What follows belongs to an exercise in optimizing a design on an open flow for small area; a production flow would make more cautious choices. RTL that was checked went through simulation tests only; none was proved equivalent to the original. Not every run is shown, and edits may drop behaviour that the tests do not exercise. Function not checked in runs 3 to 6: the RTL went through the layout flow alone. The flow treats the clock pin as an ideal source, which a real chip does not have. No activity file was given, so power comes from the tool's default toggle rates.

==> flow/run.sh <==
#!/bin/bash
# synth_recipe.tcl (not shown) runs the flow's synth.tcl, then flattens the netlist and writes it again
# the make line also repeats each setting of config.mk as NAME=value (left out here)
make -C /OpenROAD-flow-scripts/flow DESIGN_CONFIG=/design/flow/config.mk WORK_HOME=/design/flow/orfs CLKGATE_MAP_FILE= SYNTH_SCRIPT=/design/flow/synth_recipe.tcl finish
==> flow/config.mk <==
export PLATFORM = sky130hd
export DESIGN_NAME = System
export DESIGN_NICKNAME = System
export VERILOG_FILES = /design/flow/design.v
export SDC_FILE = /design/flow/constraint.sdc
export NUM_CORES = 4
export LEC_CHECK = 0
export CAP_MARGIN = 20
export CORE_MARGIN = 2
export CORE_UTILIZATION = 40
export SLEW_MARGIN = 20
==> flow/constraint.sdc <==
create_clock -name core_clock -period 10.0 [get_ports {clk}]
set_input_delay 2.0000 -clock core_clock [delete_from_list [all_inputs] [get_ports {clk}]]
set_output_delay 2.0000 -clock core_clock [all_outputs]
set_load 0.01 [all_outputs]
==> flow/design.v <==
module System(
	clk,
	rst,
	mbed,
	select,
	GreenBlueServoOut,
	RedServoOut,
	BinRecycleServoOut,
	RedBlueServoOut,
	GreenOtherServoOut,
	dispenseBlueLED,
	dispenseComplete,
	dispenseGreenLED,
	dispenseRedLED,
	mainState,
	mbedOutput,
	results,
	sortBlueLED,
	sortComplete,
	sortGreenLED,
	sortRedLED
);
input	clk;
input	rst;
input	[6:0] mbed;
input	[0:0] select;
output	GreenBlueServoOut;
output	RedServoOut;
output	BinRecycleServoOut;
output	RedBlueServoOut;
output	GreenOtherServoOut;
output	[0:0] dispenseBlueLED;
output	[0:0] dispenseComplete;
output	[0:0] dispenseGreenLED;
output	[0:0] dispenseRedLED;
output	[4:0] mainState;
output	[2:0] mbedOutput;
output	[2:0] results;
output	[0:0] sortBlueLED;
output	[0:0] sortComplete;
output	[0:0] sortGreenLED;
output	[0:0] sortRedLED;
wire [6:0] cIn = select ? 7'b1101110 : mbed;
reg  [6:0] cChk;	 
reg  [6:0] cOut;	 
reg  [2:0] cMo;
reg        cSCO, cDCO, cRcv;
reg  [15:0] cCnt;
wire cChg  = cChk != cIn;
wire cWrap = (cCnt & 16'd50000) == 16'd50000;	 
wire sCmp, dCmp;
always @(posedge clk)
	if (rst) begin
		cChk <= 7'd0;
		cOut <= 7'd0;
		cMo  <= 3'd0;
		cSCO <= 1'b0;
		cDCO <= 1'b0;
		cRcv <= 1'b0;
		cCnt <= 16'd0;
	end else begin
		cChk <= cIn;
		cOut <= cChk;
		cMo  <= {cDCO, cSCO, cRcv};
		cSCO <= ~cChg & (cSCO | sCmp);
		cDCO <= ~cChg & (cDCO | dCmp);
		if (cChg)
			cRcv <= 1'b1;
		else if (cWrap) begin
			cRcv <= 1'b0;
			cCnt <= 16'd0;
		end else
			cCnt <= cCnt + 1'b1;
	end
wire [6:0] mIn = select ? mbed : 7'b0111111;
reg  [5:0]  mY;		 
reg         mChg;	 
reg         mStart;
reg  [4:0]  mR;		 
reg  [4:0]  mState;
reg  [14:0] mPause;
reg  [15:0] mCnt;
reg         mRcv, mCmp;
reg  [1:0]  mRes;
reg         mAct;	 
reg  [1:0]  mRB;	 
reg  [2:0]  mGO;	 
reg  [1:0]  mBR;	 
reg  [1:0]  mRd;	 
reg  [1:0]  mGB;	 
wire [4:0] mEnc  = (~mY[5] & (~mY[4] | (mY[3:0] <= 4'd2))) ? mY[4:0] : 5'd0;
wire       mWrap = (mCnt & 16'd50000) == 16'd50000;	 
wire       mHit  = (mPause & 15'd25000) == 15'd25000;	 
wire       mIdle = mState == 5'd0;
wire       mSortSt = mState == 5'd1;
wire       mDispSt = (mState == 5'd2) | (mState == 5'd3) | (mState == 5'd4);
wire       mTestSt = ~mIdle & ~mSortSt & ~mDispSt;
wire       mEnd    = mState == 5'd18;
wire       mDone   = mStart & ((mSortSt & sCmp) | (mDispSt & dCmp) | (mTestSt & mHit));
wire       mSS = mAct & mSortSt;
wire       mDS = mAct & mDispSt;
wire [2:0] mSortColour = {~mSS, 2'b11};
wire [1:0] mDispense   = {~mDS | mState[2], ~mDS | mState[0]};
always @(posedge clk)
	if (rst) begin
		mY     <= 6'd0;
		mChg   <= 1'b0;
		mStart <= 1'b0;
		mR     <= 5'd0;
		mState <= 5'd0;
		mPause <= 15'd0;
		mCnt   <= 16'd0;
		mRcv   <= 1'b0;
		mCmp   <= 1'b0;
		mRes   <= 2'd0;
		mAct   <= 1'b0;
		mRB    <= 2'd0;
		mGO    <= 3'd0;
		mBR    <= 2'd0;
		mRd    <= 2'd0;
		mGB    <= 2'd0;
	end else begin
		mY     <= mIn[5:0];
		mChg   <= mIn[5:0] != mY;
		mStart <= mIn[6];
		mRes   <= {mCmp, mRcv};
		if (mChg)
			mRcv <= 1'b1;
		else if (mWrap) begin
			mRcv <= 1'b0;
			mCnt <= 16'd0;
		end else
			mCnt <= mCnt + 1'b1;
		if (mDone)
			mCmp <= 1'b1;
		else if (mChg)
			mCmp <= 1'b0;
		if (mStart & mIdle & (mR != 5'd0))
			mR <= 5'd0;
		else if (mChg)
			mR <= mEnc;
		if (mStart) begin
			if (mIdle)
				mState <= mR;
			else if (mDone)
				mState <= 5'd0;
			if (mSortSt) mAct <= ~sCmp;
			if (mDispSt) mAct <= ~dCmp;
			if (mTestSt)
				mPause <= mHit ? 15'd0 : mPause + 1'b1;
			case (mState)
				5'd5:  mRB <= 2'd1;
				5'd6:  mRB <= 2'd2;
				5'd7:  mRB <= 2'd3;
				5'd8:  mGO <= 3'b110;
				5'd9:  mGO <= 3'b100;
				5'd10: mGO <= 3'b101;
				5'd11: mBR <= 2'b11;
				5'd12: mBR <= 2'b10;
				5'd13: mRd <= 2'b11;
				5'd14: mRd <= 2'b10;
				5'd15: mGB <= 2'd1;
				5'd16: mGB <= 2'd2;
				5'd17: mGB <= 2'd3;
				5'd18: begin
					mRB <= mHit ? 2'd0 : 2'd2;
					mGO <= mHit ? 3'b000 : 3'b111;
					mBR <= mHit ? 2'b00 : 2'b10;
					mRd <= mHit ? 2'b00 : 2'b10;
					mGB <= mHit ? 2'd0 : 2'd2;
				end
				default: ;
			endcase
		end
	end
wire       sStart = select ? mSS : cOut[0];
wire [2:0] sCol   = select ? mSortColour : cOut[3:1];
reg  [2:0]  sChk;
reg         sUsed;
reg         sCmpR;
reg  [3:0]  sState;
reg  [16:0] sPause;
reg         sBR;	 
wire [2:0] sReg  = sUsed ? 3'b111 : sChk;
wire       sIdle = sState == 4'd0;
wire       sTake = sStart & sIdle & ~(sReg[2] & sReg[1]);
wire       sP    = |sPause;
reg        sHit, sLast;
always @* begin
	case (sState)
		4'd2, 4'd4, 4'd6, 4'd9, 4'd12:
			sHit = (sPause & 17'd5000) == 17'd5000;
		4'd14:
			sHit = (sPause & 17'd10000) == 17'd10000;
		4'd13, 4'd15:
			sHit = (sPause & 17'd100000) == 17'd100000;
		default:
			sHit = (sPause & 17'd20000) == 17'd20000;
	endcase
	case (sState)
		4'd2, 4'd4, 4'd6, 4'd9, 4'd12, 4'd15: sLast = 1'b1;
		default: sLast = 1'b0;
	endcase
end
always @(posedge clk)
	if (rst) begin
		sChk   <= 3'd0;
		sUsed  <= 1'b0;
		sCmpR  <= 1'b0;
		sState <= 4'd0;
		sPause <= 17'd0;
		sBR    <= 1'b0;
	end else begin
		sChk <= sCol;
		if (sTake)
			sUsed <= 1'b1;
		else if (sCol != sChk)
			sUsed <= 1'b0;
		if (sStart & ~sIdle & sHit & sLast)
			sCmpR <= 1'b1;
		else if (sCol != sChk)
			sCmpR <= 1'b0;
		if (sStart) begin
			if (sIdle) begin
				if (sTake)
					case (sReg)
						3'd0: sState <= 4'd1;
						3'd1: sState <= 4'd3;
						3'd2: sState <= 4'd5;
						3'd3: sState <= 4'd7;
						3'd4: sState <= 4'd10;
						default: sState <= 4'd13;
					endcase
			end else if (sHit) begin
				sPause <= 17'd0;
				sState <= sLast ? 4'd0 : sState + 1'b1;
			end else
				sPause <= sPause + 1'b1;
			if (sState == 4'd7) sBR <= 1'b1;
			if (sState == 4'd8 && sHit) sBR <= 1'b0;
			if (sState == 4'd10) sBR <= 1'b0;
			if (sState == 4'd11 && sHit) sBR <= 1'b1;
		end
	end
assign sCmp = sCmpR;
assign sortRedLED   = (sState == 4'd1 & sP) | (sState == 4'd2);
assign sortGreenLED = (sState == 4'd3 & sP) | (sState == 4'd4);
assign sortBlueLED  = (sState == 4'd5 & sP) | (sState == 4'd6);
assign sortComplete = sCmpR;
wire       dStart = select ? mDS : cOut[4];
wire [1:0] dCol   = select ? mDispense : cOut[6:5];
reg  [1:0]  dChk;
reg         dUsed;
reg         dCmpR;
reg  [3:0]  dState;
reg  [14:0] dPause;
wire [1:0] dReg  = dUsed ? 2'b11 : dChk;
wire       dIdle = dState == 4'd0;
wire       dTake = dStart & dIdle & ~(dReg[1] & dReg[0]);
wire       dP    = |dPause;
reg        dHit, dLast;
always @* begin
	case (dState)
		4'd2:       dHit = (dPause & 15'd30000) == 15'd30000;
		4'd4, 4'd7: dHit = (dPause & 15'd15000) == 15'd15000;
		4'd1:       dHit = 1'b1;
		default:    dHit = (dPause & 15'd20000) == 15'd20000;
	endcase
	case (dState)
		4'd3, 4'd6, 4'd9: dLast = 1'b1;
		default: dLast = 1'b0;
	endcase
end
always @(posedge clk)
	if (rst) begin
		dChk   <= 2'd0;
		dUsed  <= 1'b0;
		dCmpR  <= 1'b0;
		dState <= 4'd0;
		dPause <= 15'd0;
	end else begin
		dChk <= dCol;
		if (dTake)
			dUsed <= 1'b1;
		else if (dCol != dChk)
			dUsed <= 1'b0;
		if (dStart & ~dIdle & dHit & dLast)
			dCmpR <= 1'b1;
		else if (dCol != dChk)
			dCmpR <= 1'b0;
		if (dStart) begin
			if (dIdle) begin
				if (dTake)
					case (dReg)
						2'd0: dState <= 4'd1;
						2'd1: dState <= 4'd4;
						default: dState <= 4'd7;
					endcase
			end else if (dHit) begin
				dPause <= 15'd0;
				dState <= dLast ? 4'd0 : dState + 1'b1;
			end else
				dPause <= dPause + 1'b1;
		end
	end
assign dCmp = dCmpR;
assign dispenseRedLED   = (dState == 4'd2) | (dState == 4'd3);
assign dispenseGreenLED = (dState == 4'd4 & dP) | (dState == 4'd5) | (dState == 4'd6);
assign dispenseBlueLED  = (dState == 4'd7 & dP) | (dState == 4'd8) | (dState == 4'd9);
assign dispenseComplete = dCmpR;
assign mainState  = mState;
assign results    = {1'b0, mRes};
assign mbedOutput = select ? {1'b0, mRes} : cMo;
wire [1:0] nRB = (sState == 4'd1 & sP) ? 2'd1 : (sState == 4'd5 & sP) ? 2'd2 : 2'd0;
wire [1:0] nGO = (sState == 4'd3 & sP) ? 2'd1 :
                 ((sState == 4'd7 | sState == 4'd10) & sP) ? 2'd2 : 2'd0;
wire       nBR = sBR;
wire       nRD = dState == 4'd2;
reg  [2:0] nGB;
always @* begin
	case (dState)
		4'd4: nGB = dP ? 3'd1 : 3'd0;
		4'd5: nGB = dP ? 3'd2 : 3'd1;
		4'd6: nGB = dP ? 3'd0 : 3'd2;
		4'd7: nGB = dP ? 3'd3 : 3'd0;
		4'd8: nGB = dP ? 3'd4 : 3'd3;
		4'd9: nGB = dP ? 3'd0 : 3'd4;
		default: nGB = 3'd0;
	endcase
end
wire [1:0] eRB = (mRB == 2'd0) ? nRB : (mRB == 2'd1) ? 2'd1 : (mRB == 2'd2) ? 2'd0 : 2'd2;
wire [1:0] eGO = mGO[2] ? mGO[1:0] : nGO;
wire       eBR = mBR[1] ? mBR[0] : nBR;
wire       eRD = mRd[1] ? mRd[0] : nRD;
wire [2:0] eGB = (mGB == 2'd0) ? nGB : (mGB == 2'd1) ? 3'd5 : (mGB == 2'd2) ? 3'd1 : 3'd4;
reg  [13:0] pwmCnt;
reg         pwmRun;	 
reg  [1:0]  pRB, pGO;
reg         pBR, pRD;
reg  [2:0]  pGB;
reg         oRB, oGO, oBR, oRD, oGB;
wire [11:0] pc = pwmCnt[13:2];
reg [9:0] vRB, vGO, vBR, vRD, vGB;
always @* begin
	case (pRB)
		2'd1: vRB = 10'd570;
		2'd2: vRB = 10'd185;
		default: vRB = 10'd355;
	endcase
	case (pGO)
		2'd0: vGO = 10'd340;
		2'd1: vGO = 10'd70;
		2'd2: vGO = 10'd560;
		default: vGO = 10'd355;
	endcase
	vBR = pBR ? 10'd350 : 10'd580;
	vRD = pRD ? 10'd200 : 10'd440;
	case (pGB)
		3'd1: vGB = 10'd355;
		3'd2: vGB = 10'd590;
		3'd3: vGB = 10'd395;
		3'd4: vGB = 10'd10;
		3'd5: vGB = 10'd550;
		default: vGB = 10'd375;
	endcase
end
always @(posedge clk)
	if (rst) begin
		pwmCnt <= 14'd0;
		pwmRun <= 1'b0;
		oRB <= 1'b0;
		oGO <= 1'b0;
		oBR <= 1'b0;
		oRD <= 1'b0;
		oGB <= 1'b0;
	end else begin
		pwmCnt <= pwmCnt + 1'b1;
		pwmRun <= pwmRun | pwmCnt[0];
		oRB <= pwmRun & (pc < {2'b00, vRB});
		oGO <= pwmRun & (pc < {2'b00, vGO});
		oBR <= pwmRun & (pc < {2'b00, vBR});
		oRD <= pwmRun & (pc < {2'b00, vRD});
		oGB <= pwmRun & (pc < {2'b00, vGB});
	end
always @(posedge clk)
	if (rst) begin
		pRB <= 2'd0;
		pGO <= 2'd0;
		pBR <= 1'b0;
		pRD <= 1'b0;
		pGB <= 3'd0;
	end else if (pwmCnt == 14'd2) begin
		pRB <= eRB;
		pGO <= eGO;
		pBR <= eBR;
		pRD <= eRD;
		pGB <= eGB;
	end
assign RedBlueServoOut    = oRB;
assign GreenOtherServoOut = oGO;
assign BinRecycleServoOut = oBR;
assign RedServoOut        = oRD;
assign GreenBlueServoOut  = oGB;
endmodule
==> run_results.csv, run 1 <==
group,metric,value,unit
pwr,finalPower,1.50,mW
pwr,p_leak,3.99,nW
floorplanning,die_h,160,um
setup_path,crit_type,"in2out",
setup_path,cp-startpoint,"select[0]",
pwr,p_switching,389,uW
global_routing,antenna_found_initial,0,
drt,num_vias,7961,
setup_path,ff2ff_setup_slack,7.20,ns
timing,max_freq,0.177,GHz
yosys,synth_top_area_share,37.1,%
run_status,status,"no timing/DRC/antenna violations",
global_routing,grt_max_degree,67,
cells_and_area,areaGrowthSynthToFinish,10.9,%
clocking,clkLatencyLatePin,0.43,ns
global_routing,overflow,0,
timing,fin_tns_setup,0,ns
timing,slew_headroom,42.8,%
drt,viasPerCell,5.21,
global_routing,grt_usage,16.2,%
cells_and_area,fin_area,0.0108,mm^2
pwr,ir_drop,95.8,uV
worst_hold_path,worstHoldPathType,"reg2reg",
floorplanning,coreArea,0.0240,mm^2
yosys,synth_top_area_cell,"dfxtp_1",
setup_path,cp.required,8.00,ns
place,hpwlAfterDp,14200,um
pwr,p_comb_share,7.1,%
yosys,syn_area,0.00970,mm^2
timing,hold_violations,0,
yosys,ys_seq_elements,180,
global_routing,grt_pass1_wl,35000,um
drt,dr.pass1.iters,5,
setup_path,r2r-end,"sPause[16]$_SDFFE_PP0P_",
setup_path,cpMaxStageDelayCell,"clkdlybuf4s50_1",
clocking,numCtsBuffers,17,
pwr,swShare,25.9,%
setup_path,crit_path_start_kind,"input pin",
timing,period_needed,5.66,ns
floorplanning,start_util,40.4,%
floorplanning,row_count,57,
setup_path,max_stage_delay,0.48,ns
place,place_area,0.0102,mm^2
clocking,clock-sinks,180,
yosys,yosysMostFrequentCell,"dfxtp_1",
clocking,cts_max_level,4,
timing,timing.hold.ws,0.467,ns
yosys,synthTopCellsByCount,"dfxtp_1 (180), nor2_1 (176), nand2_1 (91)",
pwr,p_int,1.11,mW
global_routing,first_global_vias,7301,
setup_path,reg2reg_from,"mState[1]$_SDFFE_PP0P_",
cells_and_area,layout-drive-gt1-share,4.82,%
clocking,clockBufferDepth,2,
clocking,cts_tree,"built",
run 1: final cells by class:
type | count | area (um^2)
Multi-Input combinational cell | 904 | 5660
Tap cell | 324 | 405
Clock inverter | 12 | 110
Fill cell | 2411 | 13300
Inverter | 53 | 199
Sequential cell | 180 | 3600
Timing Repair Buffer | 34 | 333
Clock buffer | 20 | 447
run 1: metal layers:
metal | track usage, % | wire (um) | part of all wire [%]
met3 | 2.60 | 395 | 1.9
met4 | 4.55 | 210 | 1.0
met2 | 26.8 | 9350 | 46
met1 | 22.0 | 10400 | 51
met5 | 0 | 0 | 0
run 1: cell usage in the layout (no fill, tap or decap), drive strengths merged, types with 18 or more instances in the layout:
cell type and instances:
ha 59, nand2 91, and3 23, nor2 177, nor3 35, nand4 26, clkdlybuf4s50 31, a211oi 23
o21ai 45, dfxtp 180, a21oi 79, xor2 41, nand3 49, nand2b 18, inv 61, xnor2 26
clkbuf 20, nor2b 29
run 1: power groups by stage:
stage	clock network [mW]	logic [mW]	registers, mW
detailed placement	0	0.108	0.766
floorplan	0	0.0839	0.760
CTS	0.666	0.108	0.749
finish	0.646	0.107	0.749
global placement	0	0.106	0.765
global route	0.693	0.122	0.752
run 1: worst max-delay path: cells and delay by family:
kind	cells	cell delay (ns)
mux	1	0.38
buf+inv	3	1.27
run 1: cells by family (layout without fill, tap and decap cells):
family	Yosys count	after routing	synth area share [%]
and+or+nand+nor	510	510	25.7
AOI/OAI and AO/OA	250	250	17.1
DFF	180	180	37.1
buffers and inverters	106	119	4.51
xor gates and xnor gates	67	67	6.05
adders and majority gates	59	59	7.61
muxes	17	17	1.79
other	1	1	0.0386
run 1: registers in the layout, indices dropped and copies added (netlist names), 3 cells and up:
name	cells
mState	5
cOut	7
cChk	7
mPause	15
cCnt	16
mCnt	16
sPause	17
sChk	3
dPause	15
mR	5
mY	6
dState	4
pGB	3
mGO	3
cMo	3
sState	4
pwmCnt	14
run 1: how the worst min path moves through the flow:
stage	startpoint	endpoint	slack [ns]	depth (start not counted)
after floorplan	mCnt[11]$_SDFFE_PP0N_	mCnt[11]$_SDFFE_PP0N_	0.43	2
after global placement	mCnt[11]$_SDFFE_PP0N_	mCnt[11]$_SDFFE_PP0N_	0.45	2
after detailed placement	mCnt[15]$_SDFFE_PP0N_	mCnt[15]$_SDFFE_PP0N_	0.46	2
after CTS	cSCO$_SDFF_PP0_	cMo[1]$_SDFF_PP0_	0.47	1
after global routing	cSCO$_SDFF_PP0_	cMo[1]$_SDFF_PP0_	0.49	1
final	cSCO$_SDFF_PP0_	cMo[1]$_SDFF_PP0_	0.47	1
run 1: metrics by stage:
stage,std cells,worst slack [ns]
finish,1527,4.34
global route,1527,4.27
CTS,1527,4.33
detailed placement,1495,4.34
global placement,1495,4.34
floorplan,1190,4.97
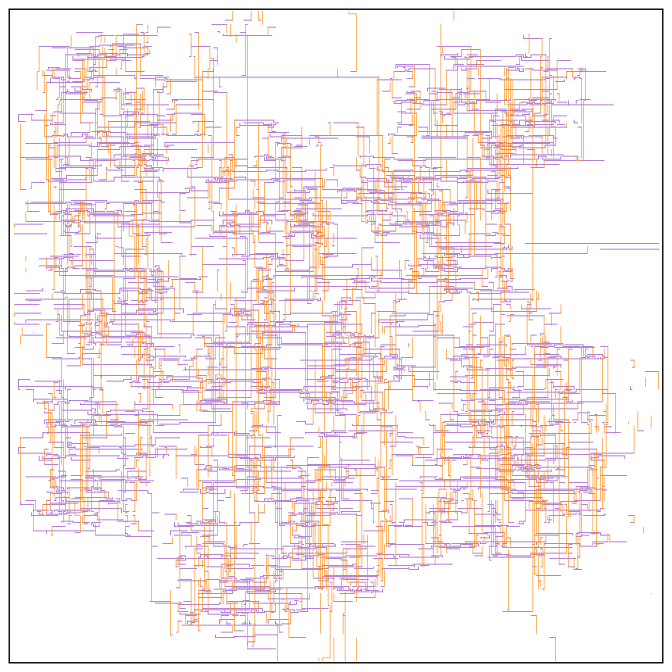
*Signal wires by layer, run 1*
Only two layers are drawn.
Key: orange = met2 [wire length 9,350 um]; purple = met1 [wire length 10,400 um]
average routed wire per standard cell: 13.3 um
total wire length: 20,400 um

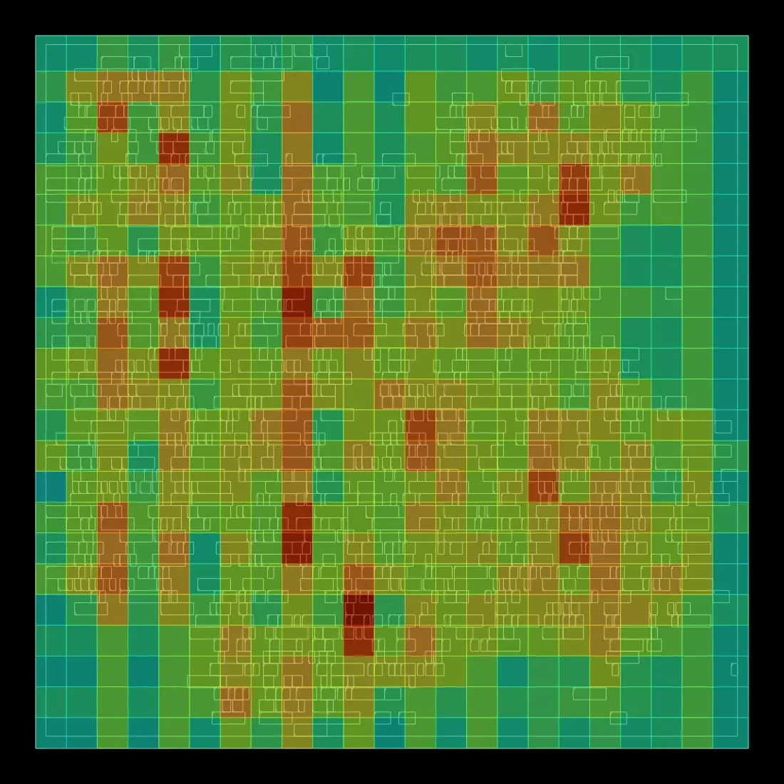
*Track usage over the die, run 1*
Final Util: 44.8%
GR Util met3: 2.60%

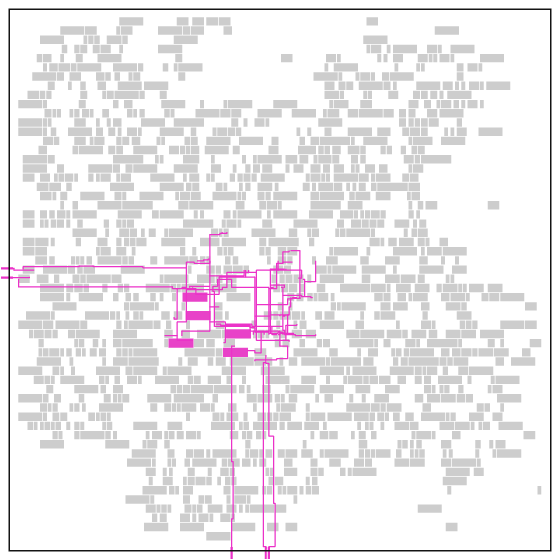
*Port wiring, run 1*
Key: magenta = `mainState` [bits 5, direction output, end cells 5, buffers 5, wire 864 um]
number of port buffers: 32
I/O pin count: 34

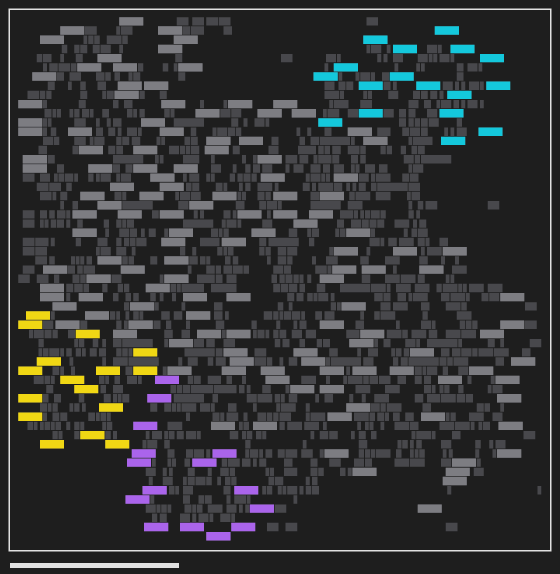
*Sequential cells grouped by signal name, run 1*
The bar under the picture is 50 um long.
Key: cyan = `sPause` [flops 17, where north-east]; yellow = `mCnt` [flops 16]; purple = `dPause` [flops 15]
Another 132 sequential cells are not coloured.
P_seq: 749 uW
Seq/total area: 33.5%
sequential cell area: 0.00360 mm^2

### Finished layout with every layer on, run 1

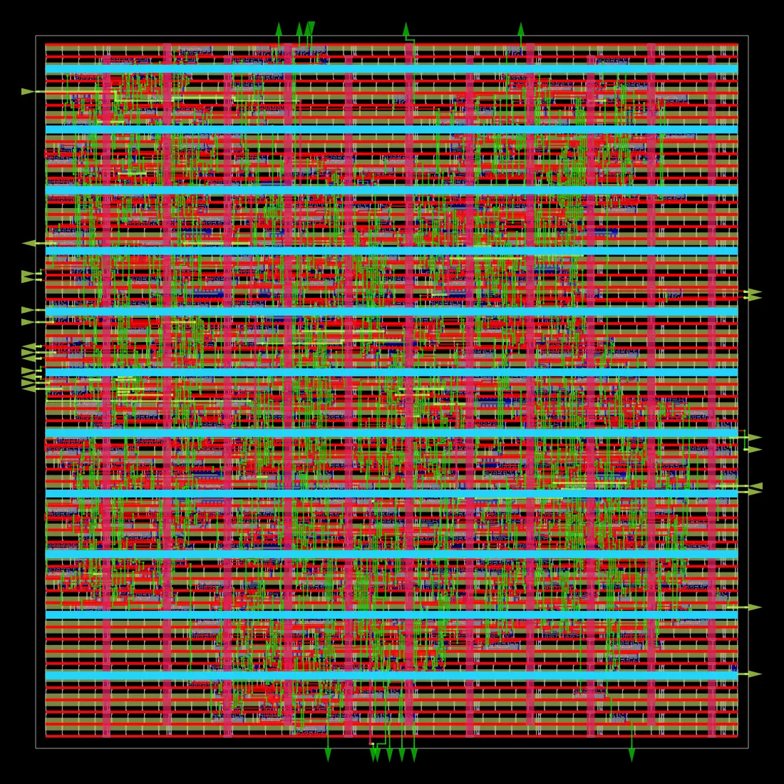

==> inputs of run 2 (changes only) <==
--- a/flow/config.mk
+++ b/flow/config.mk
@@ -9,3 +9,4 @@
 export CORE_MARGIN = 2
-export CORE_UTILIZATION = 40
+export CORE_UTILIZATION = 70
+export PLACE_DENSITY = 0.8
 export SLEW_MARGIN = 20
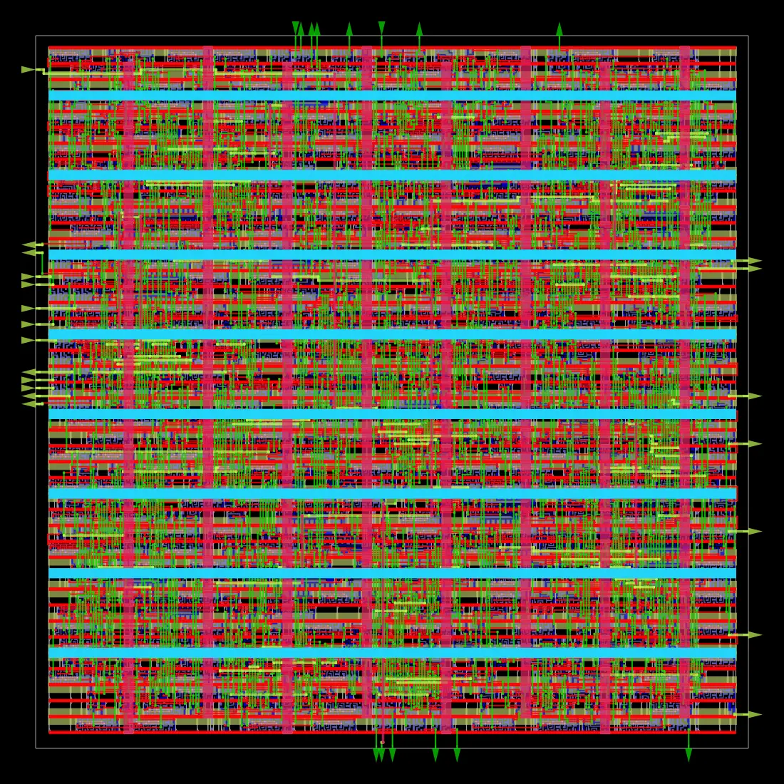
*Finished layout with every layer on, run 2*
Post-Layout Cell Count: 1,383
width of the die: 122 um
total wire length: 20,000 um
# rows: 43
Die Span Y: 122 um

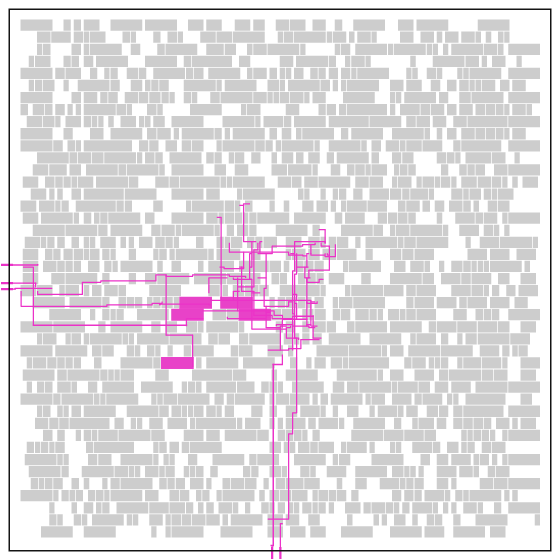
*Port wiring, run 2*
Key: magenta = `mainState` [bits 5, direction output, end cells 5, buffers 5, wire 747 um]

==> run 2 against run 1 <==
Compared with the run above:
- design area is 1.6% lower
- core utilization increased by 32 points
- routed wire length decreased by 2.0%
- clock skew shrank 0.0071 ns
- via count increased by 3.5%
- sequential power barely moved
- power decreased by 0.39%
- count of clock-buffer cells in the layout did not move
- synthesized area is the same
- die area shrank 42%
- first-iteration DRC count is 63% higher
- largest cell class unchanged
- largest power group unchanged
==> run_results.csv, run 2 <==
group,metric,value,unit
run_status,status,"no timing/DRC/antenna violations",
yosys,ys_seq_elements,180,
place,io_buffers,32,
cells_and_area,areaGrowthSynthToFinish,9.14,%
setup_path,crit_family,"buffers and inverters",
timing,slew_headroom,40.0,%
pwr,p_switching,364,uW
setup_path,max_stage_delay,0.47,ns
pwr,p_leak,3.99,nW
setup_path,cpMaxStageDelayCell,"clkdlybuf4s50_1",
global_routing,antenna_found_initial,0,
yosys,syn_area,0.00970,mm^2
setup_path,reg2reg_from,"sState[2]$_SDFFE_PP0P_",
floorplanning,pin_count,34,
yosys,synth_top_area_share,37.1,%
cells_and_area,fin_area,0.0106,mm^2
worst_hold_path,min_delay_path_depth,1,
cells_and_area,fillers,1017,
place,hpwlAfterDp,13500,um
clocking,cts_tree,"built",
worst_hold_path,hold_end,"cMo[2]$_SDFF_PP0_",
timing,period_needed,5.64,ns
cells_and_area,largest_reg_flops,17,
drt,viasPerCell,5.96,
setup_path,path_buf_inv,3,
drt,routedWlPerCell,14.4,um
cells_and_area,utilization,77.2,%
cells_and_area,ff_latch_area,0.00360,mm^2
cells_and_area,regMostFlops,"sPause",
floorplanning,coreArea,0.0137,mm^2
yosys,synthTopCellsByCount,"dfxtp_1 (180), nor2_1 (176), nand2_1 (91)",
clocking,numCtsBuffers,17,
clocking,cts_max_level,4,
pwr,ir_drop,116,uV
setup_path,ff2ff_setup_slack,7.22,ns
clocking,clock-sinks,180,
global_routing,grt_pass1_wl,33500,um
setup_path,cp.required,8.00,ns
drt,dr.pass1.iters,7,
global_routing,overflow,0,
floorplanning,start_util,70.7,%
pwr,p_int,1.13,mW
global_routing,first_global_vias,7341,
timing,timing.hold.ws,0.465,ns
worst_hold_path,hold_path_startpoint,"cDCO$_SDFF_PP0_",
pwr,p_comb_share,7.2,%
timing,fin_tns_setup,0,ns
place,dp.cells,1351,
cells_and_area,top_regs,"sPause: 17 flops, cCnt: 16 flops, mCnt: 16 flops",
setup_path,crit_path_start_kind,"input pin",
pwr,swShare,24.3,%
timing,hold_violations,0,
setup_path,r2r-end,"sPause[16]$_SDFFE_PP0P_",
clocking,clkLatencyLatePin,0.43,ns
clocking,clockBufferDepth,2,
cells_and_area,layout_common_cells,"dfxtp_1 (180), nor2_1 (176), nand2_1 (91)",
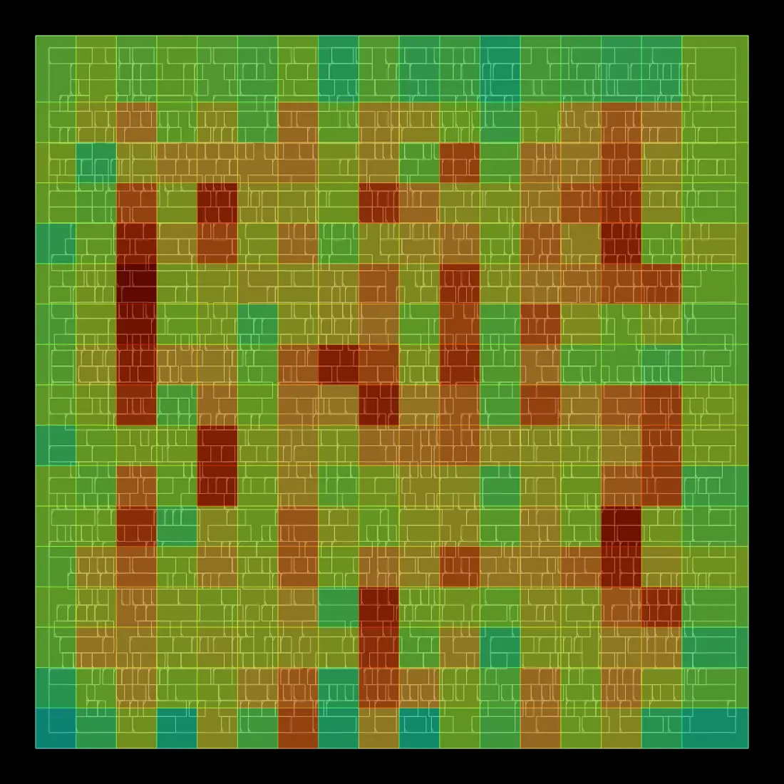
*Track usage over the die, run 2*
GR Util met3: 5.01%
Top Usage Layer GRT: met2

[run 2: cell counts after synthesis]
Identical to the previous run, type by type.
[run 2: kinds of logic (layout without fill, tap and decap cells)]
group           after synthesis  count (layout)  synth area share [%]
fa+ha+maj                    59              59                  7.61
simple gates                510             510                  25.7
buf+inv                     106             119                  4.51
mux                          17              17                  1.79
other cells                   1               1                0.0386
compound gates              250             250                  17.1
xor+xnor                     67              67                  6.05
flops                       180             180                  37.1
[run 2: final cells by class]
class / count / area share, %
well taps: 180 / 2.13
flip-flops and latches: 180 / 34.0
multi-input cells: 904 / 53.5
inverters: 53 / 1.88
clock inverters: 12 / 1.15
clock buffers: 20 / 4.22
repair buffers: 34 / 3.14
[run 2: power by group through the flow]
stage               combinational [mW]  sequential [mW]  clock, mW
floorplan                       0.0839            0.760          0
detailed placement               0.106            0.765          0
finish                           0.108            0.750      0.639
global route                     0.121            0.752      0.678
CTS                              0.108            0.749      0.649
global placement                 0.104            0.765          0
[run 2: how the worst max path moves through the flow]
stage	start	to	slack, ns	depth (start not counted)
finish	select[0]	mbedOutput[0]	4.36	4
global route	select[0]	mbedOutput[0]	4.28	4
CTS	select[0]	mbedOutput[1]	4.36	4
detailed placement	select[0]	mbedOutput[1]	4.36	4
global placement	select[0]	mbedOutput[0]	4.37	4
floorplan	select[0]	mbedOutput[0]	4.97	4
[run 2: routing by layer]
metal / part of all wire [%] / global-route usage (%) / vias to the layer above
met5: 0 / 0 / -
met1: 46 / 35.9 / 3824
met2: 48 / 45.4 / 200
met3: 4.2 / 5.01 / 23
met4: 1.4 / 7.83 / 0
li1: - / - / 4193
[run 2: worst reg2reg max path: stages (launching register included)]
cell,delay [ns]
dfxtp_1,0.67
nand3_1,0.22
nor3_1,0.25
a41oi_1,0.09
o311ai_2,0.50
and2_1,0.25
or2_1,0.47
o21ba_2,0.23
[run 2: through the flow]
step / power (mW) / setup WS (ns)
floorplan: 0.843 / 4.97
global placement: 0.868 / 4.37
detailed placement: 0.871 / 4.36
CTS: 1.51 / 4.36
global route: 1.55 / 4.28
finish: 1.50 / 4.36
### Local utilization, run 2

The bar under the picture is 20 um long. The die is cut into 12 by 12 equal tiles; dark blue is low, red is high, 0 to 100% covered.
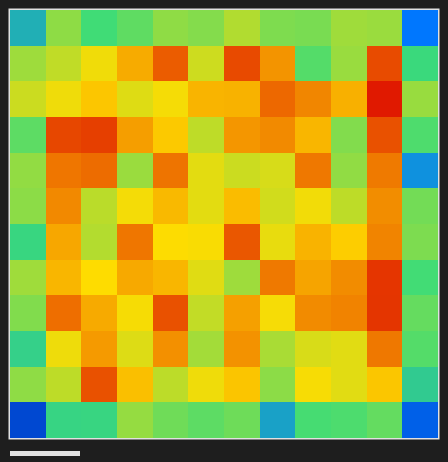

==> inputs of run 3 (changes only) <==
--- a/flow/design.v
+++ b/flow/design.v
@@ -68,7 +68,5 @@
 			cRcv <= 1'b1;
-		else if (cWrap) begin
+		else if (cWrap)
 			cRcv <= 1'b0;
-			cCnt <= 16'd0;
-		end else
-			cCnt <= cCnt + 1'b1;
+		cCnt <= (cWrap & ~cChg) ? 16'd0 : cCnt + {15'd0, ~cChg};
 	end
@@ -128,7 +126,6 @@
 			mRcv <= 1'b1;
-		else if (mWrap) begin
+		else if (mWrap)
 			mRcv <= 1'b0;
-			mCnt <= 16'd0;
-		end else
-			mCnt <= mCnt + 1'b1;
+		mCnt <= (mWrap & ~mChg) ? 16'd0 : mCnt + {15'd0, ~mChg};
+		mPause <= (mStart & mTestSt & mHit) ? 15'd0 : mPause + {14'd0, mStart & mTestSt};
 		if (mDone)
@@ -148,4 +145,2 @@
 			if (mDispSt) mAct <= ~dCmp;
-			if (mTestSt)
-				mPause <= mHit ? 15'd0 : mPause + 1'b1;
 			case (mState)
@@ -214,2 +209,3 @@
 		sChk <= sCol;
+		sPause <= (sStart & ~sIdle & sHit) ? 17'd0 : sPause + {16'd0, sStart & ~sIdle};
 		if (sTake)
@@ -233,7 +229,4 @@
 					endcase
-			end else if (sHit) begin
-				sPause <= 17'd0;
+			end else if (sHit)
 				sState <= sLast ? 4'd0 : sState + 1'b1;
-			end else
-				sPause <= sPause + 1'b1;
 			if (sState == 4'd7) sBR <= 1'b1;
@@ -282,2 +275,3 @@
 		dChk <= dCol;
+		dPause <= (dStart & ~dIdle & dHit) ? 15'd0 : dPause + {14'd0, dStart & ~dIdle};
 		if (dTake)
@@ -298,7 +292,4 @@
 					endcase
-			end else if (dHit) begin
-				dPause <= 15'd0;
+			end else if (dHit)
 				dState <= dLast ? 4'd0 : dState + 1'b1;
-			end else
-				dPause <= dPause + 1'b1;
 		end
--- a/flow/config.mk
+++ b/flow/config.mk
@@ -9,4 +9,6 @@
 export CORE_MARGIN = 2
-export CORE_UTILIZATION = 70
-export PLACE_DENSITY = 0.8
+export CORE_UTILIZATION = 60
+export CTS_BUF_LIST = sky130_fd_sc_hd__clkbuf_8
+export CTS_CLUSTER_DIAMETER = 100
+export CTS_CLUSTER_SIZE = 30
 export SLEW_MARGIN = 20
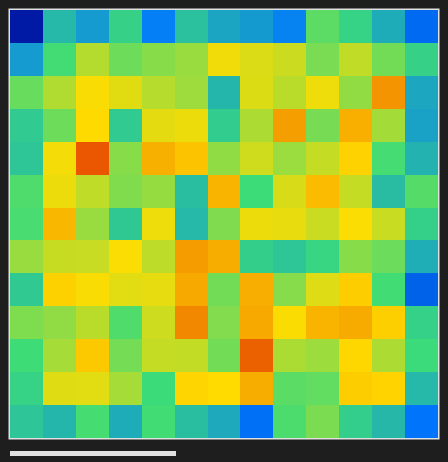
*Local utilization, run 3*
The bar under the picture is 50 um long. The die is cut into 13 by 13 equal tiles; dark blue is low, red is high, 0 to 100% covered.
The mean over all tiles is 60%. The fullest tile reaches 90%. 18% of the tiles are over 75% full.
Initial Util: 61.6%
Core Region: 0.0153 mm^2
Final Util: 66.7%

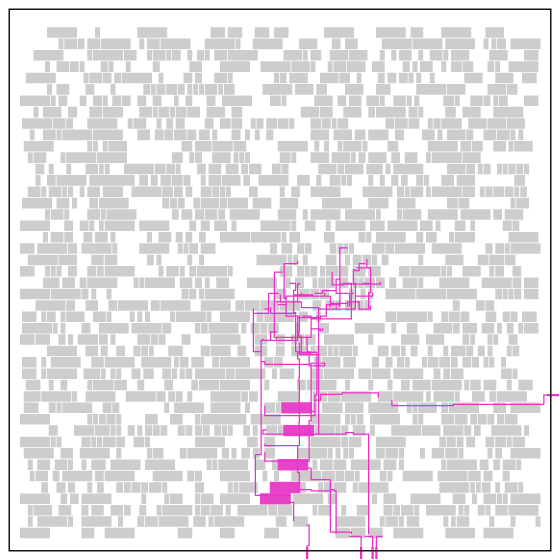
*Port wiring, run 3*
Key: magenta = `mainState` [bits 5, direction output, end cells 5, buffers 5, wire 729 um]

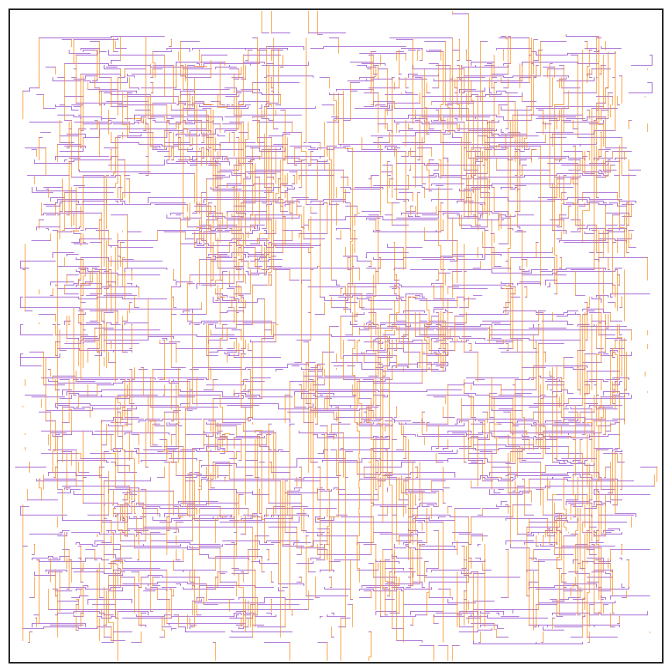
*Signal wires by layer, run 3*
Only two layers are drawn.
Key: orange = met2 [wire length 8,310 um]; purple = met1 [wire length 9,460 um]
average routed wire per standard cell: 13.5 um
total wire length: 18,500 um
via count: 7,541

==> run 3 against run 2 <==
Compared with the run above:
- critical path type unchanged
- fmax fell by 1.2%
- via count fell by 8.5%
- count of clock-buffer cells in the layout is 2 lower
- synthesized area fell by 3.2%
- sequential share of layout area is 1.4 points higher
- design area down 3.9%
- routed wire length is 7.1% lower
- synthesized cell count is 3.7% lower
- global-route usage fell by 3.8 points
- setup slack got worse by 0.070 ns
- flip-flop and latch count did not move
- critical path depth unchanged
- highest routed layer unchanged
==> run_results.csv, run 3 <==
group,metric,value,unit
floorplanning,die_w,129,um
setup_path,path_buf_inv,3,
pwr,p_int,1.00,mW
setup_path,r2r-end,"dPause[14]$_SDFF_PP0_",
setup_path,reg2reg_from,"mState[2]$_SDFFE_PP0P_",
clocking,numCtsBuffers,17,
cells_and_area,areaGrowthSynthToFinish,8.39,%
place,hpwlAfterDp,13000,um
cells_and_area,fin_area,0.0102,mm^2
setup_path,crit_path_start_kind,"input pin",
place,dp.cells,1338,
worst_hold_path,min_delay_path_depth,2,
clocking,cts_max_level,4,
timing,fin_tns_setup,0,ns
pwr,finalPower,1.34,mW
clocking,clockBufferDepth,2,
global_routing,overflow,0,
cells_and_area,regMostFlops,"sPause",
place,io_buffers,32,
setup_path,max_stage_delay,0.47,ns
pwr,p_switching,342,uW
worst_hold_path,hold_path_startpoint,"cRcv$_SDFFE_PP0P_",
clocking,cts_tree,"built",
floorplanning,row_count,45,
clocking,clock-sinks,180,
pwr,p_comb_share,7.1,%
floorplanning,die_h,129,um
timing,setup_slack,4.29,ns
clocking,clkLatencyLatePin,0.47,ns
floorplanning,pin_count,34,
cells_and_area,top_regs,"sPause: 17 flops, cCnt: 16 flops, mCnt: 16 flops",
timing,slew_headroom,54.9,%
drt,dr.pass1.iters,5,
setup_path,crit_family,"buffers and inverters",
yosys,syn_area,0.00940,mm^2
pwr,p_leak,3.93,nW
setup_path,cp.required,8.00,ns
pwr,ir_drop,99.3,uV
yosys,synth_top_area_share,38.4,%
cells_and_area,ff_latch_area,0.00360,mm^2
global_routing,first_global_vias,6847,
cells_and_area,largest_reg_flops,17,
drt,viasPerCell,5.50,
run_status,status,"no timing/DRC/antenna violations",
place,post-place-ws,4.29,ns
cells_and_area,layout_common_cells,"nor2_1 (203), dfxtp_1 (180), nand2_1 (70)",
setup_path,ff2ff_setup_slack,6.77,ns
pwr,swShare,25.4,%
timing,hold_violations,0,
setup_path,cp-startpoint,"select[0]",
setup_path,cpMaxStageDelayCell,"clkdlybuf4s50_1",
-- run 3: logic make-up after synthesis --
kind of cell	after synthesis	synth area share (%)
compound gates	201	14.3
fa+ha+maj	63	8.39
flops	180	38.4
simple gates	487	24.7
mux	11	1.28
buf+inv	113	4.59
other cells	1	0.0399
xor+xnor	90	8.39
-- run 3: cell type report --
type                       instances  share of cell area [%]
multi-input combinational        853                    52.6
clock buffer                      18                    2.43
clock inverter                    14                    1.50
tap                              211                    2.59
timing repair buffer              34                    3.24
sequential                       180                    35.4
inverter                          60                    2.21
-- run 3: worst reg2reg max path, cell delays in order, from the launching register on --
cell and delay (ns):
dfxtp_1 0.62, or3b_1 0.41, a2111o_1 0.47, mux2_4 0.30, nor2_1 0.10, ha_1 0.20
ha_1 0.23, nand2_1 0.14, nor3_1 0.31, nand3_1 0.13, xor2_1 0.16, nor2_1 0.05
-- run 3: power by group through the flow --
stage	registers, mW	logic [mW]	clock network (mW)
finish	0.747	0.0955	0.502
global route	0.750	0.108	0.546
CTS	0.747	0.0964	0.515
detailed placement	0.764	0.0956	0
global placement	0.763	0.0942	0
floorplan	0.758	0.0753	0
-- run 3: how the worst max path moves through the flow --
stage	end	slack [ns]	depth (start not counted)
floorplan	mbedOutput[0]	4.52	5
global placement	mbedOutput[0]	4.29	4
detailed placement	mbedOutput[0]	4.29	4
CTS	mbedOutput[1]	4.29	4
global route	mbedOutput[1]	4.23	4
finish	mbedOutput[1]	4.29	4
-- run 3: layer usage --
metal | part of all wire (%) | up-vias | track usage (%)
met1 | 51 | 3449 | 32.6
met3 | 3.1 | 18 | 4.54
met4 | 1.0 | 0 | 6.27
met2 | 45 | 111 | 37.1
li1 | - | 3963 | -
met5 | 0 | - | 0
-- run 3: per-stage QoR --
stage	hold WS (ns)	util [%]
floorplan	0.416	-
global placement	0.437	64.1
detailed placement	0.448	64.1
CTS	0.461	66.7
global route	0.491	66.7
finish	0.454	66.7
### Track usage over the die, run 3

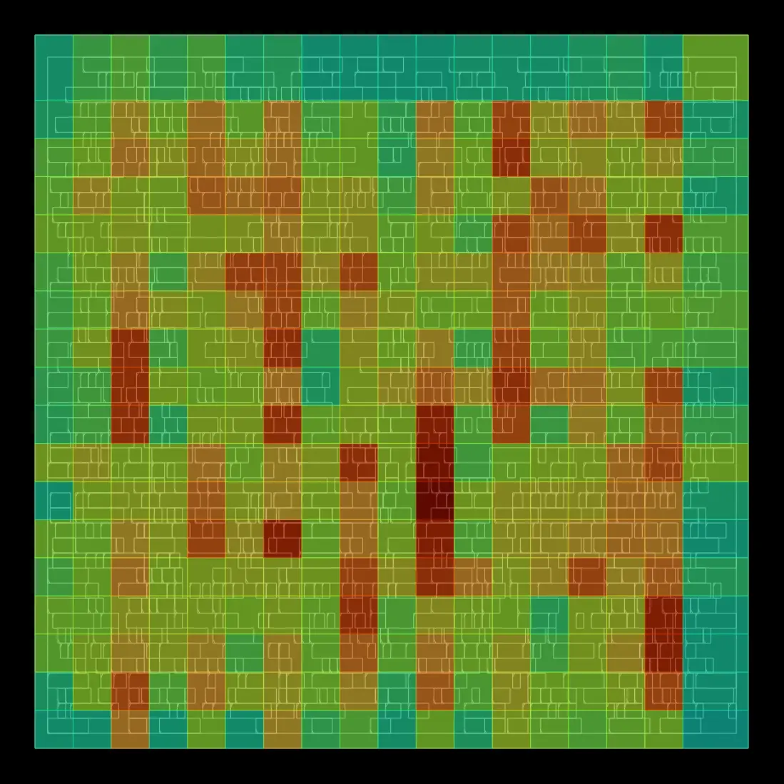

==> inputs of run 4 (changes only) <==
==> flow/flow/run.sh (new file) <==
#!/bin/bash
# Own layout flow: the standard ORFS flow (standard.sh, unchanged synthesis),
# with smaller port buffers and a clock tree without dummy loads.
set -euo pipefail
export BUFFER_PORTS_ARGS="-buffer_cell sky130_fd_sc_hd__buf_1"
export CTS_ARGS="-sink_clustering_enable -repair_clock_nets -dont_use_dummy_load -buf_list sky130_fd_sc_hd__clkbuf_8 -sink_clustering_size 30 -sink_clustering_max_diameter 100"
bash standard.sh synth     > log_1_synth.log     2>&1
bash standard.sh floorplan > log_2_floorplan.log 2>&1
bash standard.sh place     > log_3_place.log     2>&1
bash standard.sh cts       > log_4_cts.log       2>&1
bash standard.sh route     > log_5_route.log     2>&1
bash standard.sh finish    > log_6_finish.log    2>&1
==> flow/standard.sh (new file) <==
#!/bin/bash
# synth_recipe.tcl (not shown) runs the flow's synth.tcl, then flattens the netlist and writes it again
# the make line also repeats each setting of config.mk as NAME=value (left out here)
make -C /OpenROAD-flow-scripts/flow DESIGN_CONFIG=/design/flow/config.mk WORK_HOME=/design/flow/orfs CLKGATE_MAP_FILE= SYNTH_SCRIPT=/design/flow/synth_recipe.tcl "${@:-finish}"
--- a/flow/config.mk
+++ b/flow/config.mk
@@ -10,5 +10,2 @@
 export CORE_UTILIZATION = 60
-export CTS_BUF_LIST = sky130_fd_sc_hd__clkbuf_8
-export CTS_CLUSTER_DIAMETER = 100
-export CTS_CLUSTER_SIZE = 30
 export SLEW_MARGIN = 20
removed: flow/run.sh
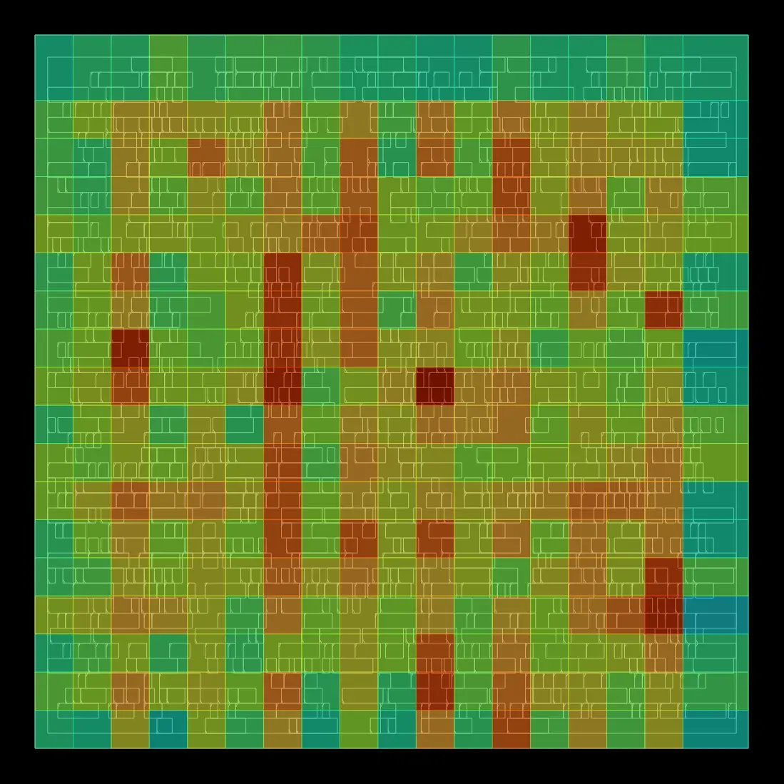
*Track usage over the die, run 4*
M1 GR Usage: 32.5%
Final Util: 64.4%
Tot GR Track Use: 22.9%

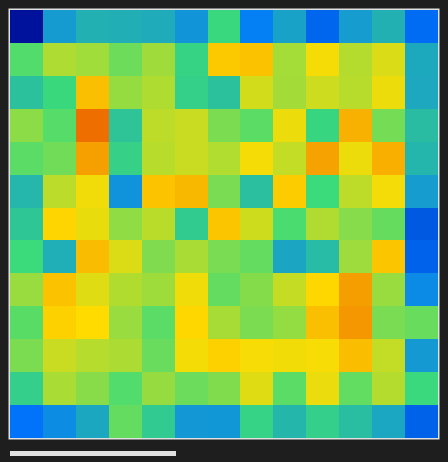
*Local utilization, run 4*
The bar under the picture is 50 um long. The die is cut into 13 by 13 equal tiles; dark blue is low, red is high, 0 to 100% covered.
15% of the tiles are over 75% full. The fullest tile reaches 87%. The mean over all tiles is 57%.

==> run 4 against run 3 <==
Compared with the run above:
- routed wire length decreased by 1.8%
- synthesized area unchanged
- still clean
- register-to-register slack got worse by 0.02 ns
==> run_results.csv, run 4 <==
group,metric,value,unit
floorplanning,start_util,61.6,%
clocking,cts_max_level,4,
drt,dr.pass1.iters,5,
clocking,path_clk_slew,0.08,ns
cells_and_area,fin_area,0.00983,mm^2
floorplanning,pin_count,34,
place,hpwlAfterDp,12900,um
cells_and_area,areaGrowthSynthToFinish,4.59,%
drt,num_vias,7500,
clocking,clockBufferDepth,2,
global_routing,overflow,0,
floorplanning,dieArea,0.0167,mm^2
timing,timing.hold.ws,0.457,ns
clocking,cts_tree,"built",
clocking,numCtsBuffers,17,
global_routing,first_global_vias,6710,
pwr,p_leak,3.77,nW
setup_path,crit_path_start_kind,"input pin",
yosys,yosysUniqueCellTypes,65,
floorplanning,die_w,129,um
yosys,syn_area,0.00940,mm^2
setup_path,reg2reg_from,"mState[4]$_SDFFE_PP0P_",
setup_path,ff2ff_setup_slack,6.75,ns
timing,hold_violations,0,
yosys,yosysSeqAreaShare,38.4,%
clocking,clkLatencyLatePin,0.46,ns
drt,viasPerCell,5.54,
timing,slew_headroom,49.4,%
cells_and_area,regMostFlops,"sPause",
pwr,ir_drop,106,uV
cells_and_area,ff_latch_area,0.00360,mm^2
cells_and_area,layout_common_cells,"nor2_1 (203), dfxtp_1 (180), nand2_1 (70)",
place,dp.cells,1338,
run_status,status,"no timing/DRC/antenna violations",
worst_hold_path,min_delay_path_depth,2,
cells_and_area,largest_reg_flops,17,
timing,fin_tns_setup,0,ns
yosys,synth_top_area_share,38.4,%
floorplanning,coreArea,0.0153,mm^2
worst_hold_path,hold_path_startpoint,"cRcv$_SDFFE_PP0P_",
setup_path,r2r-end,"sPause[12]$_SDFF_PP0_",
setup_path,cp.required,8.00,ns
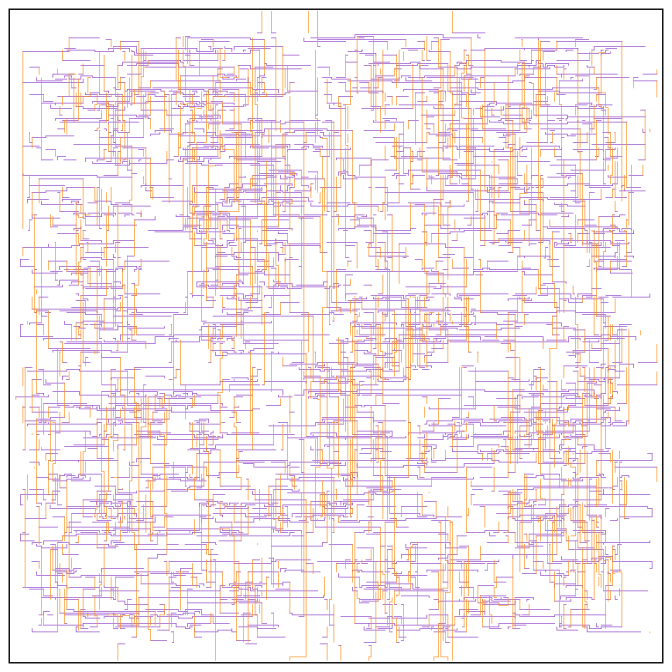
*Signal wires by layer, run 4*
Only two layers are drawn.
Key: orange = met2 [wire length 8,100 um]; purple = met1 [wire length 9,310 um]
total wire length: 18,200 um
average routed wire per standard cell: 13.4 um

## run 4: cell counts after synthesis
Identical to the previous run, type by type.
## run 4: metrics by stage
step / total power [mW] / setup slack [ns]
floorplan: 0.833 / 4.52
global placement: 0.853 / 5.03
detailed placement: 0.854 / 5.03
CTS: 1.22 / 5.03
global route: 1.27 / 4.96
finish: 1.21 / 5.03
## run 4: cells by family after synthesis
logic type	synth area share, %
other cells	0.0399
buf+inv	4.59
fa+ha+maj	8.39
mux	1.28
flops	38.4
xor+xnor	8.39
simple gates	24.7
compound gates	14.3
## run 4: critical path, stage by stage
cell	delay [ns]
clkbuf_2	0.07
buf_4	0.36
mux2_2	0.39
buf_1	0.12
## run 4: routing by layer
layer / up-vias / GRT usage [%] / part of all wire, %
li1: 3951 / - / -
met1: 3416 / 32.5 / 51
met2: 114 / 35.8 / 45
met3: 19 / 4.29 / 3.2
met4: 0 / 6.65 / 1.1
met5: - / 0 / 0
## run 4: report_power, final
| group | total, mW | internal, mW | switching (mW) |
|---|---|---|---|
| Clock | 0.371 | 0.150 | 0.221 |
| Sequential | 0.747 | 0.732 | 0.0154 |
| Combinational | 0.0902 | 0.0355 | 0.0547 |
## run 4: how the worst max path moves through the flow
stage / slack (ns) / end / depth (start not counted) / from
2_1_floorplan: 4.52 / mbedOutput[0] / 5 / select[0]
3_3_place_gp: 5.03 / mbedOutput[0] / 4 / select[0]
3_5_place_dp: 5.03 / mbedOutput[1] / 4 / select[0]
4_1_cts: 5.03 / mbedOutput[1] / 4 / select[0]
5_1_grt: 4.96 / mbedOutput[1] / 4 / select[0]
6_report: 5.03 / mbedOutput[1] / 4 / select[0]
## run 4: cell type report
type	count	area share [%]
clock buffers	17	2.38
inverters	60	2.29
multi-input cells	853	54.5
flip-flops and latches	180	36.7
well taps	211	2.69
repair buffers	34	1.43
### Sequential cells grouped by signal name, run 4

The bar under the picture is 50 um long.
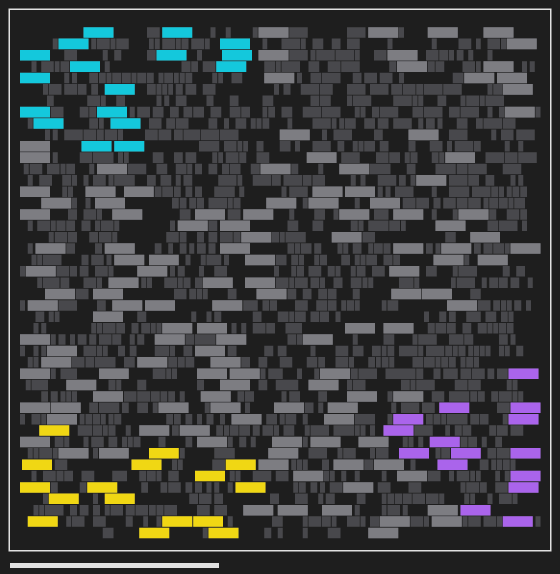

==> inputs of run 5 (changes only) <==
--- a/flow/design.v
+++ b/flow/design.v
@@ -54,3 +54,4 @@
 		cChk <= 7'd0;
-		cOut <= 7'd0;
+		cOut[0] <= 1'b0;
+		cOut[4] <= 1'b0;
 		cMo  <= 3'd0;
@@ -62,3 +63,4 @@
 		cChk <= cIn;
-		cOut <= cChk;
+		cOut[0] <= cChk[0];
+		cOut[4] <= cChk[4];
 		cMo  <= {cDCO, cSCO, cRcv};
@@ -201,3 +203,2 @@
 	if (rst) begin
-		sChk   <= 3'd0;
 		sUsed  <= 1'b0;
@@ -208,3 +209,2 @@
 	end else begin
-		sChk <= sCol;
 		sPause <= (sStart & ~sIdle & sHit) ? 17'd0 : sPause + {16'd0, sStart & ~sIdle};
@@ -268,3 +268,2 @@
 	if (rst) begin
-		dChk   <= 2'd0;
 		dUsed  <= 1'b0;
@@ -274,3 +273,2 @@
 	end else begin
-		dChk <= dCol;
 		dPause <= (dStart & ~dIdle & dHit) ? 15'd0 : dPause + {14'd0, dStart & ~dIdle};
@@ -296,2 +294,7 @@
 	end
+always @(posedge clk) begin
+	{cOut[6:5], cOut[3:1]} <= {cChk[6:5], cChk[3:1]};
+	sChk <= sCol;
+	dChk <= dCol;
+end
 assign dCmp = dCmpR;
@@ -333,24 +336,26 @@
 wire [11:0] pc = pwmCnt[13:2];
-reg [9:0] vRB, vGO, vBR, vRD, vGB;
+wire pcZero = pc == 12'd0;
+reg eRBq, eGOq, eBRq, eRDq, eGBq;
+wire [9:0] p10 = pc[9:0];
 always @* begin
 	case (pRB)
-		2'd1: vRB = 10'd570;
-		2'd2: vRB = 10'd185;
-		default: vRB = 10'd355;
+		2'd1: eRBq = p10 == 10'd570;
+		2'd2: eRBq = p10 == 10'd185;
+		default: eRBq = p10 == 10'd355;
 	endcase
 	case (pGO)
-		2'd0: vGO = 10'd340;
-		2'd1: vGO = 10'd70;
-		2'd2: vGO = 10'd560;
-		default: vGO = 10'd355;
+		2'd0: eGOq = p10 == 10'd340;
+		2'd1: eGOq = p10 == 10'd70;
+		2'd2: eGOq = p10 == 10'd560;
+		default: eGOq = p10 == 10'd355;
 	endcase
-	vBR = pBR ? 10'd350 : 10'd580;
-	vRD = pRD ? 10'd200 : 10'd440;
+	eBRq = pBR ? (p10 == 10'd350) : (p10 == 10'd580);
+	eRDq = pRD ? (p10 == 10'd200) : (p10 == 10'd440);
 	case (pGB)
-		3'd1: vGB = 10'd355;
-		3'd2: vGB = 10'd590;
-		3'd3: vGB = 10'd395;
-		3'd4: vGB = 10'd10;
-		3'd5: vGB = 10'd550;
-		default: vGB = 10'd375;
+		3'd1: eGBq = p10 == 10'd355;
+		3'd2: eGBq = p10 == 10'd590;
+		3'd3: eGBq = p10 == 10'd395;
+		3'd4: eGBq = p10 == 10'd10;
+		3'd5: eGBq = p10 == 10'd550;
+		default: eGBq = p10 == 10'd375;
 	endcase
@@ -369,16 +374,10 @@
 		pwmRun <= pwmRun | pwmCnt[0];
-		oRB <= pwmRun & (pc < {2'b00, vRB});
-		oGO <= pwmRun & (pc < {2'b00, vGO});
-		oBR <= pwmRun & (pc < {2'b00, vBR});
-		oRD <= pwmRun & (pc < {2'b00, vRD});
-		oGB <= pwmRun & (pc < {2'b00, vGB});
+		oRB <= pwmRun & (pcZero | (oRB & ~eRBq));
+		oGO <= pwmRun & (pcZero | (oGO & ~eGOq));
+		oBR <= pwmRun & (pcZero | (oBR & ~eBRq));
+		oRD <= pwmRun & (pcZero | (oRD & ~eRDq));
+		oGB <= pwmRun & (pcZero | (oGB & ~eGBq));
 	end
 always @(posedge clk)
-	if (rst) begin
-		pRB <= 2'd0;
-		pGO <= 2'd0;
-		pBR <= 1'b0;
-		pRD <= 1'b0;
-		pGB <= 3'd0;
-	end else if (pwmCnt == 14'd2) begin
+	if (pwmCnt == 14'd2) begin
 		pRB <= eRB;
--- a/flow/flow/run.sh
+++ b/flow/flow/run.sh
@@ -5,3 +5,3 @@
 export BUFFER_PORTS_ARGS="-buffer_cell sky130_fd_sc_hd__buf_1"
-export CTS_ARGS="-sink_clustering_enable -repair_clock_nets -dont_use_dummy_load -buf_list sky130_fd_sc_hd__clkbuf_8 -sink_clustering_size 30 -sink_clustering_max_diameter 100"
+export CTS_ARGS="-sink_clustering_enable -repair_clock_nets -dont_use_dummy_load -buf_list sky130_fd_sc_hd__clkbuf_8 -sink_clustering_size 60 -sink_clustering_max_diameter 300"
 bash standard.sh synth     > log_1_synth.log     2>&1
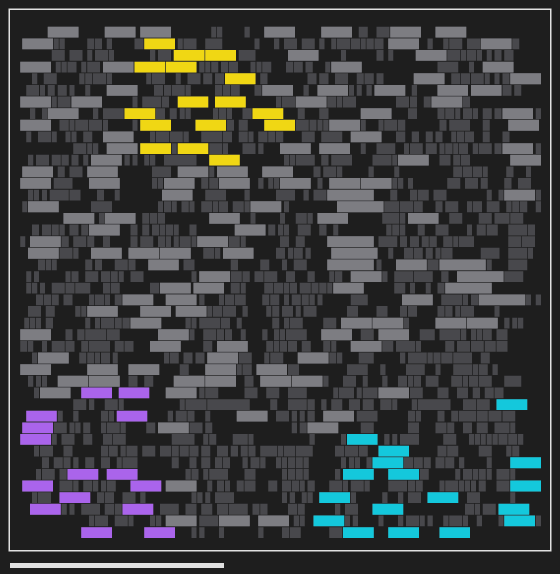
*Sequential cells grouped by signal name, run 5*
The bar under the picture is 50 um long.
Key: yellow = `mCnt` [flops 16]; purple = `dPause` [flops 15, where south-west]; cyan = `sPause` [flops 17]
Another 132 sequential cells are not coloured.
Final Util: 64.1%
sequential cell area: 0.00369 mm^2
Seq/total area: 39.5%
P_seq: 753 uW

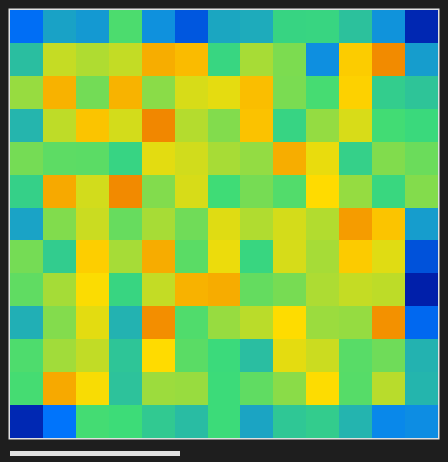
*Local utilization, run 5*
The bar under the picture is 50 um long. The die is cut into 13 by 13 equal tiles; dark blue is low, red is high, 0 to 100% covered.
The fullest tile reaches 85%. 15% of the tiles are over 75% full. The mean over all tiles is 57%.
Initial Util: 61.4%
Core Region: 0.0146 mm^2

==> run 5 against run 4 <==
Compared with the run above:
- count of clock-buffer cells in the layout stayed put
- global-route usage increased by 0.096 points
- synthesized area decreased by 4.6%
==> run_results.csv, run 5 <==
group,metric,value,unit
drt,routedWlPerCell,14.3,um
cells_and_area,areaGrowthSynthToFinish,4.34,%
clocking,clockBufferDepth,2,
yosys,yosysSeqAreaShare,41.2,%
pwr,p_leak,3.33,nW
yosys,synth-edff-count,9,
clocking,cts_max_level,4,
clocking,clkLatencyLatePin,0.47,ns
yosys,yosysMostFrequentCell,"nor2_1",
drt,drc,0,
place,hpwlAfterDp,12700,um
run_status,status,"no timing/DRC/antenna violations",
timing,slew_headroom,46.5,%
yosys,yosysUniqueCellTypes,72,
cells_and_area,layout_common_cells,"nor2_1 (179), dfxtp_1 (171), nand2_1 (93)",
clocking,clock-sinks,180,
place,post-place-ws,4.69,ns
cells_and_area,regMostFlops,"sPause",
global_routing,antenna_found_initial,0,
yosys,muxShareOfSynthArea,0.963,%
timing,rsz0062_at_grt,"no",
timing,fin_skew,0.0257,ns
clocking,cts_setup_buffers,0,
place,routabilityCongestion,0.848,
timing,hold_violations,0,
worst_hold_path,worstHoldPathType,"reg2reg",
timing,fin_crit_sh,51.5,%
global_routing,first_global_vias,6513,
yosys,ys_seq_elements,180,
yosys,synthSimpleGateAreaFrac,25.9,%
yosys,synth-adder-area-share,4.33,%
global_routing,overflow,0,
yosys,synth_top_area_cell,"dfxtp_1",
global_routing,grt_usage,23.0,%
yosys,syn_area,0.00896,mm^2
setup_path,crit_type,"in2out",
setup_path,cp.arrival,3.15,ns
timing,setup_slack,4.85,ns
timing,worst_pin_slew,0.803,ns
pwr,finalPower,1.19,mW
clocking,root_buffer,"clkbuf_8",
floorplanning,pin_count,34,
drt,viasPerCell,5.74,
global_routing,grt_pass1_wl,30400,um
clocking,ctsResizeCount,0,
clocking,path_clk_slew,0.08,ns
pwr,ir_drop,150,uV
place,io_buffers,32,
yosys,synth_top_family_by_area,"simple AND/OR/NAND/NOR gates",
drt,num_vias,7326,
setup_path,cp.required,8.00,ns
yosys,syn_inst,1090,
timing,fin_tns_setup,0,ns
yosys,synth_xor_area_share,8.60,%
yosys,synth_top_area_share,38.2,%
pwr,p_per_area,127,mW/mm^2
global_routing,grt_max_degree,67,
clocking,numCtsBuffers,17,
yosys,ys_warn_count,1,
timing,drv_slew,0,
drt,dr.pass1.iters,5,
setup_path,crit_path_start_kind,"input pin",
yosys,synth_compound_area_share,14.3,%
drt,ant_nets,0,
cells_and_area,largest_reg_flops,17,
floorplanning,dieArea,0.0159,mm^2
timing,period_needed,5.15,ns
timing,setup_violations,0,
yosys,synth_flop_cell,"dfxtp_1",
clocking,cts_tree,"built",
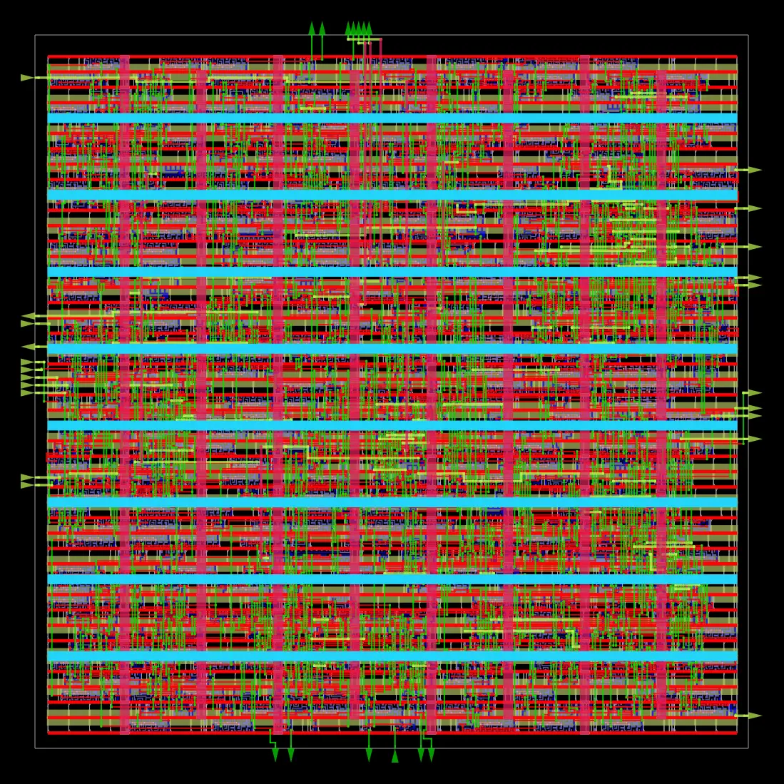
*Finished layout with every layer on, run 5*
width of the die: 126 um
total wire length: 18,200 um

[run 5: cell count changes in the layout (fill, tap and decap cells not counted), moves of 6 or more]
cell	change
ha_1	-32
nor2_1	-24
nand2_1	+23
a21oi_1	+13
o21ai_0	+12
or3_1	+10
a21o_1	-9
dfxtp_1	-9
edfxtp_1	+9
a31oi_1	-8
inv_1	-8
a211oi_1	-6
[run 5: cells by family (layout without fill, tap and decap cells)]
| kind of cell | after synthesis | in the layout |
|---|---|---|
| AND/OR/NAND/NOR | 487 | 487 |
| AO/OA/AOI/OAI | 195 | 195 |
| flip-flops | 180 | 180 |
| buffers and inverters | 100 | 103 |
| XOR/XNOR | 88 | 88 |
| adder cells (fa/ha/maj) | 31 | 31 |
| multiplexers | 8 | 8 |
| other | 1 | 1 |
[run 5: worst max-delay path, cell delays in order]
cell and delay, ns:
clkbuf_2 0.60, mux2_2 0.41, buf_1 0.12
[run 5: metrics by stage]
stage	instances	hold slack (ns)	instance area, um^2
5_1_grt	1277	0.391	9350
4_1_cts	1277	0.384	9350
6_report	1277	0.381	9350
3_3_place_gp	1260	0.371	9110
2_1_floorplan	1090	0.350	8960
3_5_place_dp	1260	0.371	9120
[run 5: layout make-up]
cell class / instances / area (um^2)
clock buffers: 17 / 234
fillers: 1308 / 5240
inverters: 53 / 199
multi-input cells: 810 / 4870
flip-flops and latches: 180 / 3690
well taps: 184 / 230
repair buffers: 33 / 130
[run 5: worst paths after layout]
| kind | cells after the start | slack, ns | from | to |
|---|---|---|---|---|
| setup / recovery | 3 | 4.85 | select[0] | mbedOutput[1] |
| hold / removal | 0 | 0.38 | cChk[2]$_SDFF_PP0_ | cOut[2]$_DFF_P_ |
| setup reg to reg | 12 | 6.48 | mState[0]$_SDFFE_PP0P_ | sPause[16]$_SDFF_PP0_ |
| hold reg to reg | 0 | 0.38 | cChk[2]$_SDFF_PP0_ | cOut[2]$_DFF_P_ |
[run 5: per-layer routing]
layer  vias to the layer above  wire length [um]  part of all wire, %  global-route usage (%)
met5                         -                 0                    0                       0
met4                         0               289                  1.6                    7.63
met3                        17               806                  4.4                    4.93
met2                       171              8060                   44                    36.2
met1                      3346              9060                   50                    31.7
li1                       3792                 -                    -                       -
[run 5: power by group]
group,internal [mW],switching [mW],total (mW)
clock,0.150,0.216,0.367
sequential,0.737,0.0156,0.753
combinational,0.0268,0.0459,0.0727
total,0.914,0.278,1.19
### Track usage over the die, run 5

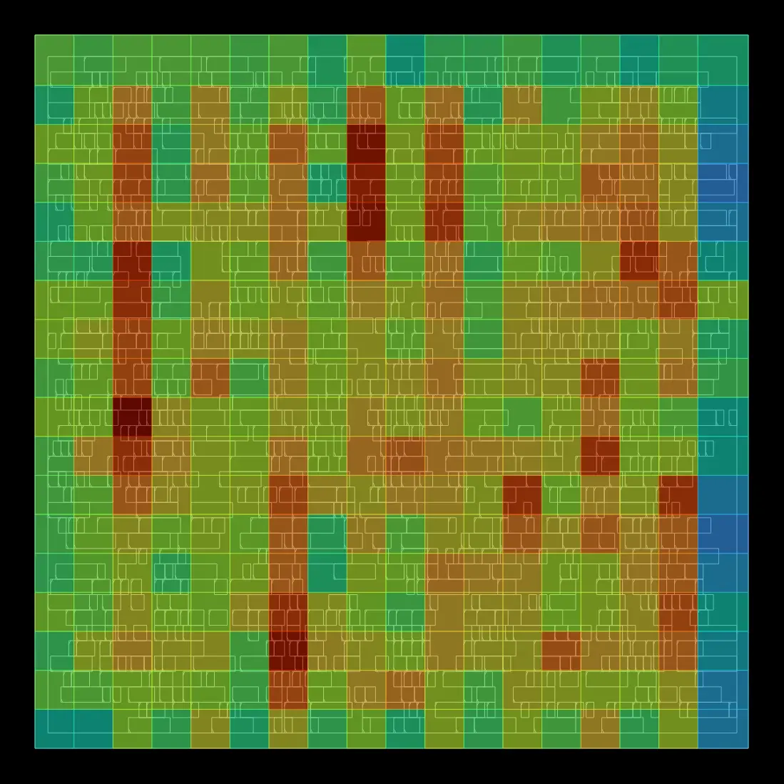

==> inputs of run 6 (changes only) <==
--- a/flow/flow/run.sh
+++ b/flow/flow/run.sh
@@ -5,3 +5,3 @@
 export BUFFER_PORTS_ARGS="-buffer_cell sky130_fd_sc_hd__buf_1"
-export CTS_ARGS="-sink_clustering_enable -repair_clock_nets -dont_use_dummy_load -buf_list sky130_fd_sc_hd__clkbuf_8 -sink_clustering_size 60 -sink_clustering_max_diameter 300"
+export CTS_ARGS="-sink_clustering_enable -repair_clock_nets -dont_use_dummy_load -buf_list sky130_fd_sc_hd__clkbuf_16 -sink_clustering_size 50 -sink_clustering_max_diameter 300"
 bash standard.sh synth     > log_1_synth.log     2>&1
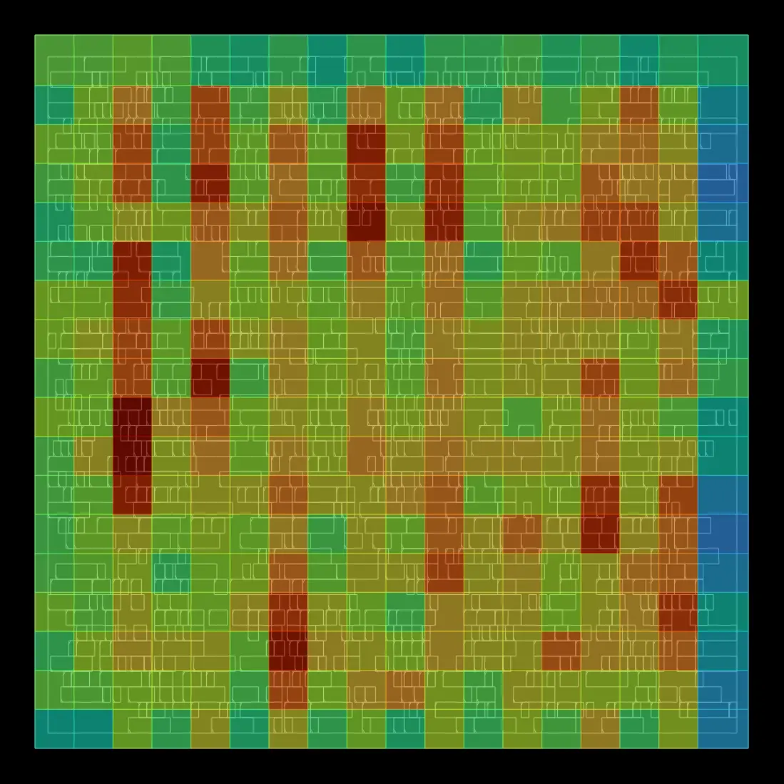
*Track usage over the die, run 6*
GR Util met3: 4.63%
average routed wire per standard cell: 14.4 um
M1 GR Usage: 31.9%
met2 Usage GRT: 36.4%

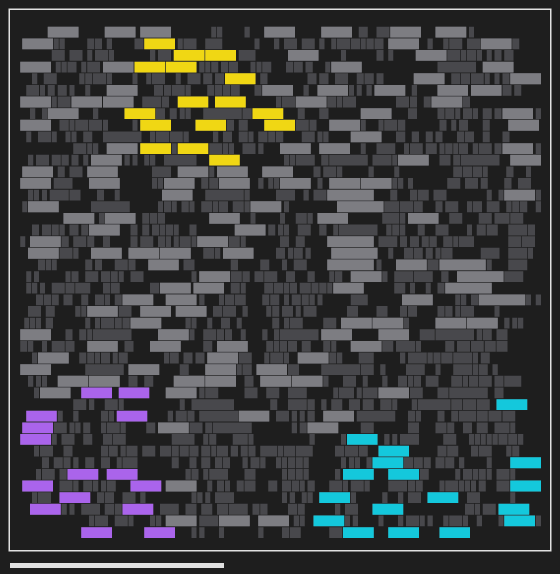
*Sequential cells grouped by signal name, run 6*
The bar under the picture is 50 um long.
Key: yellow = `mCnt` [flops 16]; purple = `dPause` [flops 15, where south-west]; cyan = `sPause` [flops 17]
Another 132 sequential cells are not coloured.
Final Util: 65.4%
P_seq: 754 uW
Seq/total area: 38.7%

==> run 6 against run 5 <==
Compared with the run above:
- design area is 2.0% higher
- sequential share of layout area is 0.79 points lower
- first-iteration DRC count is 0.68% lower
- clock power is 45% higher
- final cell count stayed put
- non-clock buffer count stayed put
- core utilization is 1.3 points higher
- die area stayed put
- global-route usage is 0.22 points higher
- highest routed layer unchanged
==> run_results.csv, run 6 <==
group,metric,value,unit
global_routing,grt_max_degree,67,
global_routing,overflow,0,
timing,hold_violations,0,
floorplanning,coreArea,0.0146,mm^2
clocking,ctsResizeCount,0,
place,io_buffers,32,
timing,timing.hold.ws,0.380,ns
clocking,clkLatencyLatePin,0.43,ns
clocking,path_clk_slew,0.06,ns
place,post-place-ws,4.69,ns
pwr,p_leak,3.42,nW
yosys,yosysMostFrequentCell,"nor2_1",
setup_path,cp.arrival,3.15,ns
yosys,synth_flop_cell,"dfxtp_1",
yosys,synth_top_area_share,38.2,%
floorplanning,start_util,61.4,%
clocking,cts_setup_buffers,0,
timing,setup_violations,0,
drt,finalWirelength,18300,um
timing,setup_slack,4.85,ns
timing,worst_pin_slew,0.809,ns
yosys,synth_top_area_cell,"dfxtp_1",
cells_and_area,layout_common_cells,"nor2_1 (179), dfxtp_1 (171), nand2_1 (93)",
clocking,cts_tree,"built",
place,place_area,0.00912,mm^2
cells_and_area,areaGrowthSynthToFinish,6.48,%
setup_path,crit_type,"in2out",
floorplanning,pin_count,34,
timing,slew_headroom,46.1,%
timing,fin_crit_sh,51.5,%
worst_hold_path,worstHoldPathType,"reg2reg",
timing,fin_skew,0.0185,ns
yosys,ys_seq_elements,180,
yosys,syn_area,0.00896,mm^2
setup_path,cp_cell_sequence,"clkbuf_2 -> mux2_2 -> buf_1",
run_status,status,"no timing/DRC/antenna violations",
clocking,clockBufferDepth,2,
cells_and_area,regMostFlops,"sPause",
yosys,yosysSeqAreaShare,41.2,%
global_routing,grt_usage,23.2,%
setup_path,cpMaxStageDelayCell,"clkbuf_2",
setup_path,crit_path_start_kind,"input pin",
place,routabilityCongestion,0.848,
pwr,finalPower,1.36,mW
global_routing,grt_pass1_wl,30600,um
setup_path,max_stage_delay,0.61,ns
timing,fin_tns_setup,0,ns
clocking,clock-sinks,180,
yosys,synth-edff-count,9,
drt,ant_nets,0,
timing,period_needed,5.15,ns
global_routing,first_global_vias,6574,
yosys,ys_warn_count,1,
drt,viasPerCell,5.76,
drt,dr.pass1.iters,5,
clocking,cts_max_level,4,
place,hpwlAfterDp,12700,um
timing,drv_slew,0,
pwr,ir_drop,130,uV
global_routing,antenna_found_initial,0,
cells_and_area,largest_reg_flops,17,
timing,rsz0062_at_grt,"no",
cells_and_area,final_nets,1136,
floorplanning,row_count,44,
drt,num_vias,7361,
yosys,synthTopCellsByCount,"nor2_1 (179), dfxtp_1 (171), nand2_1 (93)",
yosys,yosysUniqueCellTypes,72,
yosys,syn_inst,1090,
clocking,root_buffer,"clkbuf_16",
cells_and_area,fin_area,0.00954,mm^2
clocking,numCtsBuffers,17,
cells_and_area,fillers,1288,
drt,drc,0,
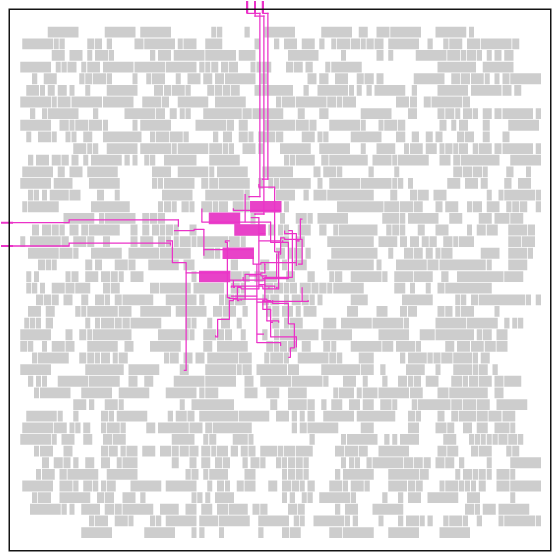
*Port wiring, run 6*
Key: magenta = `mainState` [bits 5, direction output, end cells 5, buffers 5, wire 673 um]

==> run 6: cell count changes in the layout (fill, tap and decap cells not counted) <==
cell,delta
clkbuf_16,+17
clkbuf_8,-17
==> run 6: layout make-up <==
cell class | instances | area [um^2] | share of cell area [%]
Tap cell | 184 | 230 | 2.41
Clock buffer | 17 | 425 | 4.46
Sequential cell | 180 | 3690 | 38.7
Timing Repair Buffer | 33 | 130 | 1.36
Multi-Input combinational cell | 810 | 4870 | 51.0
Inverter | 53 | 199 | 2.08
==> run 6: cell families after synthesis <==
kind of cell	Yosys count	synth area share [%]
compound gates	195	14.3
buf+inv	100	4.66
other cells	1	0.0418
mux	8	0.963
fa+ha+maj	31	4.33
simple gates	487	25.9
flops	180	41.2
xor+xnor	88	8.60
==> run 6: critical path, delay by kind of cell <==
family   cells  cell delay [ns]
mux          1             0.41
buf+inv      2             0.73
==> run 6: metrics by stage <==
stage | util (%) | cells
finish | 65.4 | 1277
global route | 65.4 | 1277
CTS | 65.4 | 1277
detailed placement | 62.5 | 1260
global placement | 62.4 | 1260
floorplan | - | 1090
==> run 6: per-layer routing <==
layer / share of wire [%] / GRT usage, %
met5: 0 / 0
met4: 2.0 / 8.66
met3: 4.8 / 4.63
met2: 44 / 36.4
met1: 49 / 31.9
==> run 6: path summary, 6_finish.rpt <==
| kind | start | to | slack, ns | cells past startpoint |
|---|---|---|---|---|
| worst min register to register | cChk[2]$_SDFF_PP0_ | cOut[2]$_DFF_P_ | 0.38 | 0 |
| worst max register to register | mState[0]$_SDFFE_PP0P_ | sPause[16]$_SDFF_PP0_ | 6.45 | 12 |
| worst min-delay path | cChk[2]$_SDFF_PP0_ | cOut[2]$_DFF_P_ | 0.38 | 0 |
| worst max-delay path | select[0] | mbedOutput[1] | 4.85 | 3 |
==> run 6: report_power, final <==
part           switching, mW  internal, mW  leakage (nW)  total, mW
Clock                  0.237         0.295         0.209      0.532
Combinational         0.0458        0.0268          1.74     0.0726
Sequential            0.0157         0.738          1.47      0.754
### Finished layout with every layer on, run 6

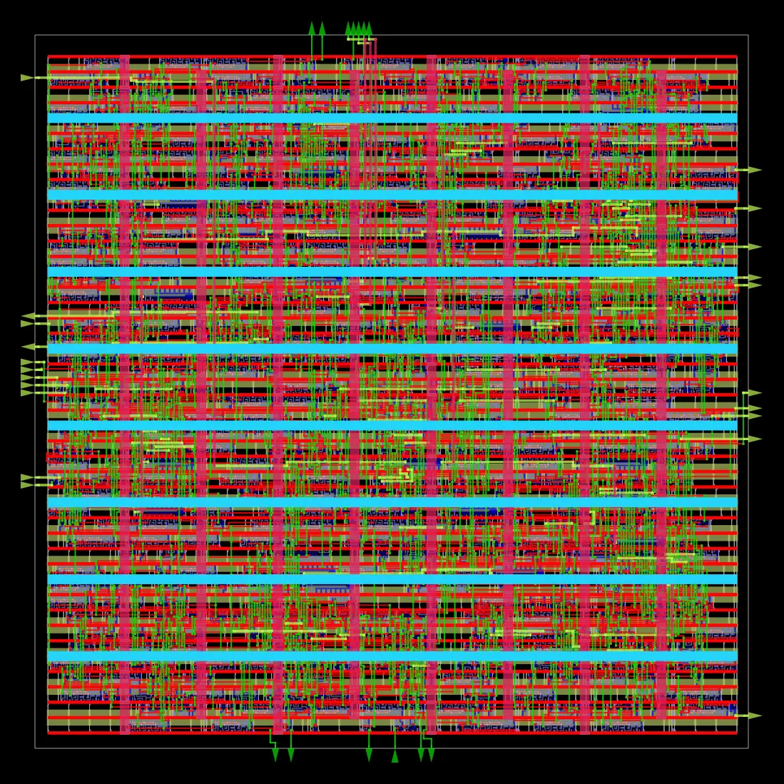

==> inputs of run 7 (changes only) <==
--- a/flow/design.v
+++ b/flow/design.v
@@ -336,26 +336,29 @@
 wire [11:0] pc = pwmCnt[13:2];
-wire pcZero = pc == 12'd0;
+wire pcZ = pc == 12'd0;
+wire k0  = pcZ & (pwmCnt[1:0] == 2'd0);
+wire k2  = pcZ & (pwmCnt[1:0] == 2'd2);
 reg eRBq, eGOq, eBRq, eRDq, eGBq;
-wire [9:0] p10 = pc[9:0];
 always @* begin
 	case (pRB)
-		2'd1: eRBq = p10 == 10'd570;
-		2'd2: eRBq = p10 == 10'd185;
-		default: eRBq = p10 == 10'd355;
+		2'd1: eRBq = &{pc[9], pc[5:3], pc[1]};		 
+		2'd2: eRBq = &{pc[7], pc[5:3], pc[0]};		 
+		default: eRBq = &{pc[8], pc[6:5], pc[1:0]};	 
 	endcase
 	case (pGO)
-		2'd0: eGOq = p10 == 10'd340;
-		2'd1: eGOq = p10 == 10'd70;
-		2'd2: eGOq = p10 == 10'd560;
-		default: eGOq = p10 == 10'd355;
+		2'd0: eGOq = &{pc[8], pc[6], pc[4], pc[2]};	 
+		2'd1: eGOq = &{pc[6], pc[2:1]};			 
+		2'd2: eGOq = &{pc[9], pc[5:4]};			 
+		default: eGOq = &{pc[8], pc[6:5], pc[1:0]};	 
 	endcase
-	eBRq = pBR ? (p10 == 10'd350) : (p10 == 10'd580);
-	eRDq = pRD ? (p10 == 10'd200) : (p10 == 10'd440);
+	eBRq = pBR ? &{pc[8], pc[6], pc[4:1]}		 
+	           : &{pc[9], pc[6], pc[2]};		 
+	eRDq = pRD ? &{pc[7:6], pc[3]}			 
+	           : &{pc[8:7], pc[5:3]};		 
 	case (pGB)
-		3'd1: eGBq = p10 == 10'd355;
-		3'd2: eGBq = p10 == 10'd590;
-		3'd3: eGBq = p10 == 10'd395;
-		3'd4: eGBq = p10 == 10'd10;
-		3'd5: eGBq = p10 == 10'd550;
-		default: eGBq = p10 == 10'd375;
+		3'd1: eGBq = &{pc[8], pc[6:5], pc[1:0]};	 
+		3'd2: eGBq = &{pc[9], pc[6], pc[3:1]};		 
+		3'd3: eGBq = &{pc[8:7], pc[3], pc[1:0]};	 
+		3'd4: eGBq = &{pc[3], pc[1]};			 
+		3'd5: eGBq = &{pc[9], pc[5], pc[2:1]};		 
+		default: eGBq = &{pc[8], pc[6:4], pc[2:0]};	 
 	endcase
@@ -373,11 +376,11 @@
 		pwmCnt <= pwmCnt + 1'b1;
-		pwmRun <= pwmRun | pwmCnt[0];
-		oRB <= pwmRun & (pcZero | (oRB & ~eRBq));
-		oGO <= pwmRun & (pcZero | (oGO & ~eGOq));
-		oBR <= pwmRun & (pcZero | (oBR & ~eBRq));
-		oRD <= pwmRun & (pcZero | (oRD & ~eRDq));
-		oGB <= pwmRun & (pcZero | (oGB & ~eGBq));
+		pwmRun <= pwmRun | k2;
+		oRB <= (k0 & pwmRun) | (k2 & ~pwmRun) | (oRB & ~eRBq);
+		oGO <= (k0 & pwmRun) | (k2 & ~pwmRun) | (oGO & ~eGOq);
+		oBR <= (k0 & pwmRun) | (k2 & ~pwmRun) | (oBR & ~eBRq);
+		oRD <= (k0 & pwmRun) | (k2 & ~pwmRun) | (oRD & ~eRDq);
+		oGB <= (k0 & pwmRun) | (k2 & ~pwmRun) | (oGB & ~eGBq);
 	end
 always @(posedge clk)
-	if (pwmCnt == 14'd2) begin
+	if (k2) begin
 		pRB <= eRB;
--- a/flow/flow/run.sh
+++ b/flow/flow/run.sh
@@ -5,3 +5,3 @@
 export BUFFER_PORTS_ARGS="-buffer_cell sky130_fd_sc_hd__buf_1"
-export CTS_ARGS="-sink_clustering_enable -repair_clock_nets -dont_use_dummy_load -buf_list sky130_fd_sc_hd__clkbuf_16 -sink_clustering_size 50 -sink_clustering_max_diameter 300"
+export CTS_ARGS="-sink_clustering_enable -repair_clock_nets -dont_use_dummy_load -root_buf sky130_fd_sc_hd__clkbuf_4 -buf_list sky130_fd_sc_hd__clkbuf_8"
 bash standard.sh synth     > log_1_synth.log     2>&1
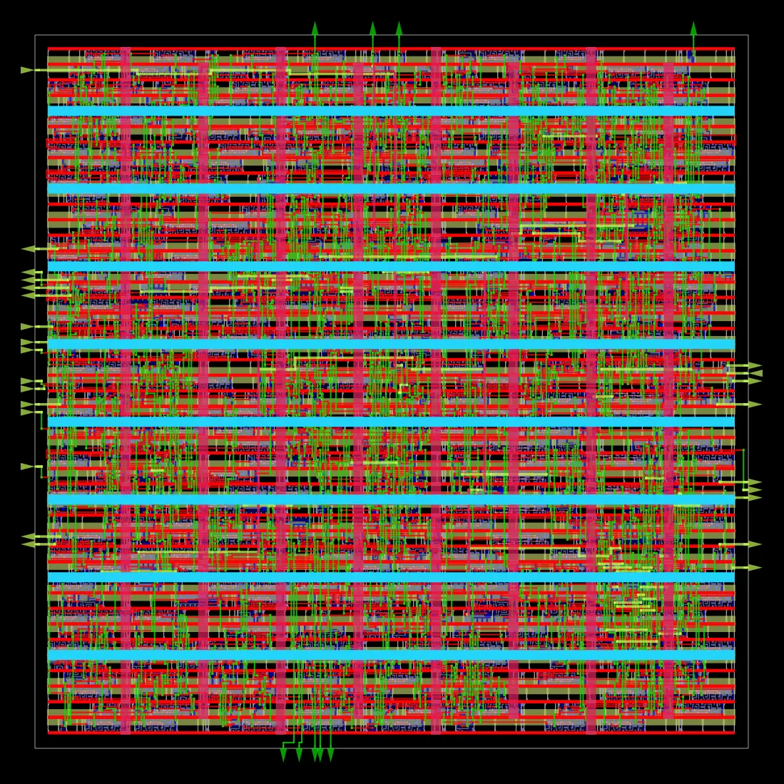
*Finished layout with every layer on, run 7*
cell area after layout: 0.00919 mm^2
Final Util: 63.9%
width of the die: 125 um
Post-Layout Cell Count: 1,231
total wire length: 17,600 um

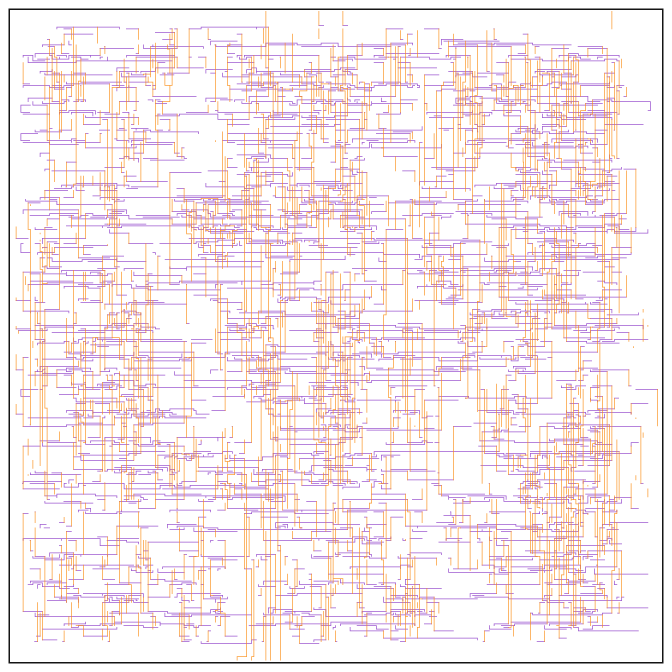
*Signal wires by layer, run 7*
Only two layers are drawn.
Key: orange = met2 [wire length 7,870 um]; purple = met1 [wire length 8,930 um]
average routed wire per standard cell: 14.3 um
Tot GR Track Use: 22.7%
via count: 7,052

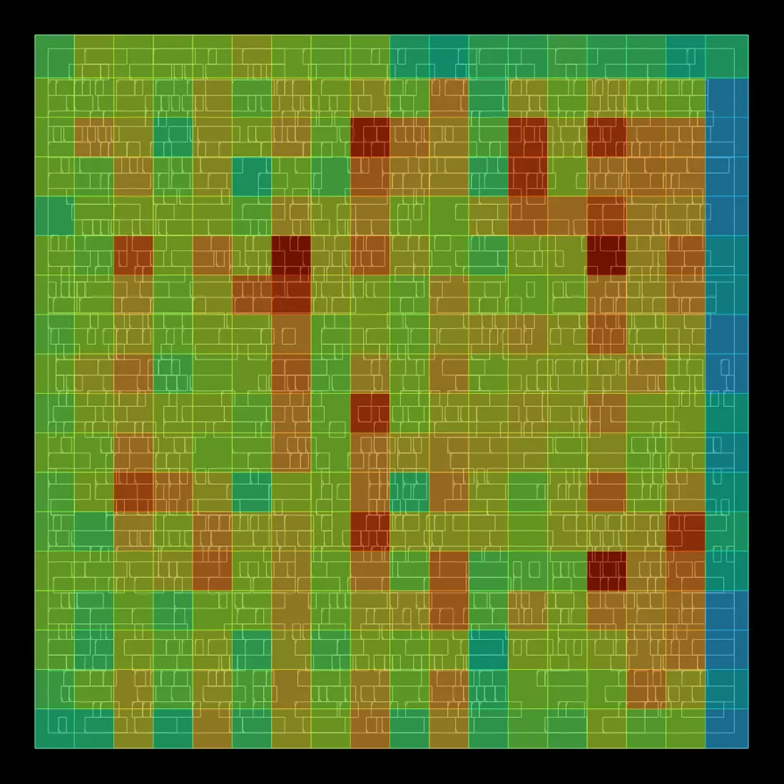
*Track usage over the die, run 7*
M1 GR Usage: 32.1%
met2 Usage GRT: 35.7%
GR Util met3: 3.99%

==> run 7 against run 6 <==
Compared with the run above:
- register-to-register slack gained 0.31 ns
- final cell count down 3.6%
- via count is 4.2% lower
- flip-flop and latch count unchanged
- synthesized cell count shrank 4.4%
- sequential power barely moved
- core utilization is 1.5 points lower
- power down 13%
- hold slack worse by 0.0077 ns
- routed wire length down 4.2%
- still clean
==> run_results.csv, run 7 <==
group,metric,value,unit
drt,dr.pass1.iters,5,
timing,hold_violations,0,
floorplanning,coreArea,0.0144,mm^2
timing,setup_violations,0,
worst_hold_path,worstHoldPathType,"reg2reg",
cells_and_area,fillers,1293,
yosys,synth_top_family_by_area,"simple AND/OR/NAND/NOR gates",
setup_path,path_buf_inv,3,
run_status,status,"no timing/DRC/antenna violations",
clocking,clock-sinks,180,
setup_path,cpMaxStageDelayCell,"mux2_2",
yosys,synth-adder-area-share,4.00,%
clocking,numCtsBuffers,17,
setup_path,reg2reg_depth,12,
yosys,muxShareOfSynthArea,1.77,%
timing,period_needed,4.85,ns
clocking,ctsResizeCount,0,
place,dp.cells,1213,
yosys,yosysMostFrequentCell,"dfxtp_1",
yosys,synth-edff-count,9,
setup_path,crit_type,"in2out",
yosys,synthSimpleGateAreaFrac,25.3,%
timing,fin_tns_setup,0,ns
global_routing,first_global_vias,6298,
yosys,yosysUniqueCellTypes,71,
yosys,synth_xor_area_share,8.40,%
cells_and_area,largest_reg_flops,17,
cells_and_area,layout_common_cells,"dfxtp_1 (171), nor2_1 (136), nand2_1 (95)",
yosys,yosysSeqAreaShare,42.2,%
global_routing,grt_max_degree,70,
cells_and_area,final_nets,1086,
setup_path,cp_cell_sequence,"buf_1 -> buf_4 -> mux2_2 -> buf_1",
cells_and_area,regMostFlops,"sPause",
timing,slew_headroom,38.7,%
setup_path,crit_path_start_kind,"input pin",
floorplanning,pin_count,34,
clocking,cts_max_level,4,
timing,drv_slew,0,
yosys,ys_seq_elements,180,
pwr,ir_drop,110,uV
clocking,path_clk_slew,0.07,ns
run 7: kinds of logic (layout without fill, tap and decap cells):
kind of cell,count (synthesis),after routing
other cells,1,2
compound gates,192,192
buf+inv,89,93
flops,180,180
mux,14,14
fa+ha+maj,28,28
xor+xnor,84,84
simple gates,454,454
run 7: path summary, 6_finish.rpt:
path,endpoint,slack [ns]
setup / recovery,mbedOutput[1],5.15
hold / removal,cOut[1]$_DFF_P_,0.37
setup reg to reg,dPause[14]$_SDFF_PP0_,6.76
hold reg to reg,cOut[1]$_DFF_P_,0.37
run 7: cell type report:
class                           instances  share of cell area [%]
Multi-Input combinational cell        773                    51.5
Antenna cell                            1                  0.0272
Timing Repair Buffer                   35                    1.57
Tap cell                              184                    2.51
Clock buffer                           17                    2.48
Sequential cell                       180                    40.2
Inverter                               41                    1.68
run 7: where the power goes:
part	switching (mW)	total [mW]	leakage, nW	internal, mW
Sequential	0.0140	0.752	1.47	0.738
Combinational	0.0435	0.0680	1.68	0.0245
Clock	0.217	0.362	0.120	0.145
Total	0.275	1.18	3.27	0.908
run 7: layer usage:
layer | part of all wire [%] | track usage [%] | up-vias
li1 | - | - | 3652
met1 | 51 | 32.1 | 3264
met2 | 45 | 35.7 | 115
met3 | 3.0 | 3.99 | 21
met4 | 1.4 | 6.86 | 0
met5 | 0 | 0 | -
run 7: through the flow:
step | area [um^2] | setup WS, ns | util (%) | total power [mW] | hold slack (ns)
finish | 9190 | 5.15 | 63.9 | 1.18 | 0.372
global route | 9190 | 5.07 | 63.9 | 1.23 | 0.384
CTS | 9180 | 5.15 | 63.9 | 1.19 | 0.371
detailed placement | 8950 | 5.15 | 62.3 | 0.837 | 0.360
global placement | 8950 | 5.15 | 62.3 | 0.836 | 0.360
floorplan | 8760 | 5.09 | - | 0.817 | 0.347
run 7: worst reg2reg max path: cells and delay by family (launching register included):
family          cells  cell delay [ns]
xor+xnor            1             0.15
compound gates      2             0.53
simple gates        7             1.44
flops               1             0.63
fa+ha+maj           2             0.39
### Local utilization, run 7

The bar under the picture is 20 um long. The die is cut into 12 by 12 equal tiles; dark blue is low, red is high, 0 to 100% covered.
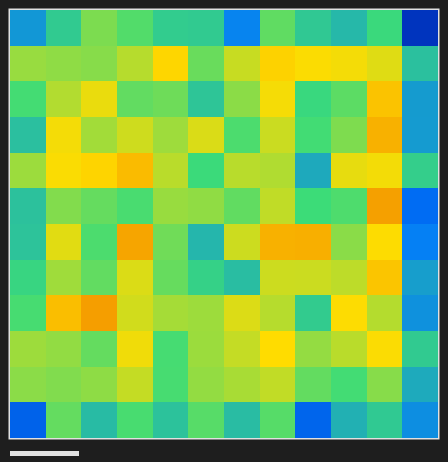

==> inputs of run 8 (changes only) <==
==> flow/run.sh (new file) <==
#!/bin/bash
# synth_recipe.tcl (not shown) runs the flow's synth.tcl, then flattens the netlist and writes it again
# the make line also repeats each setting of config.mk as NAME=value (left out here)
make -C /OpenROAD-flow-scripts/flow DESIGN_CONFIG=/design/flow/config.mk WORK_HOME=/design/flow/orfs CLKGATE_MAP_FILE= SYNTH_SCRIPT=/design/flow/synth_recipe.tcl finish
--- a/flow/config.mk
+++ b/flow/config.mk
@@ -10,2 +10,3 @@
 export CORE_UTILIZATION = 60
+export CTS_BUF_LIST = sky130_fd_sc_hd__clkbuf_8
 export SLEW_MARGIN = 20
removed: flow/flow/run.sh
removed: flow/standard.sh
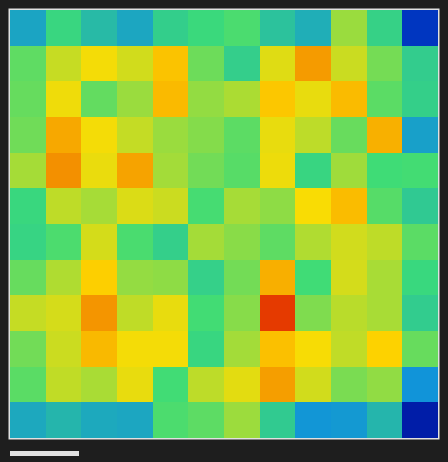
*Local utilization, run 8*
The bar under the picture is 20 um long. The die is cut into 12 by 12 equal tiles; dark blue is low, red is high, 0 to 100% covered.
The fullest tile reaches 93%. 13% of the tiles are over 75% full. The mean over all tiles is 60%.
Core Region: 0.0144 mm^2
Initial Util: 60.9%
Final Util: 66.4%

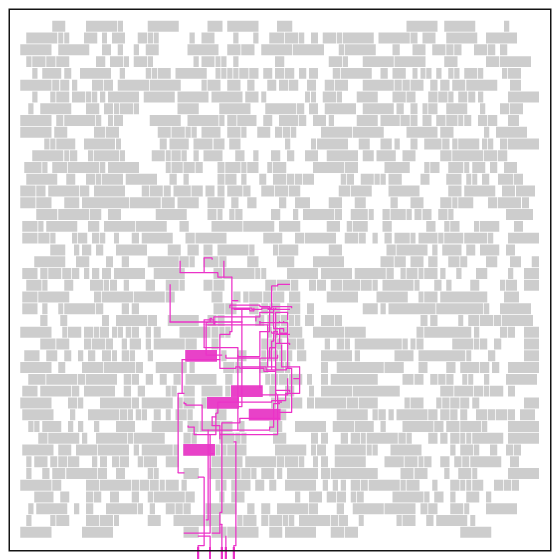
*Port wiring, run 8*
Key: magenta = `mainState` [bits 5, direction output, end cells 5, buffers 5, wire 721 um]

==> run 8 against run 7 <==
Compared with the run above:
- core utilization is 2.4 points higher
- sequential share of layout area is 1.5 points lower
- clock skew is 0.020 ns lower
- routed wire length is 0.92% lower
==> run_results.csv, run 8 <==
group,metric,value,unit
run_status,status,"no timing/DRC/antenna violations",
timing,fin_skew,0.0128,ns
yosys,synth_flop_cell,"dfxtp_1",
drt,dr.pass1.iters,5,
clocking,cts_max_level,4,
setup_path,crit_path_start_kind,"input pin",
cells_and_area,final_nets,1087,
cells_and_area,diodes,0,
clocking,clock-sinks,180,
setup_path,cp.required,8.00,ns
global_routing,overflow,0,
setup_path,path_common_cell,"clkdlybuf4s50_1",
yosys,syn_area,0.00876,mm^2
floorplanning,die_w,125,um
yosys,synth-edff-count,9,
clocking,ctsResizeCount,0,
worst_hold_path,worstHoldPathType,"reg2reg",
yosys,syn_nets,1080,
setup_path,cpMaxStageDelayCell,"clkdlybuf4s50_1",
cells_and_area,regMostFlops,"sPause",
drt,routedWlPerCell,14.0,um
place,routabilityCongestion,0.829,
drt,viasPerCell,5.67,
floorplanning,die_h,125,um
setup_path,end_kind,"primary output",
setup_path,max_stage_delay,0.53,ns
clocking,cts_tree,"built",
cells_and_area,areaGrowthSynthToFinish,8.87,%
cells_and_area,multi_input_area,0.00472,mm^2
timing,period_needed,5.68,ns
setup_path,cp_cell_sequence,"clkdlybuf4s50_1 -> buf_4 -> mux2_2 -> clkdlybuf4s50_1",
clocking,path_clk_slew,0.08,ns
drt,finalWirelength,17400,um
setup_path,path_buf_inv,3,
cells_and_area,layout_common_cells,"dfxtp_1 (171), nor2_1 (136), nand2_1 (95)",
yosys,ys_seq_elements,180,
floorplanning,pin_count,34,
drt,drc,0,
yosys,yosysMostFrequentCell,"dfxtp_1",
yosys,yosysUniqueCellTypes,71,
global_routing,antenna_found_initial,0,
clocking,numCtsBuffers,17,
drt,ant_nets,0,
clocking,root_buffer,"clkbuf_8",
yosys,synth_top_area_share,39.1,%
global_routing,grt_max_degree,71,
yosys,yosysSeqAreaShare,42.2,%
cells_and_area,layout-drive-gt1-share,4.99,%
yosys,synth_top_area_cell,"dfxtp_1",
drt,drt_iter0_drc,403,
yosys,ys_warn_count,1,
place,hpwlAfterDp,12000,um
cells_and_area,final_common_cell,"dfxtp_1",
global_routing,grt_usage,22.7,%
drt,num_vias,7060,
clocking,clkLatencyLatePin,0.47,ns
yosys,async_flop_share,0,%
global_routing,grt_pass1_wl,29600,um
pwr,ir_drop,150,uV
timing,worst_pin_slew,0.901,ns
clocking,cts_setup_buffers,0,
clocking,clockBufferDepth,2,
cells_and_area,top_regs,"sPause: 17 flops, cCnt: 16 flops, mCnt: 16 flops",
global_routing,first_global_vias,6395,
job,maxCapViolCount,0,
pwr,p_per_area,138,mW/mm^2
yosys,synth.avg_cell_area,8.40,um^2
setup_path,crit_type,"in2out",
place,io_buffers,32,
floorplanning,row_count,44,
timing,setup_violations,0,
timing,fin_crit_sh,56.8,%
yosys,syn_inst,1042,
timing,max_freq,0.176,GHz
pwr,p_leak,3.43,nW
floorplanning,dieArea,0.0156,mm^2
yosys,synthTopCellsByArea,"dfxtp_1 (39%), nor2_1 (5.8%), xor2_1 (4.7%), nand2_1 (4.1%), ha_1 (4.0%)",
timing,slew_headroom,39.1,%
timing,fin_tns_setup,0,ns
timing,timing.hold.ws,0.369,ns
timing,drv_slew,0,
setup_path,cp.arrival,3.68,ns
cells_and_area,ff_latch_area,0.00369,mm^2
cells_and_area,largest_reg_flops,17,
timing,rsz0062_at_grt,"no",
timing,hold_violations,0,
setup_path,crit_family,"buffers and inverters",
clocking,cts_hold_buf,0,
yosys,synthTopCellsByCount,"dfxtp_1 (171), nor2_1 (136), nand2_1 (95)",
cells_and_area,fillers,1267,
setup_path,path_max_fanout,29,
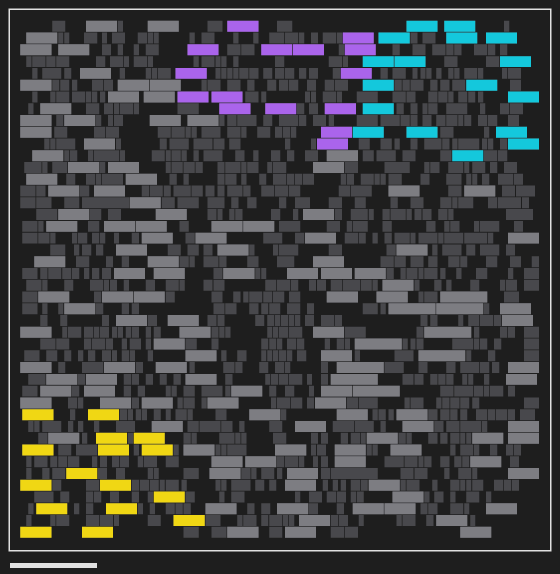
*Sequential cells grouped by signal name, run 8*
The bar under the picture is 20 um long.
Key: purple = `dPause` [flops 15, where north]; cyan = `sPause` [flops 17, where north-east]; yellow = `mCnt` [flops 16, where south-west]
Another 132 sequential cells are not coloured.
P_seq: 752 uW
Seq/total area: 38.7%

[run 8: cells by family after synthesis]
logic type	Yosys count	synth area share (%)
adder cells (fa/ha/maj)	28	4.00
XOR/XNOR	84	8.40
buffers and inverters	89	3.93
multiplexers	14	1.77
AO/OA/AOI/OAI	192	14.4
other	1	0.0428
flip-flops	180	42.2
AND/OR/NAND/NOR	454	25.3
[run 8: worst paths after layout]
| check | from | end | slack, ns | cells after the start |
|---|---|---|---|---|
| min reg2reg | cChk[1]$_SDFF_PP0_ | cOut[1]$_DFF_P_ | 0.37 | 0 |
| max | select[0] | mbedOutput[0] | 4.32 | 4 |
| min | cChk[1]$_SDFF_PP0_ | cOut[1]$_DFF_P_ | 0.37 | 0 |
| max reg2reg | mState[1]$_SDFFE_PP0P_ | sPause[12]$_SDFF_PP0_ | 6.81 | 11 |
[run 8: worst register-to-register path, cell delays in order (launching register included)]
cell     delay [ns]
dfxtp_1        0.48
nor4_1         0.64
a32o_1         0.45
nand2_1        0.11
inv_1          0.11
ha_1           0.19
ha_1           0.21
nand4_1        0.17
nor2_1         0.28
nand4_1        0.15
xnor2_1        0.15
nor3b_1        0.13
[run 8: cell type report]
type,count,share of cell area (%)
multi-input cells,773,49.6
flip-flops and latches,180,38.7
repair buffers,36,3.62
clock buffers,18,2.60
well taps,184,2.41
inverters,41,1.61
clock inverters,14,1.46
[run 8: metal layers]
metal / vias to the layer above / global-route usage [%] / routed length [um]
met5: - / 0 / 0
met4: 0 / 6.47 / 197
met3: 18 / 5.63 / 638
met2: 115 / 36.2 / 7910
met1: 3255 / 30.8 / 8650
li1: 3672 / - / -
[run 8: per-stage QoR]
step | power (mW) | area [um^2] | std cells | setup slack (ns)
floorplan | 0.817 | 8760 | 1042 | 5.09
global placement | 0.842 | 9140 | 1213 | 4.34
detailed placement | 0.843 | 9150 | 1214 | 4.32
CTS | 1.33 | 9530 | 1246 | 4.31
global route | 1.37 | 9530 | 1246 | 4.23
finish | 1.31 | 9530 | 1246 | 4.32
[run 8: where the power goes]
group	total [mW]	switching, mW	internal (mW)
combinational	0.0741	0.0433	0.0309
clock	0.487	0.260	0.227
sequential	0.752	0.0138	0.738
### Track usage over the die, run 8

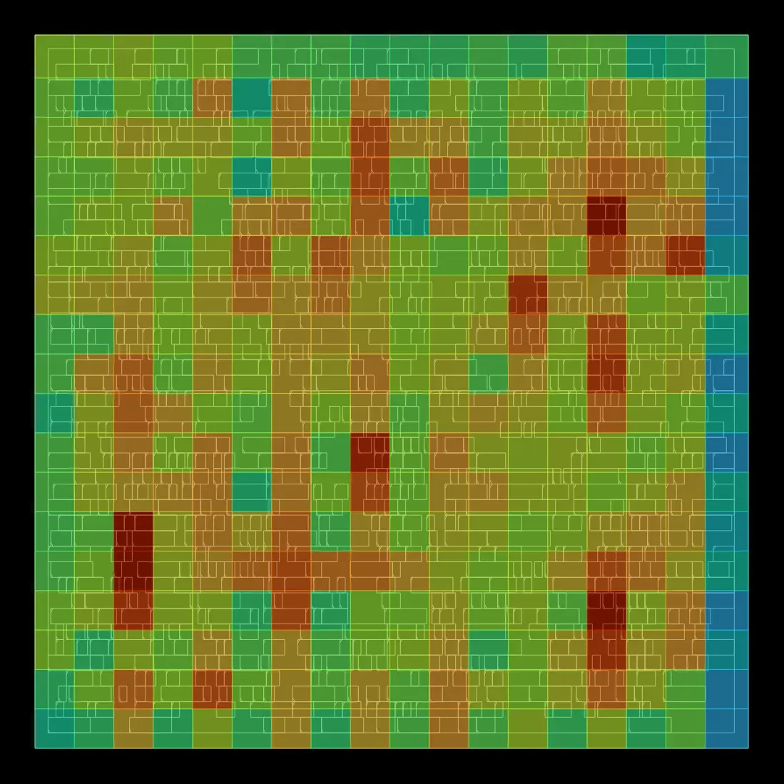

==> inputs of run 9 (changes only) <==
--- a/flow/design.v
+++ b/flow/design.v
@@ -42,2 +42,6 @@
 output	[0:0] sortRedLED;
+wire [15:0] cCntInc, mCntInc;
+wire [14:0] mPauseInc, dPauseInc;
+wire [16:0] sPauseInc;
+wire [13:0] pwmCntInc;
 wire [6:0] cIn = select ? 7'b1101110 : mbed;
@@ -72,3 +76,3 @@
 			cRcv <= 1'b0;
-		cCnt <= (cWrap & ~cChg) ? 16'd0 : cCnt + {15'd0, ~cChg};
+		cCnt <= (cWrap & ~cChg) ? 16'd0 : cCntInc;
 	end
@@ -90,3 +94,3 @@
 reg  [1:0]  mGB;	 
-wire [4:0] mEnc  = (~mY[5] & (~mY[4] | (mY[3:0] <= 4'd2))) ? mY[4:0] : 5'd0;
+wire [4:0] mEnc  = (~mY[5] & (~mY[4] | (~mY[3] & ~mY[2] & ~(mY[1] & mY[0])))) ? mY[4:0] : 5'd0;
 wire       mWrap = (mCnt & 16'd50000) == 16'd50000;	 
@@ -130,4 +134,4 @@
 			mRcv <= 1'b0;
-		mCnt <= (mWrap & ~mChg) ? 16'd0 : mCnt + {15'd0, ~mChg};
-		mPause <= (mStart & mTestSt & mHit) ? 15'd0 : mPause + {14'd0, mStart & mTestSt};
+		mCnt <= (mWrap & ~mChg) ? 16'd0 : mCntInc;
+		mPause <= (mStart & mTestSt & mHit) ? 15'd0 : mPauseInc;
 		if (mDone)
@@ -185,2 +189,3 @@
 reg        sHit, sLast;
+wire [3:0] sNext;
 always @* begin
@@ -209,3 +214,3 @@
 	end else begin
-		sPause <= (sStart & ~sIdle & sHit) ? 17'd0 : sPause + {16'd0, sStart & ~sIdle};
+		sPause <= (sStart & ~sIdle & sHit) ? 17'd0 : sPauseInc;
 		if (sTake)
@@ -230,3 +235,3 @@
 			end else if (sHit)
-				sState <= sLast ? 4'd0 : sState + 1'b1;
+				sState <= sLast ? 4'd0 : sNext;
 			if (sState == 4'd7) sBR <= 1'b1;
@@ -254,2 +259,3 @@
 reg        dHit, dLast;
+wire [3:0] dNext;
 always @* begin
@@ -273,3 +279,3 @@
 	end else begin
-		dPause <= (dStart & ~dIdle & dHit) ? 15'd0 : dPause + {14'd0, dStart & ~dIdle};
+		dPause <= (dStart & ~dIdle & dHit) ? 15'd0 : dPauseInc;
 		if (dTake)
@@ -291,3 +297,3 @@
 			end else if (dHit)
-				dState <= dLast ? 4'd0 : dState + 1'b1;
+				dState <= dLast ? 4'd0 : dNext;
 		end
@@ -375,3 +381,3 @@
 	end else begin
-		pwmCnt <= pwmCnt + 1'b1;
+		pwmCnt <= pwmCntInc;
 		pwmRun <= pwmRun | k2;
@@ -396,2 +402,24 @@
 assign GreenBlueServoOut  = oGB;
+rippleInc #(16) u_cCnt  (.q(cCnt),   .ci(~cChg),               .s(cCntInc));
+rippleInc #(16) u_mCnt  (.q(mCnt),   .ci(~mChg),               .s(mCntInc));
+rippleInc #(15) u_mPause(.q(mPause), .ci(mStart & mTestSt),    .s(mPauseInc));
+rippleInc #(17) u_sPause(.q(sPause), .ci(sStart & ~sIdle),     .s(sPauseInc));
+rippleInc #(15) u_dPause(.q(dPause), .ci(dStart & ~dIdle),     .s(dPauseInc));
+rippleInc #(4)  u_sSt   (.q(sState), .ci(1'b1),                .s(sNext));
+rippleInc #(4)  u_dSt   (.q(dState), .ci(1'b1),                .s(dNext));
+rippleInc #(14) u_pwm   (.q(pwmCnt), .ci(1'b1),                .s(pwmCntInc));
+endmodule
+module rippleInc #(parameter W = 8) (q, ci, s);
+input  [W-1:0] q;
+input          ci;
+output [W-1:0] s;
+wire   [W:0]   c;
+assign c[0] = ci;
+genvar i;
+generate
+	for (i = 0; i < W; i = i + 1) begin : g
+		assign s[i]   = q[i] ^ c[i];
+		assign c[i+1] = q[i] & c[i];
+	end
+endgenerate
 endmodule
==> flow/flow/run.sh (new file) <==
#!/bin/bash
# Own layout flow: the standard ORFS flow (standard.sh, unchanged synthesis),
# with smaller port buffers and a clock tree without dummy loads.
set -euo pipefail
export BUFFER_PORTS_ARGS="-buffer_cell sky130_fd_sc_hd__buf_1"
export CTS_ARGS="-sink_clustering_enable -repair_clock_nets -dont_use_dummy_load -root_buf sky130_fd_sc_hd__clkbuf_4 -buf_list sky130_fd_sc_hd__clkbuf_8"
bash standard.sh synth     > log_1_synth.log     2>&1
bash standard.sh floorplan > log_2_floorplan.log 2>&1
bash standard.sh place     > log_3_place.log     2>&1
bash standard.sh cts       > log_4_cts.log       2>&1
bash standard.sh route     > log_5_route.log     2>&1
bash standard.sh finish    > log_6_finish.log    2>&1
==> flow/standard.sh (new file) <==
#!/bin/bash
# synth_recipe.tcl (not shown) runs the flow's synth.tcl, then flattens the netlist and writes it again
# the make line also repeats each setting of config.mk as NAME=value (left out here)
make -C /OpenROAD-flow-scripts/flow DESIGN_CONFIG=/design/flow/config.mk WORK_HOME=/design/flow/orfs CLKGATE_MAP_FILE= SYNTH_SCRIPT=/design/flow/synth_recipe.tcl "${@:-finish}"
--- a/flow/config.mk
+++ b/flow/config.mk
@@ -9,4 +9,4 @@
 export CORE_MARGIN = 2
-export CORE_UTILIZATION = 60
-export CTS_BUF_LIST = sky130_fd_sc_hd__clkbuf_8
+export CORE_UTILIZATION = 75
+export PLACE_DENSITY = 0.9
 export SLEW_MARGIN = 20
removed: flow/run.sh
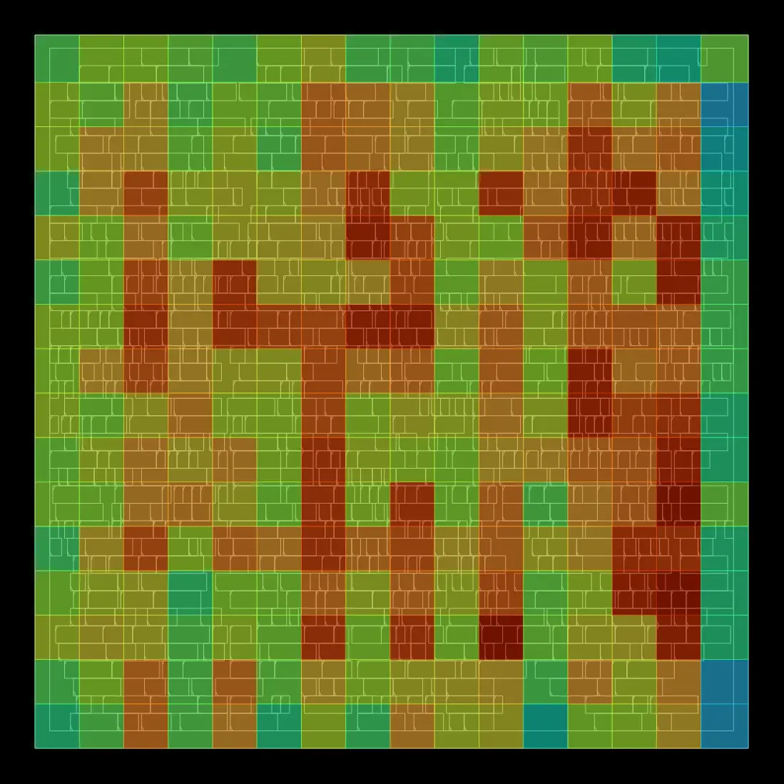
*Track usage over the die, run 9*
average routed wire per standard cell: 16.0 um
Tot GR Track Use: 28.6%
Final Util: 79.4%

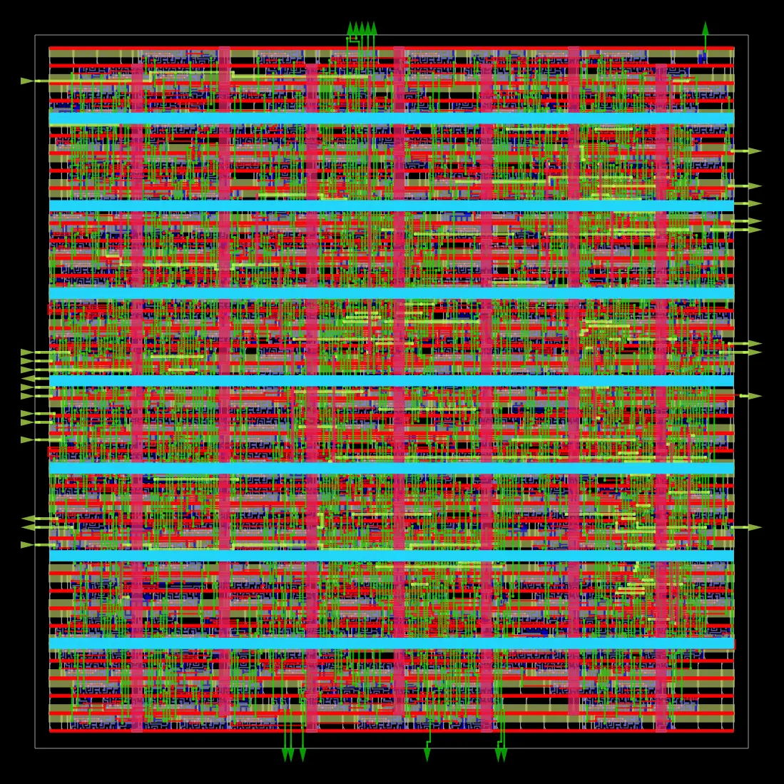
*Finished layout with every layer on, run 9*
Post-Layout Cell Count: 1,048
# rows: 39
width of the die: 111 um
total wire length: 16,700 um
cell area after layout: 0.00895 mm^2

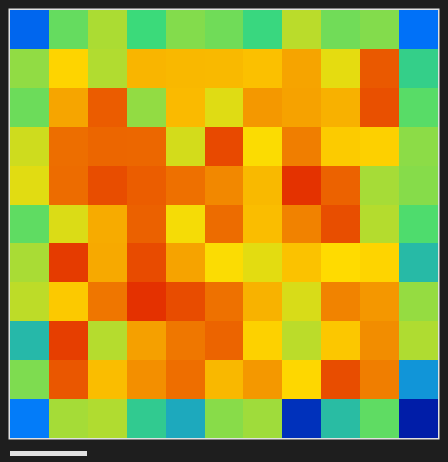
*Local utilization, run 9*
The bar under the picture is 20 um long. The die is cut into 11 by 11 equal tiles; dark blue is low, red is high, 0 to 100% covered.
The mean over all tiles is 71%. The fullest tile reaches 95%. 55% of the tiles are over 75% full.
Initial Util: 76.0%
Core Region: 0.0113 mm^2

==> run 9 against run 8 <==
Compared with the run above:
- largest cell class unchanged
- fmax down 1.8%
- power down 10%
- highest routed layer unchanged
- largest power group unchanged
- critical endpoint is now sPause[16]$_SDFF_PP0_
- still clean on timing, DRC and antenna
- synthesized area down 2.2%
- sequential share of layout area up 2.5 points
==> run_results.csv, run 9 <==
group,metric,value,unit
cells_and_area,multi_input_area,0.00458,mm^2
worst_hold_path,worstHoldPathType,"reg2reg",
cells_and_area,largest_reg_flops,17,
setup_path,r2r-end,"sPause[16]$_SDFF_PP0_",
cells_and_area,diodes,0,
timing,period_needed,5.79,ns
place,hpwlAfterDp,12000,um
global_routing,overflow,0,
clocking,cts_max_level,4,
run_status,status,"no timing/DRC/antenna violations",
timing,setup_violations,0,
cells_and_area,regMostFlops,"sPause",
cells_and_area,layout_common_cells,"dfxtp_1 (171), ha_1 (104), nor2_1 (77)",
timing,drv_slew,0,
setup_path,reg2reg_from,"mState[1]$_SDFFE_PP0P_",
setup_path,end_kind,"flop",
clocking,root_buffer,"clkbuf_4",
setup_path,crit_path_start_kind,"input pin",
floorplanning,dieArea,0.0123,mm^2
cells_and_area,final_nets,1021,
yosys,syn_inst,890,
cells_and_area,final_common_cell,"dfxtp_1",
drt,drc,0,
setup_path,reg2reg_depth,21,
pwr,finalPower,1.18,mW
timing,slew_headroom,40.4,%
pwr,p_per_area,132,mW/mm^2
clocking,clock-sinks,180,
yosys,synth-edff-count,9,
timing,setup_slack,4.21,ns
yosys,yosysUniqueCellTypes,71,
cells_and_area,areaGrowthSynthToFinish,4.54,%
drt,ant_nets,0,
place,post-place-ws,3.63,ns
cells_and_area,ff_latch_area,0.00369,mm^2
timing,fin_skew,0.0230,ns
cells_and_area,fillers,717,
setup_path,cp.arrival,6.26,ns
clocking,ctsResizeCount,0,
setup_path,cp-startpoint,"select[0]",
clocking,cts_tree,"built",
setup_path,ff2ff_setup_slack,5.27,ns
global_routing,grt_max_degree,80,
job,maxCapViolCount,0,
setup_path,setup.worst_path.end,"sPause[16]$_SDFF_PP0_",
yosys,yosysSeqAreaShare,43.1,%
yosys,syn_area,0.00856,mm^2
global_routing,antenna_found_initial,0,
yosys,ys_warn_count,1,
yosys,synth.avg_cell_area,9.62,um^2
timing,hold_violations,0,
clocking,numCtsBuffers,17,
pwr,p_leak,3.94,nW
clocking,cts_hold_buf,0,
yosys,yosysMostFrequentCell,"dfxtp_1",
clocking,clkLatencyLatePin,0.60,ns
yosys,synth_flop_cell,"dfxtp_1",
yosys,syn_nets,1004,
yosys,synth_top_area_cell,"dfxtp_1",
timing,worst_pin_slew,0.894,ns
drt,dr.pass1.iters,5,
clocking,path_clk_slew,0.09,ns
yosys,async_flop_share,0,%
cells_and_area,top_regs,"sPause: 17 flops, cCnt: 16 flops, mCnt: 16 flops",
timing,max_freq,0.173,GHz
drt,drt_iter0_drc,689,
setup_path,crit_type,"in2reg",
setup_path,path_max_fanout,44,
yosys,synthTopCellsByArea,"dfxtp_1 (40%), ha_1 (15%), and2_1 (5.3%), nor2_1 (3.4%), a21oi_1 (3.2%)",
clocking,cts_setup_buffers,0,
yosys,synthTopCellsByCount,"dfxtp_1 (171), ha_1 (104), nor2_1 (77)",
place,io_buffers,32,
floorplanning,pin_count,34,
global_routing,grt_pass1_wl,29100,um
drt,num_vias,6480,
clocking,clockBufferDepth,2,
setup_path,cp.required,10.47,ns
cells_and_area,layout-drive-gt1-share,5.30,%
drt,viasPerCell,6.18,
yosys,synth_top_area_share,40.0,%
yosys,ys_seq_elements,180,
timing,fin_tns_setup,0,ns
timing,fin_crit_sh,57.9,%
place,routabilityCongestion,0.859,
timing,rsz0062_at_grt,"no",
pwr,ir_drop,144,uV
global_routing,first_global_vias,6400,
[run 9: cell count changes after synthesis, sizes merged, moves of 8 or more]
cell,delta
nand3,-26
o21ai,-20
nor2,-59
clkbuf,-8
ha,+76
a211oi,+8
xor2,-37
xnor2,-29
a22oi,-9
or3,-10
and2,+71
nand2,-47
and3,-21
nand4,-16
[run 9: cell families after synthesis]
group	count (synthesis)	synth area share, %
compound gates	169	14.1
xor+xnor	18	1.84
fa+ha+maj	104	15.2
buf+inv	71	3.33
flops	180	43.1
mux	8	0.994
other cells	1	0.0438
simple gates	339	21.4
[run 9: where the power goes]
part           total [mW]  switching [mW]  leakage (nW)  internal (mW)
Clock               0.356           0.212         0.120          0.145
Combinational      0.0696          0.0441          2.35         0.0255
Sequential          0.752          0.0139          1.47          0.738
[run 9: worst min path at each step]
stage / startpoint / end / cells past startpoint
5_1_grt: cChk[5]$_SDFF_PP0_ / cOut[5]$_DFF_P_ / 0
6_report: cChk[5]$_SDFF_PP0_ / cOut[5]$_DFF_P_ / 0
4_1_cts: cChk[5]$_SDFF_PP0_ / cOut[5]$_DFF_P_ / 0
3_5_place_dp: cChk[5]$_SDFF_PP0_ / cOut[5]$_DFF_P_ / 0
2_1_floorplan: cChk[5]$_SDFF_PP0_ / cOut[5]$_DFF_P_ / 0
3_3_place_gp: cChk[5]$_SDFF_PP0_ / cOut[5]$_DFF_P_ / 0
[run 9: metal layers]
metal / GRT usage, % / vias to the layer above / part of all wire, %
met5: 0 / - / 0
met3: 6.67 / 31 / 4.7
met1: 34.1 / 3103 / 43
li1: - / 3167 / -
met2: 51.0 / 179 / 51
met4: 8.92 / 0 / 1.4
[run 9: stage by stage]
step                instances  util [%]  cell area [um^2]  hold slack, ns
CTS                      1048      79.4              8950           0.347
floorplan                 890         -              8560           0.331
global placement         1031      77.4              8720           0.343
finish                   1048      79.4              8950           0.346
global route             1048      79.4              8950           0.351
detailed placement       1031      77.4              8720           0.351
[run 9: cell type report]
| class | count | share of cell area [%] |
|---|---|---|
| Timing Repair Buffer | 34 | 1.52 |
| Multi-Input combinational cell | 639 | 51.2 |
| Tap cell | 143 | 2.00 |
| Inverter | 35 | 1.47 |
| Sequential cell | 180 | 41.3 |
| Clock buffer | 17 | 2.54 |
[run 9: critical path, stage by stage]
cell and delay, ns:
buf_1 0.06, buf_4 0.35, nor2b_1 0.11, a41oi_2 0.47
nor2_1 0.09, ha_1 0.20, ha_1 0.18, ha_1 0.18
ha_1 0.18, ha_1 0.17, ha_1 0.18, ha_1 0.18
ha_1 0.18, ha_1 0.17, ha_1 0.18, ha_1 0.18
ha_1 0.18, ha_1 0.17, ha_1 0.18, ha_1 0.18
ha_1 0.19, xor2_1 0.14, and2_1 0.16

==> separate check: timing with driven ports <==
In the flow no input, the clock included, has a driving cell. The finished layouts below were timed again as built, in two steps. Step 1, drivers: a clkbuf_16 drives clk and a buf_2 each remaining input, both assumed. Step 2 times the ports against the registers' clock, not the clock port: input delays grow and output delays shrink by t, the midpoint of the rising clock arrivals with the driver on. a / b / c = ideal ports / drivers / drivers and shift; a / b = the first two.
run | t, ns | setup WS [ns] | worst hold slack (ns) | latest minus earliest clock arrival (ns) | worst register clock-pin slew, ns
run 1 | 0.470 | 4.342 / 4.321 / 4.321 | 0.467 / 0.467 / 0.467 | 0.014 / 0.014 | 0.08 / 0.08
run 2 | 0.467 | 4.361 / 4.340 / 4.340 | 0.465 / 0.465 / 0.465 | 0.008 / 0.008 | 0.07 / 0.07
run 3 | 0.499 | 4.291 / 4.268 / 4.268 | 0.454 / 0.454 / 0.454 | 0.016 / 0.016 | 0.10 / 0.10
run 4 | 0.484 | 5.030 / 5.008 / 5.008 | 0.457 / 0.457 / 0.457 | 0.040 / 0.041 | 0.10 / 0.10
run 5 | 0.487 | 4.846 / 4.825 / 4.732 | 0.381 / 0.381 / 0.381 | 0.041 / 0.040 | 0.11 / 0.11
run 6 | 0.468 | 4.848 / 4.827 / 4.716 | 0.380 / 0.380 / 0.380 | 0.026 / 0.026 | 0.07 / 0.07
run 7 | 0.620 | 5.149 / 5.127 / 5.127 | 0.372 / 0.372 / 0.372 | 0.035 / 0.034 | 0.10 / 0.10
run 8 | 0.500 | 4.317 / 4.294 / 4.294 | 0.369 / 0.369 / 0.369 | 0.014 / 0.015 | 0.10 / 0.10
run 9 | 0.624 | 4.214 / 4.227 / 3.603 | 0.346 / 0.346 / 0.346 | 0.028 / 0.028 | 0.09 / 0.09
After both steps setup and hold are still met in every run listed. The setup slack of run 9, which loses most, moves by +0.013 ns with the drivers and by -0.611 ns with both steps.
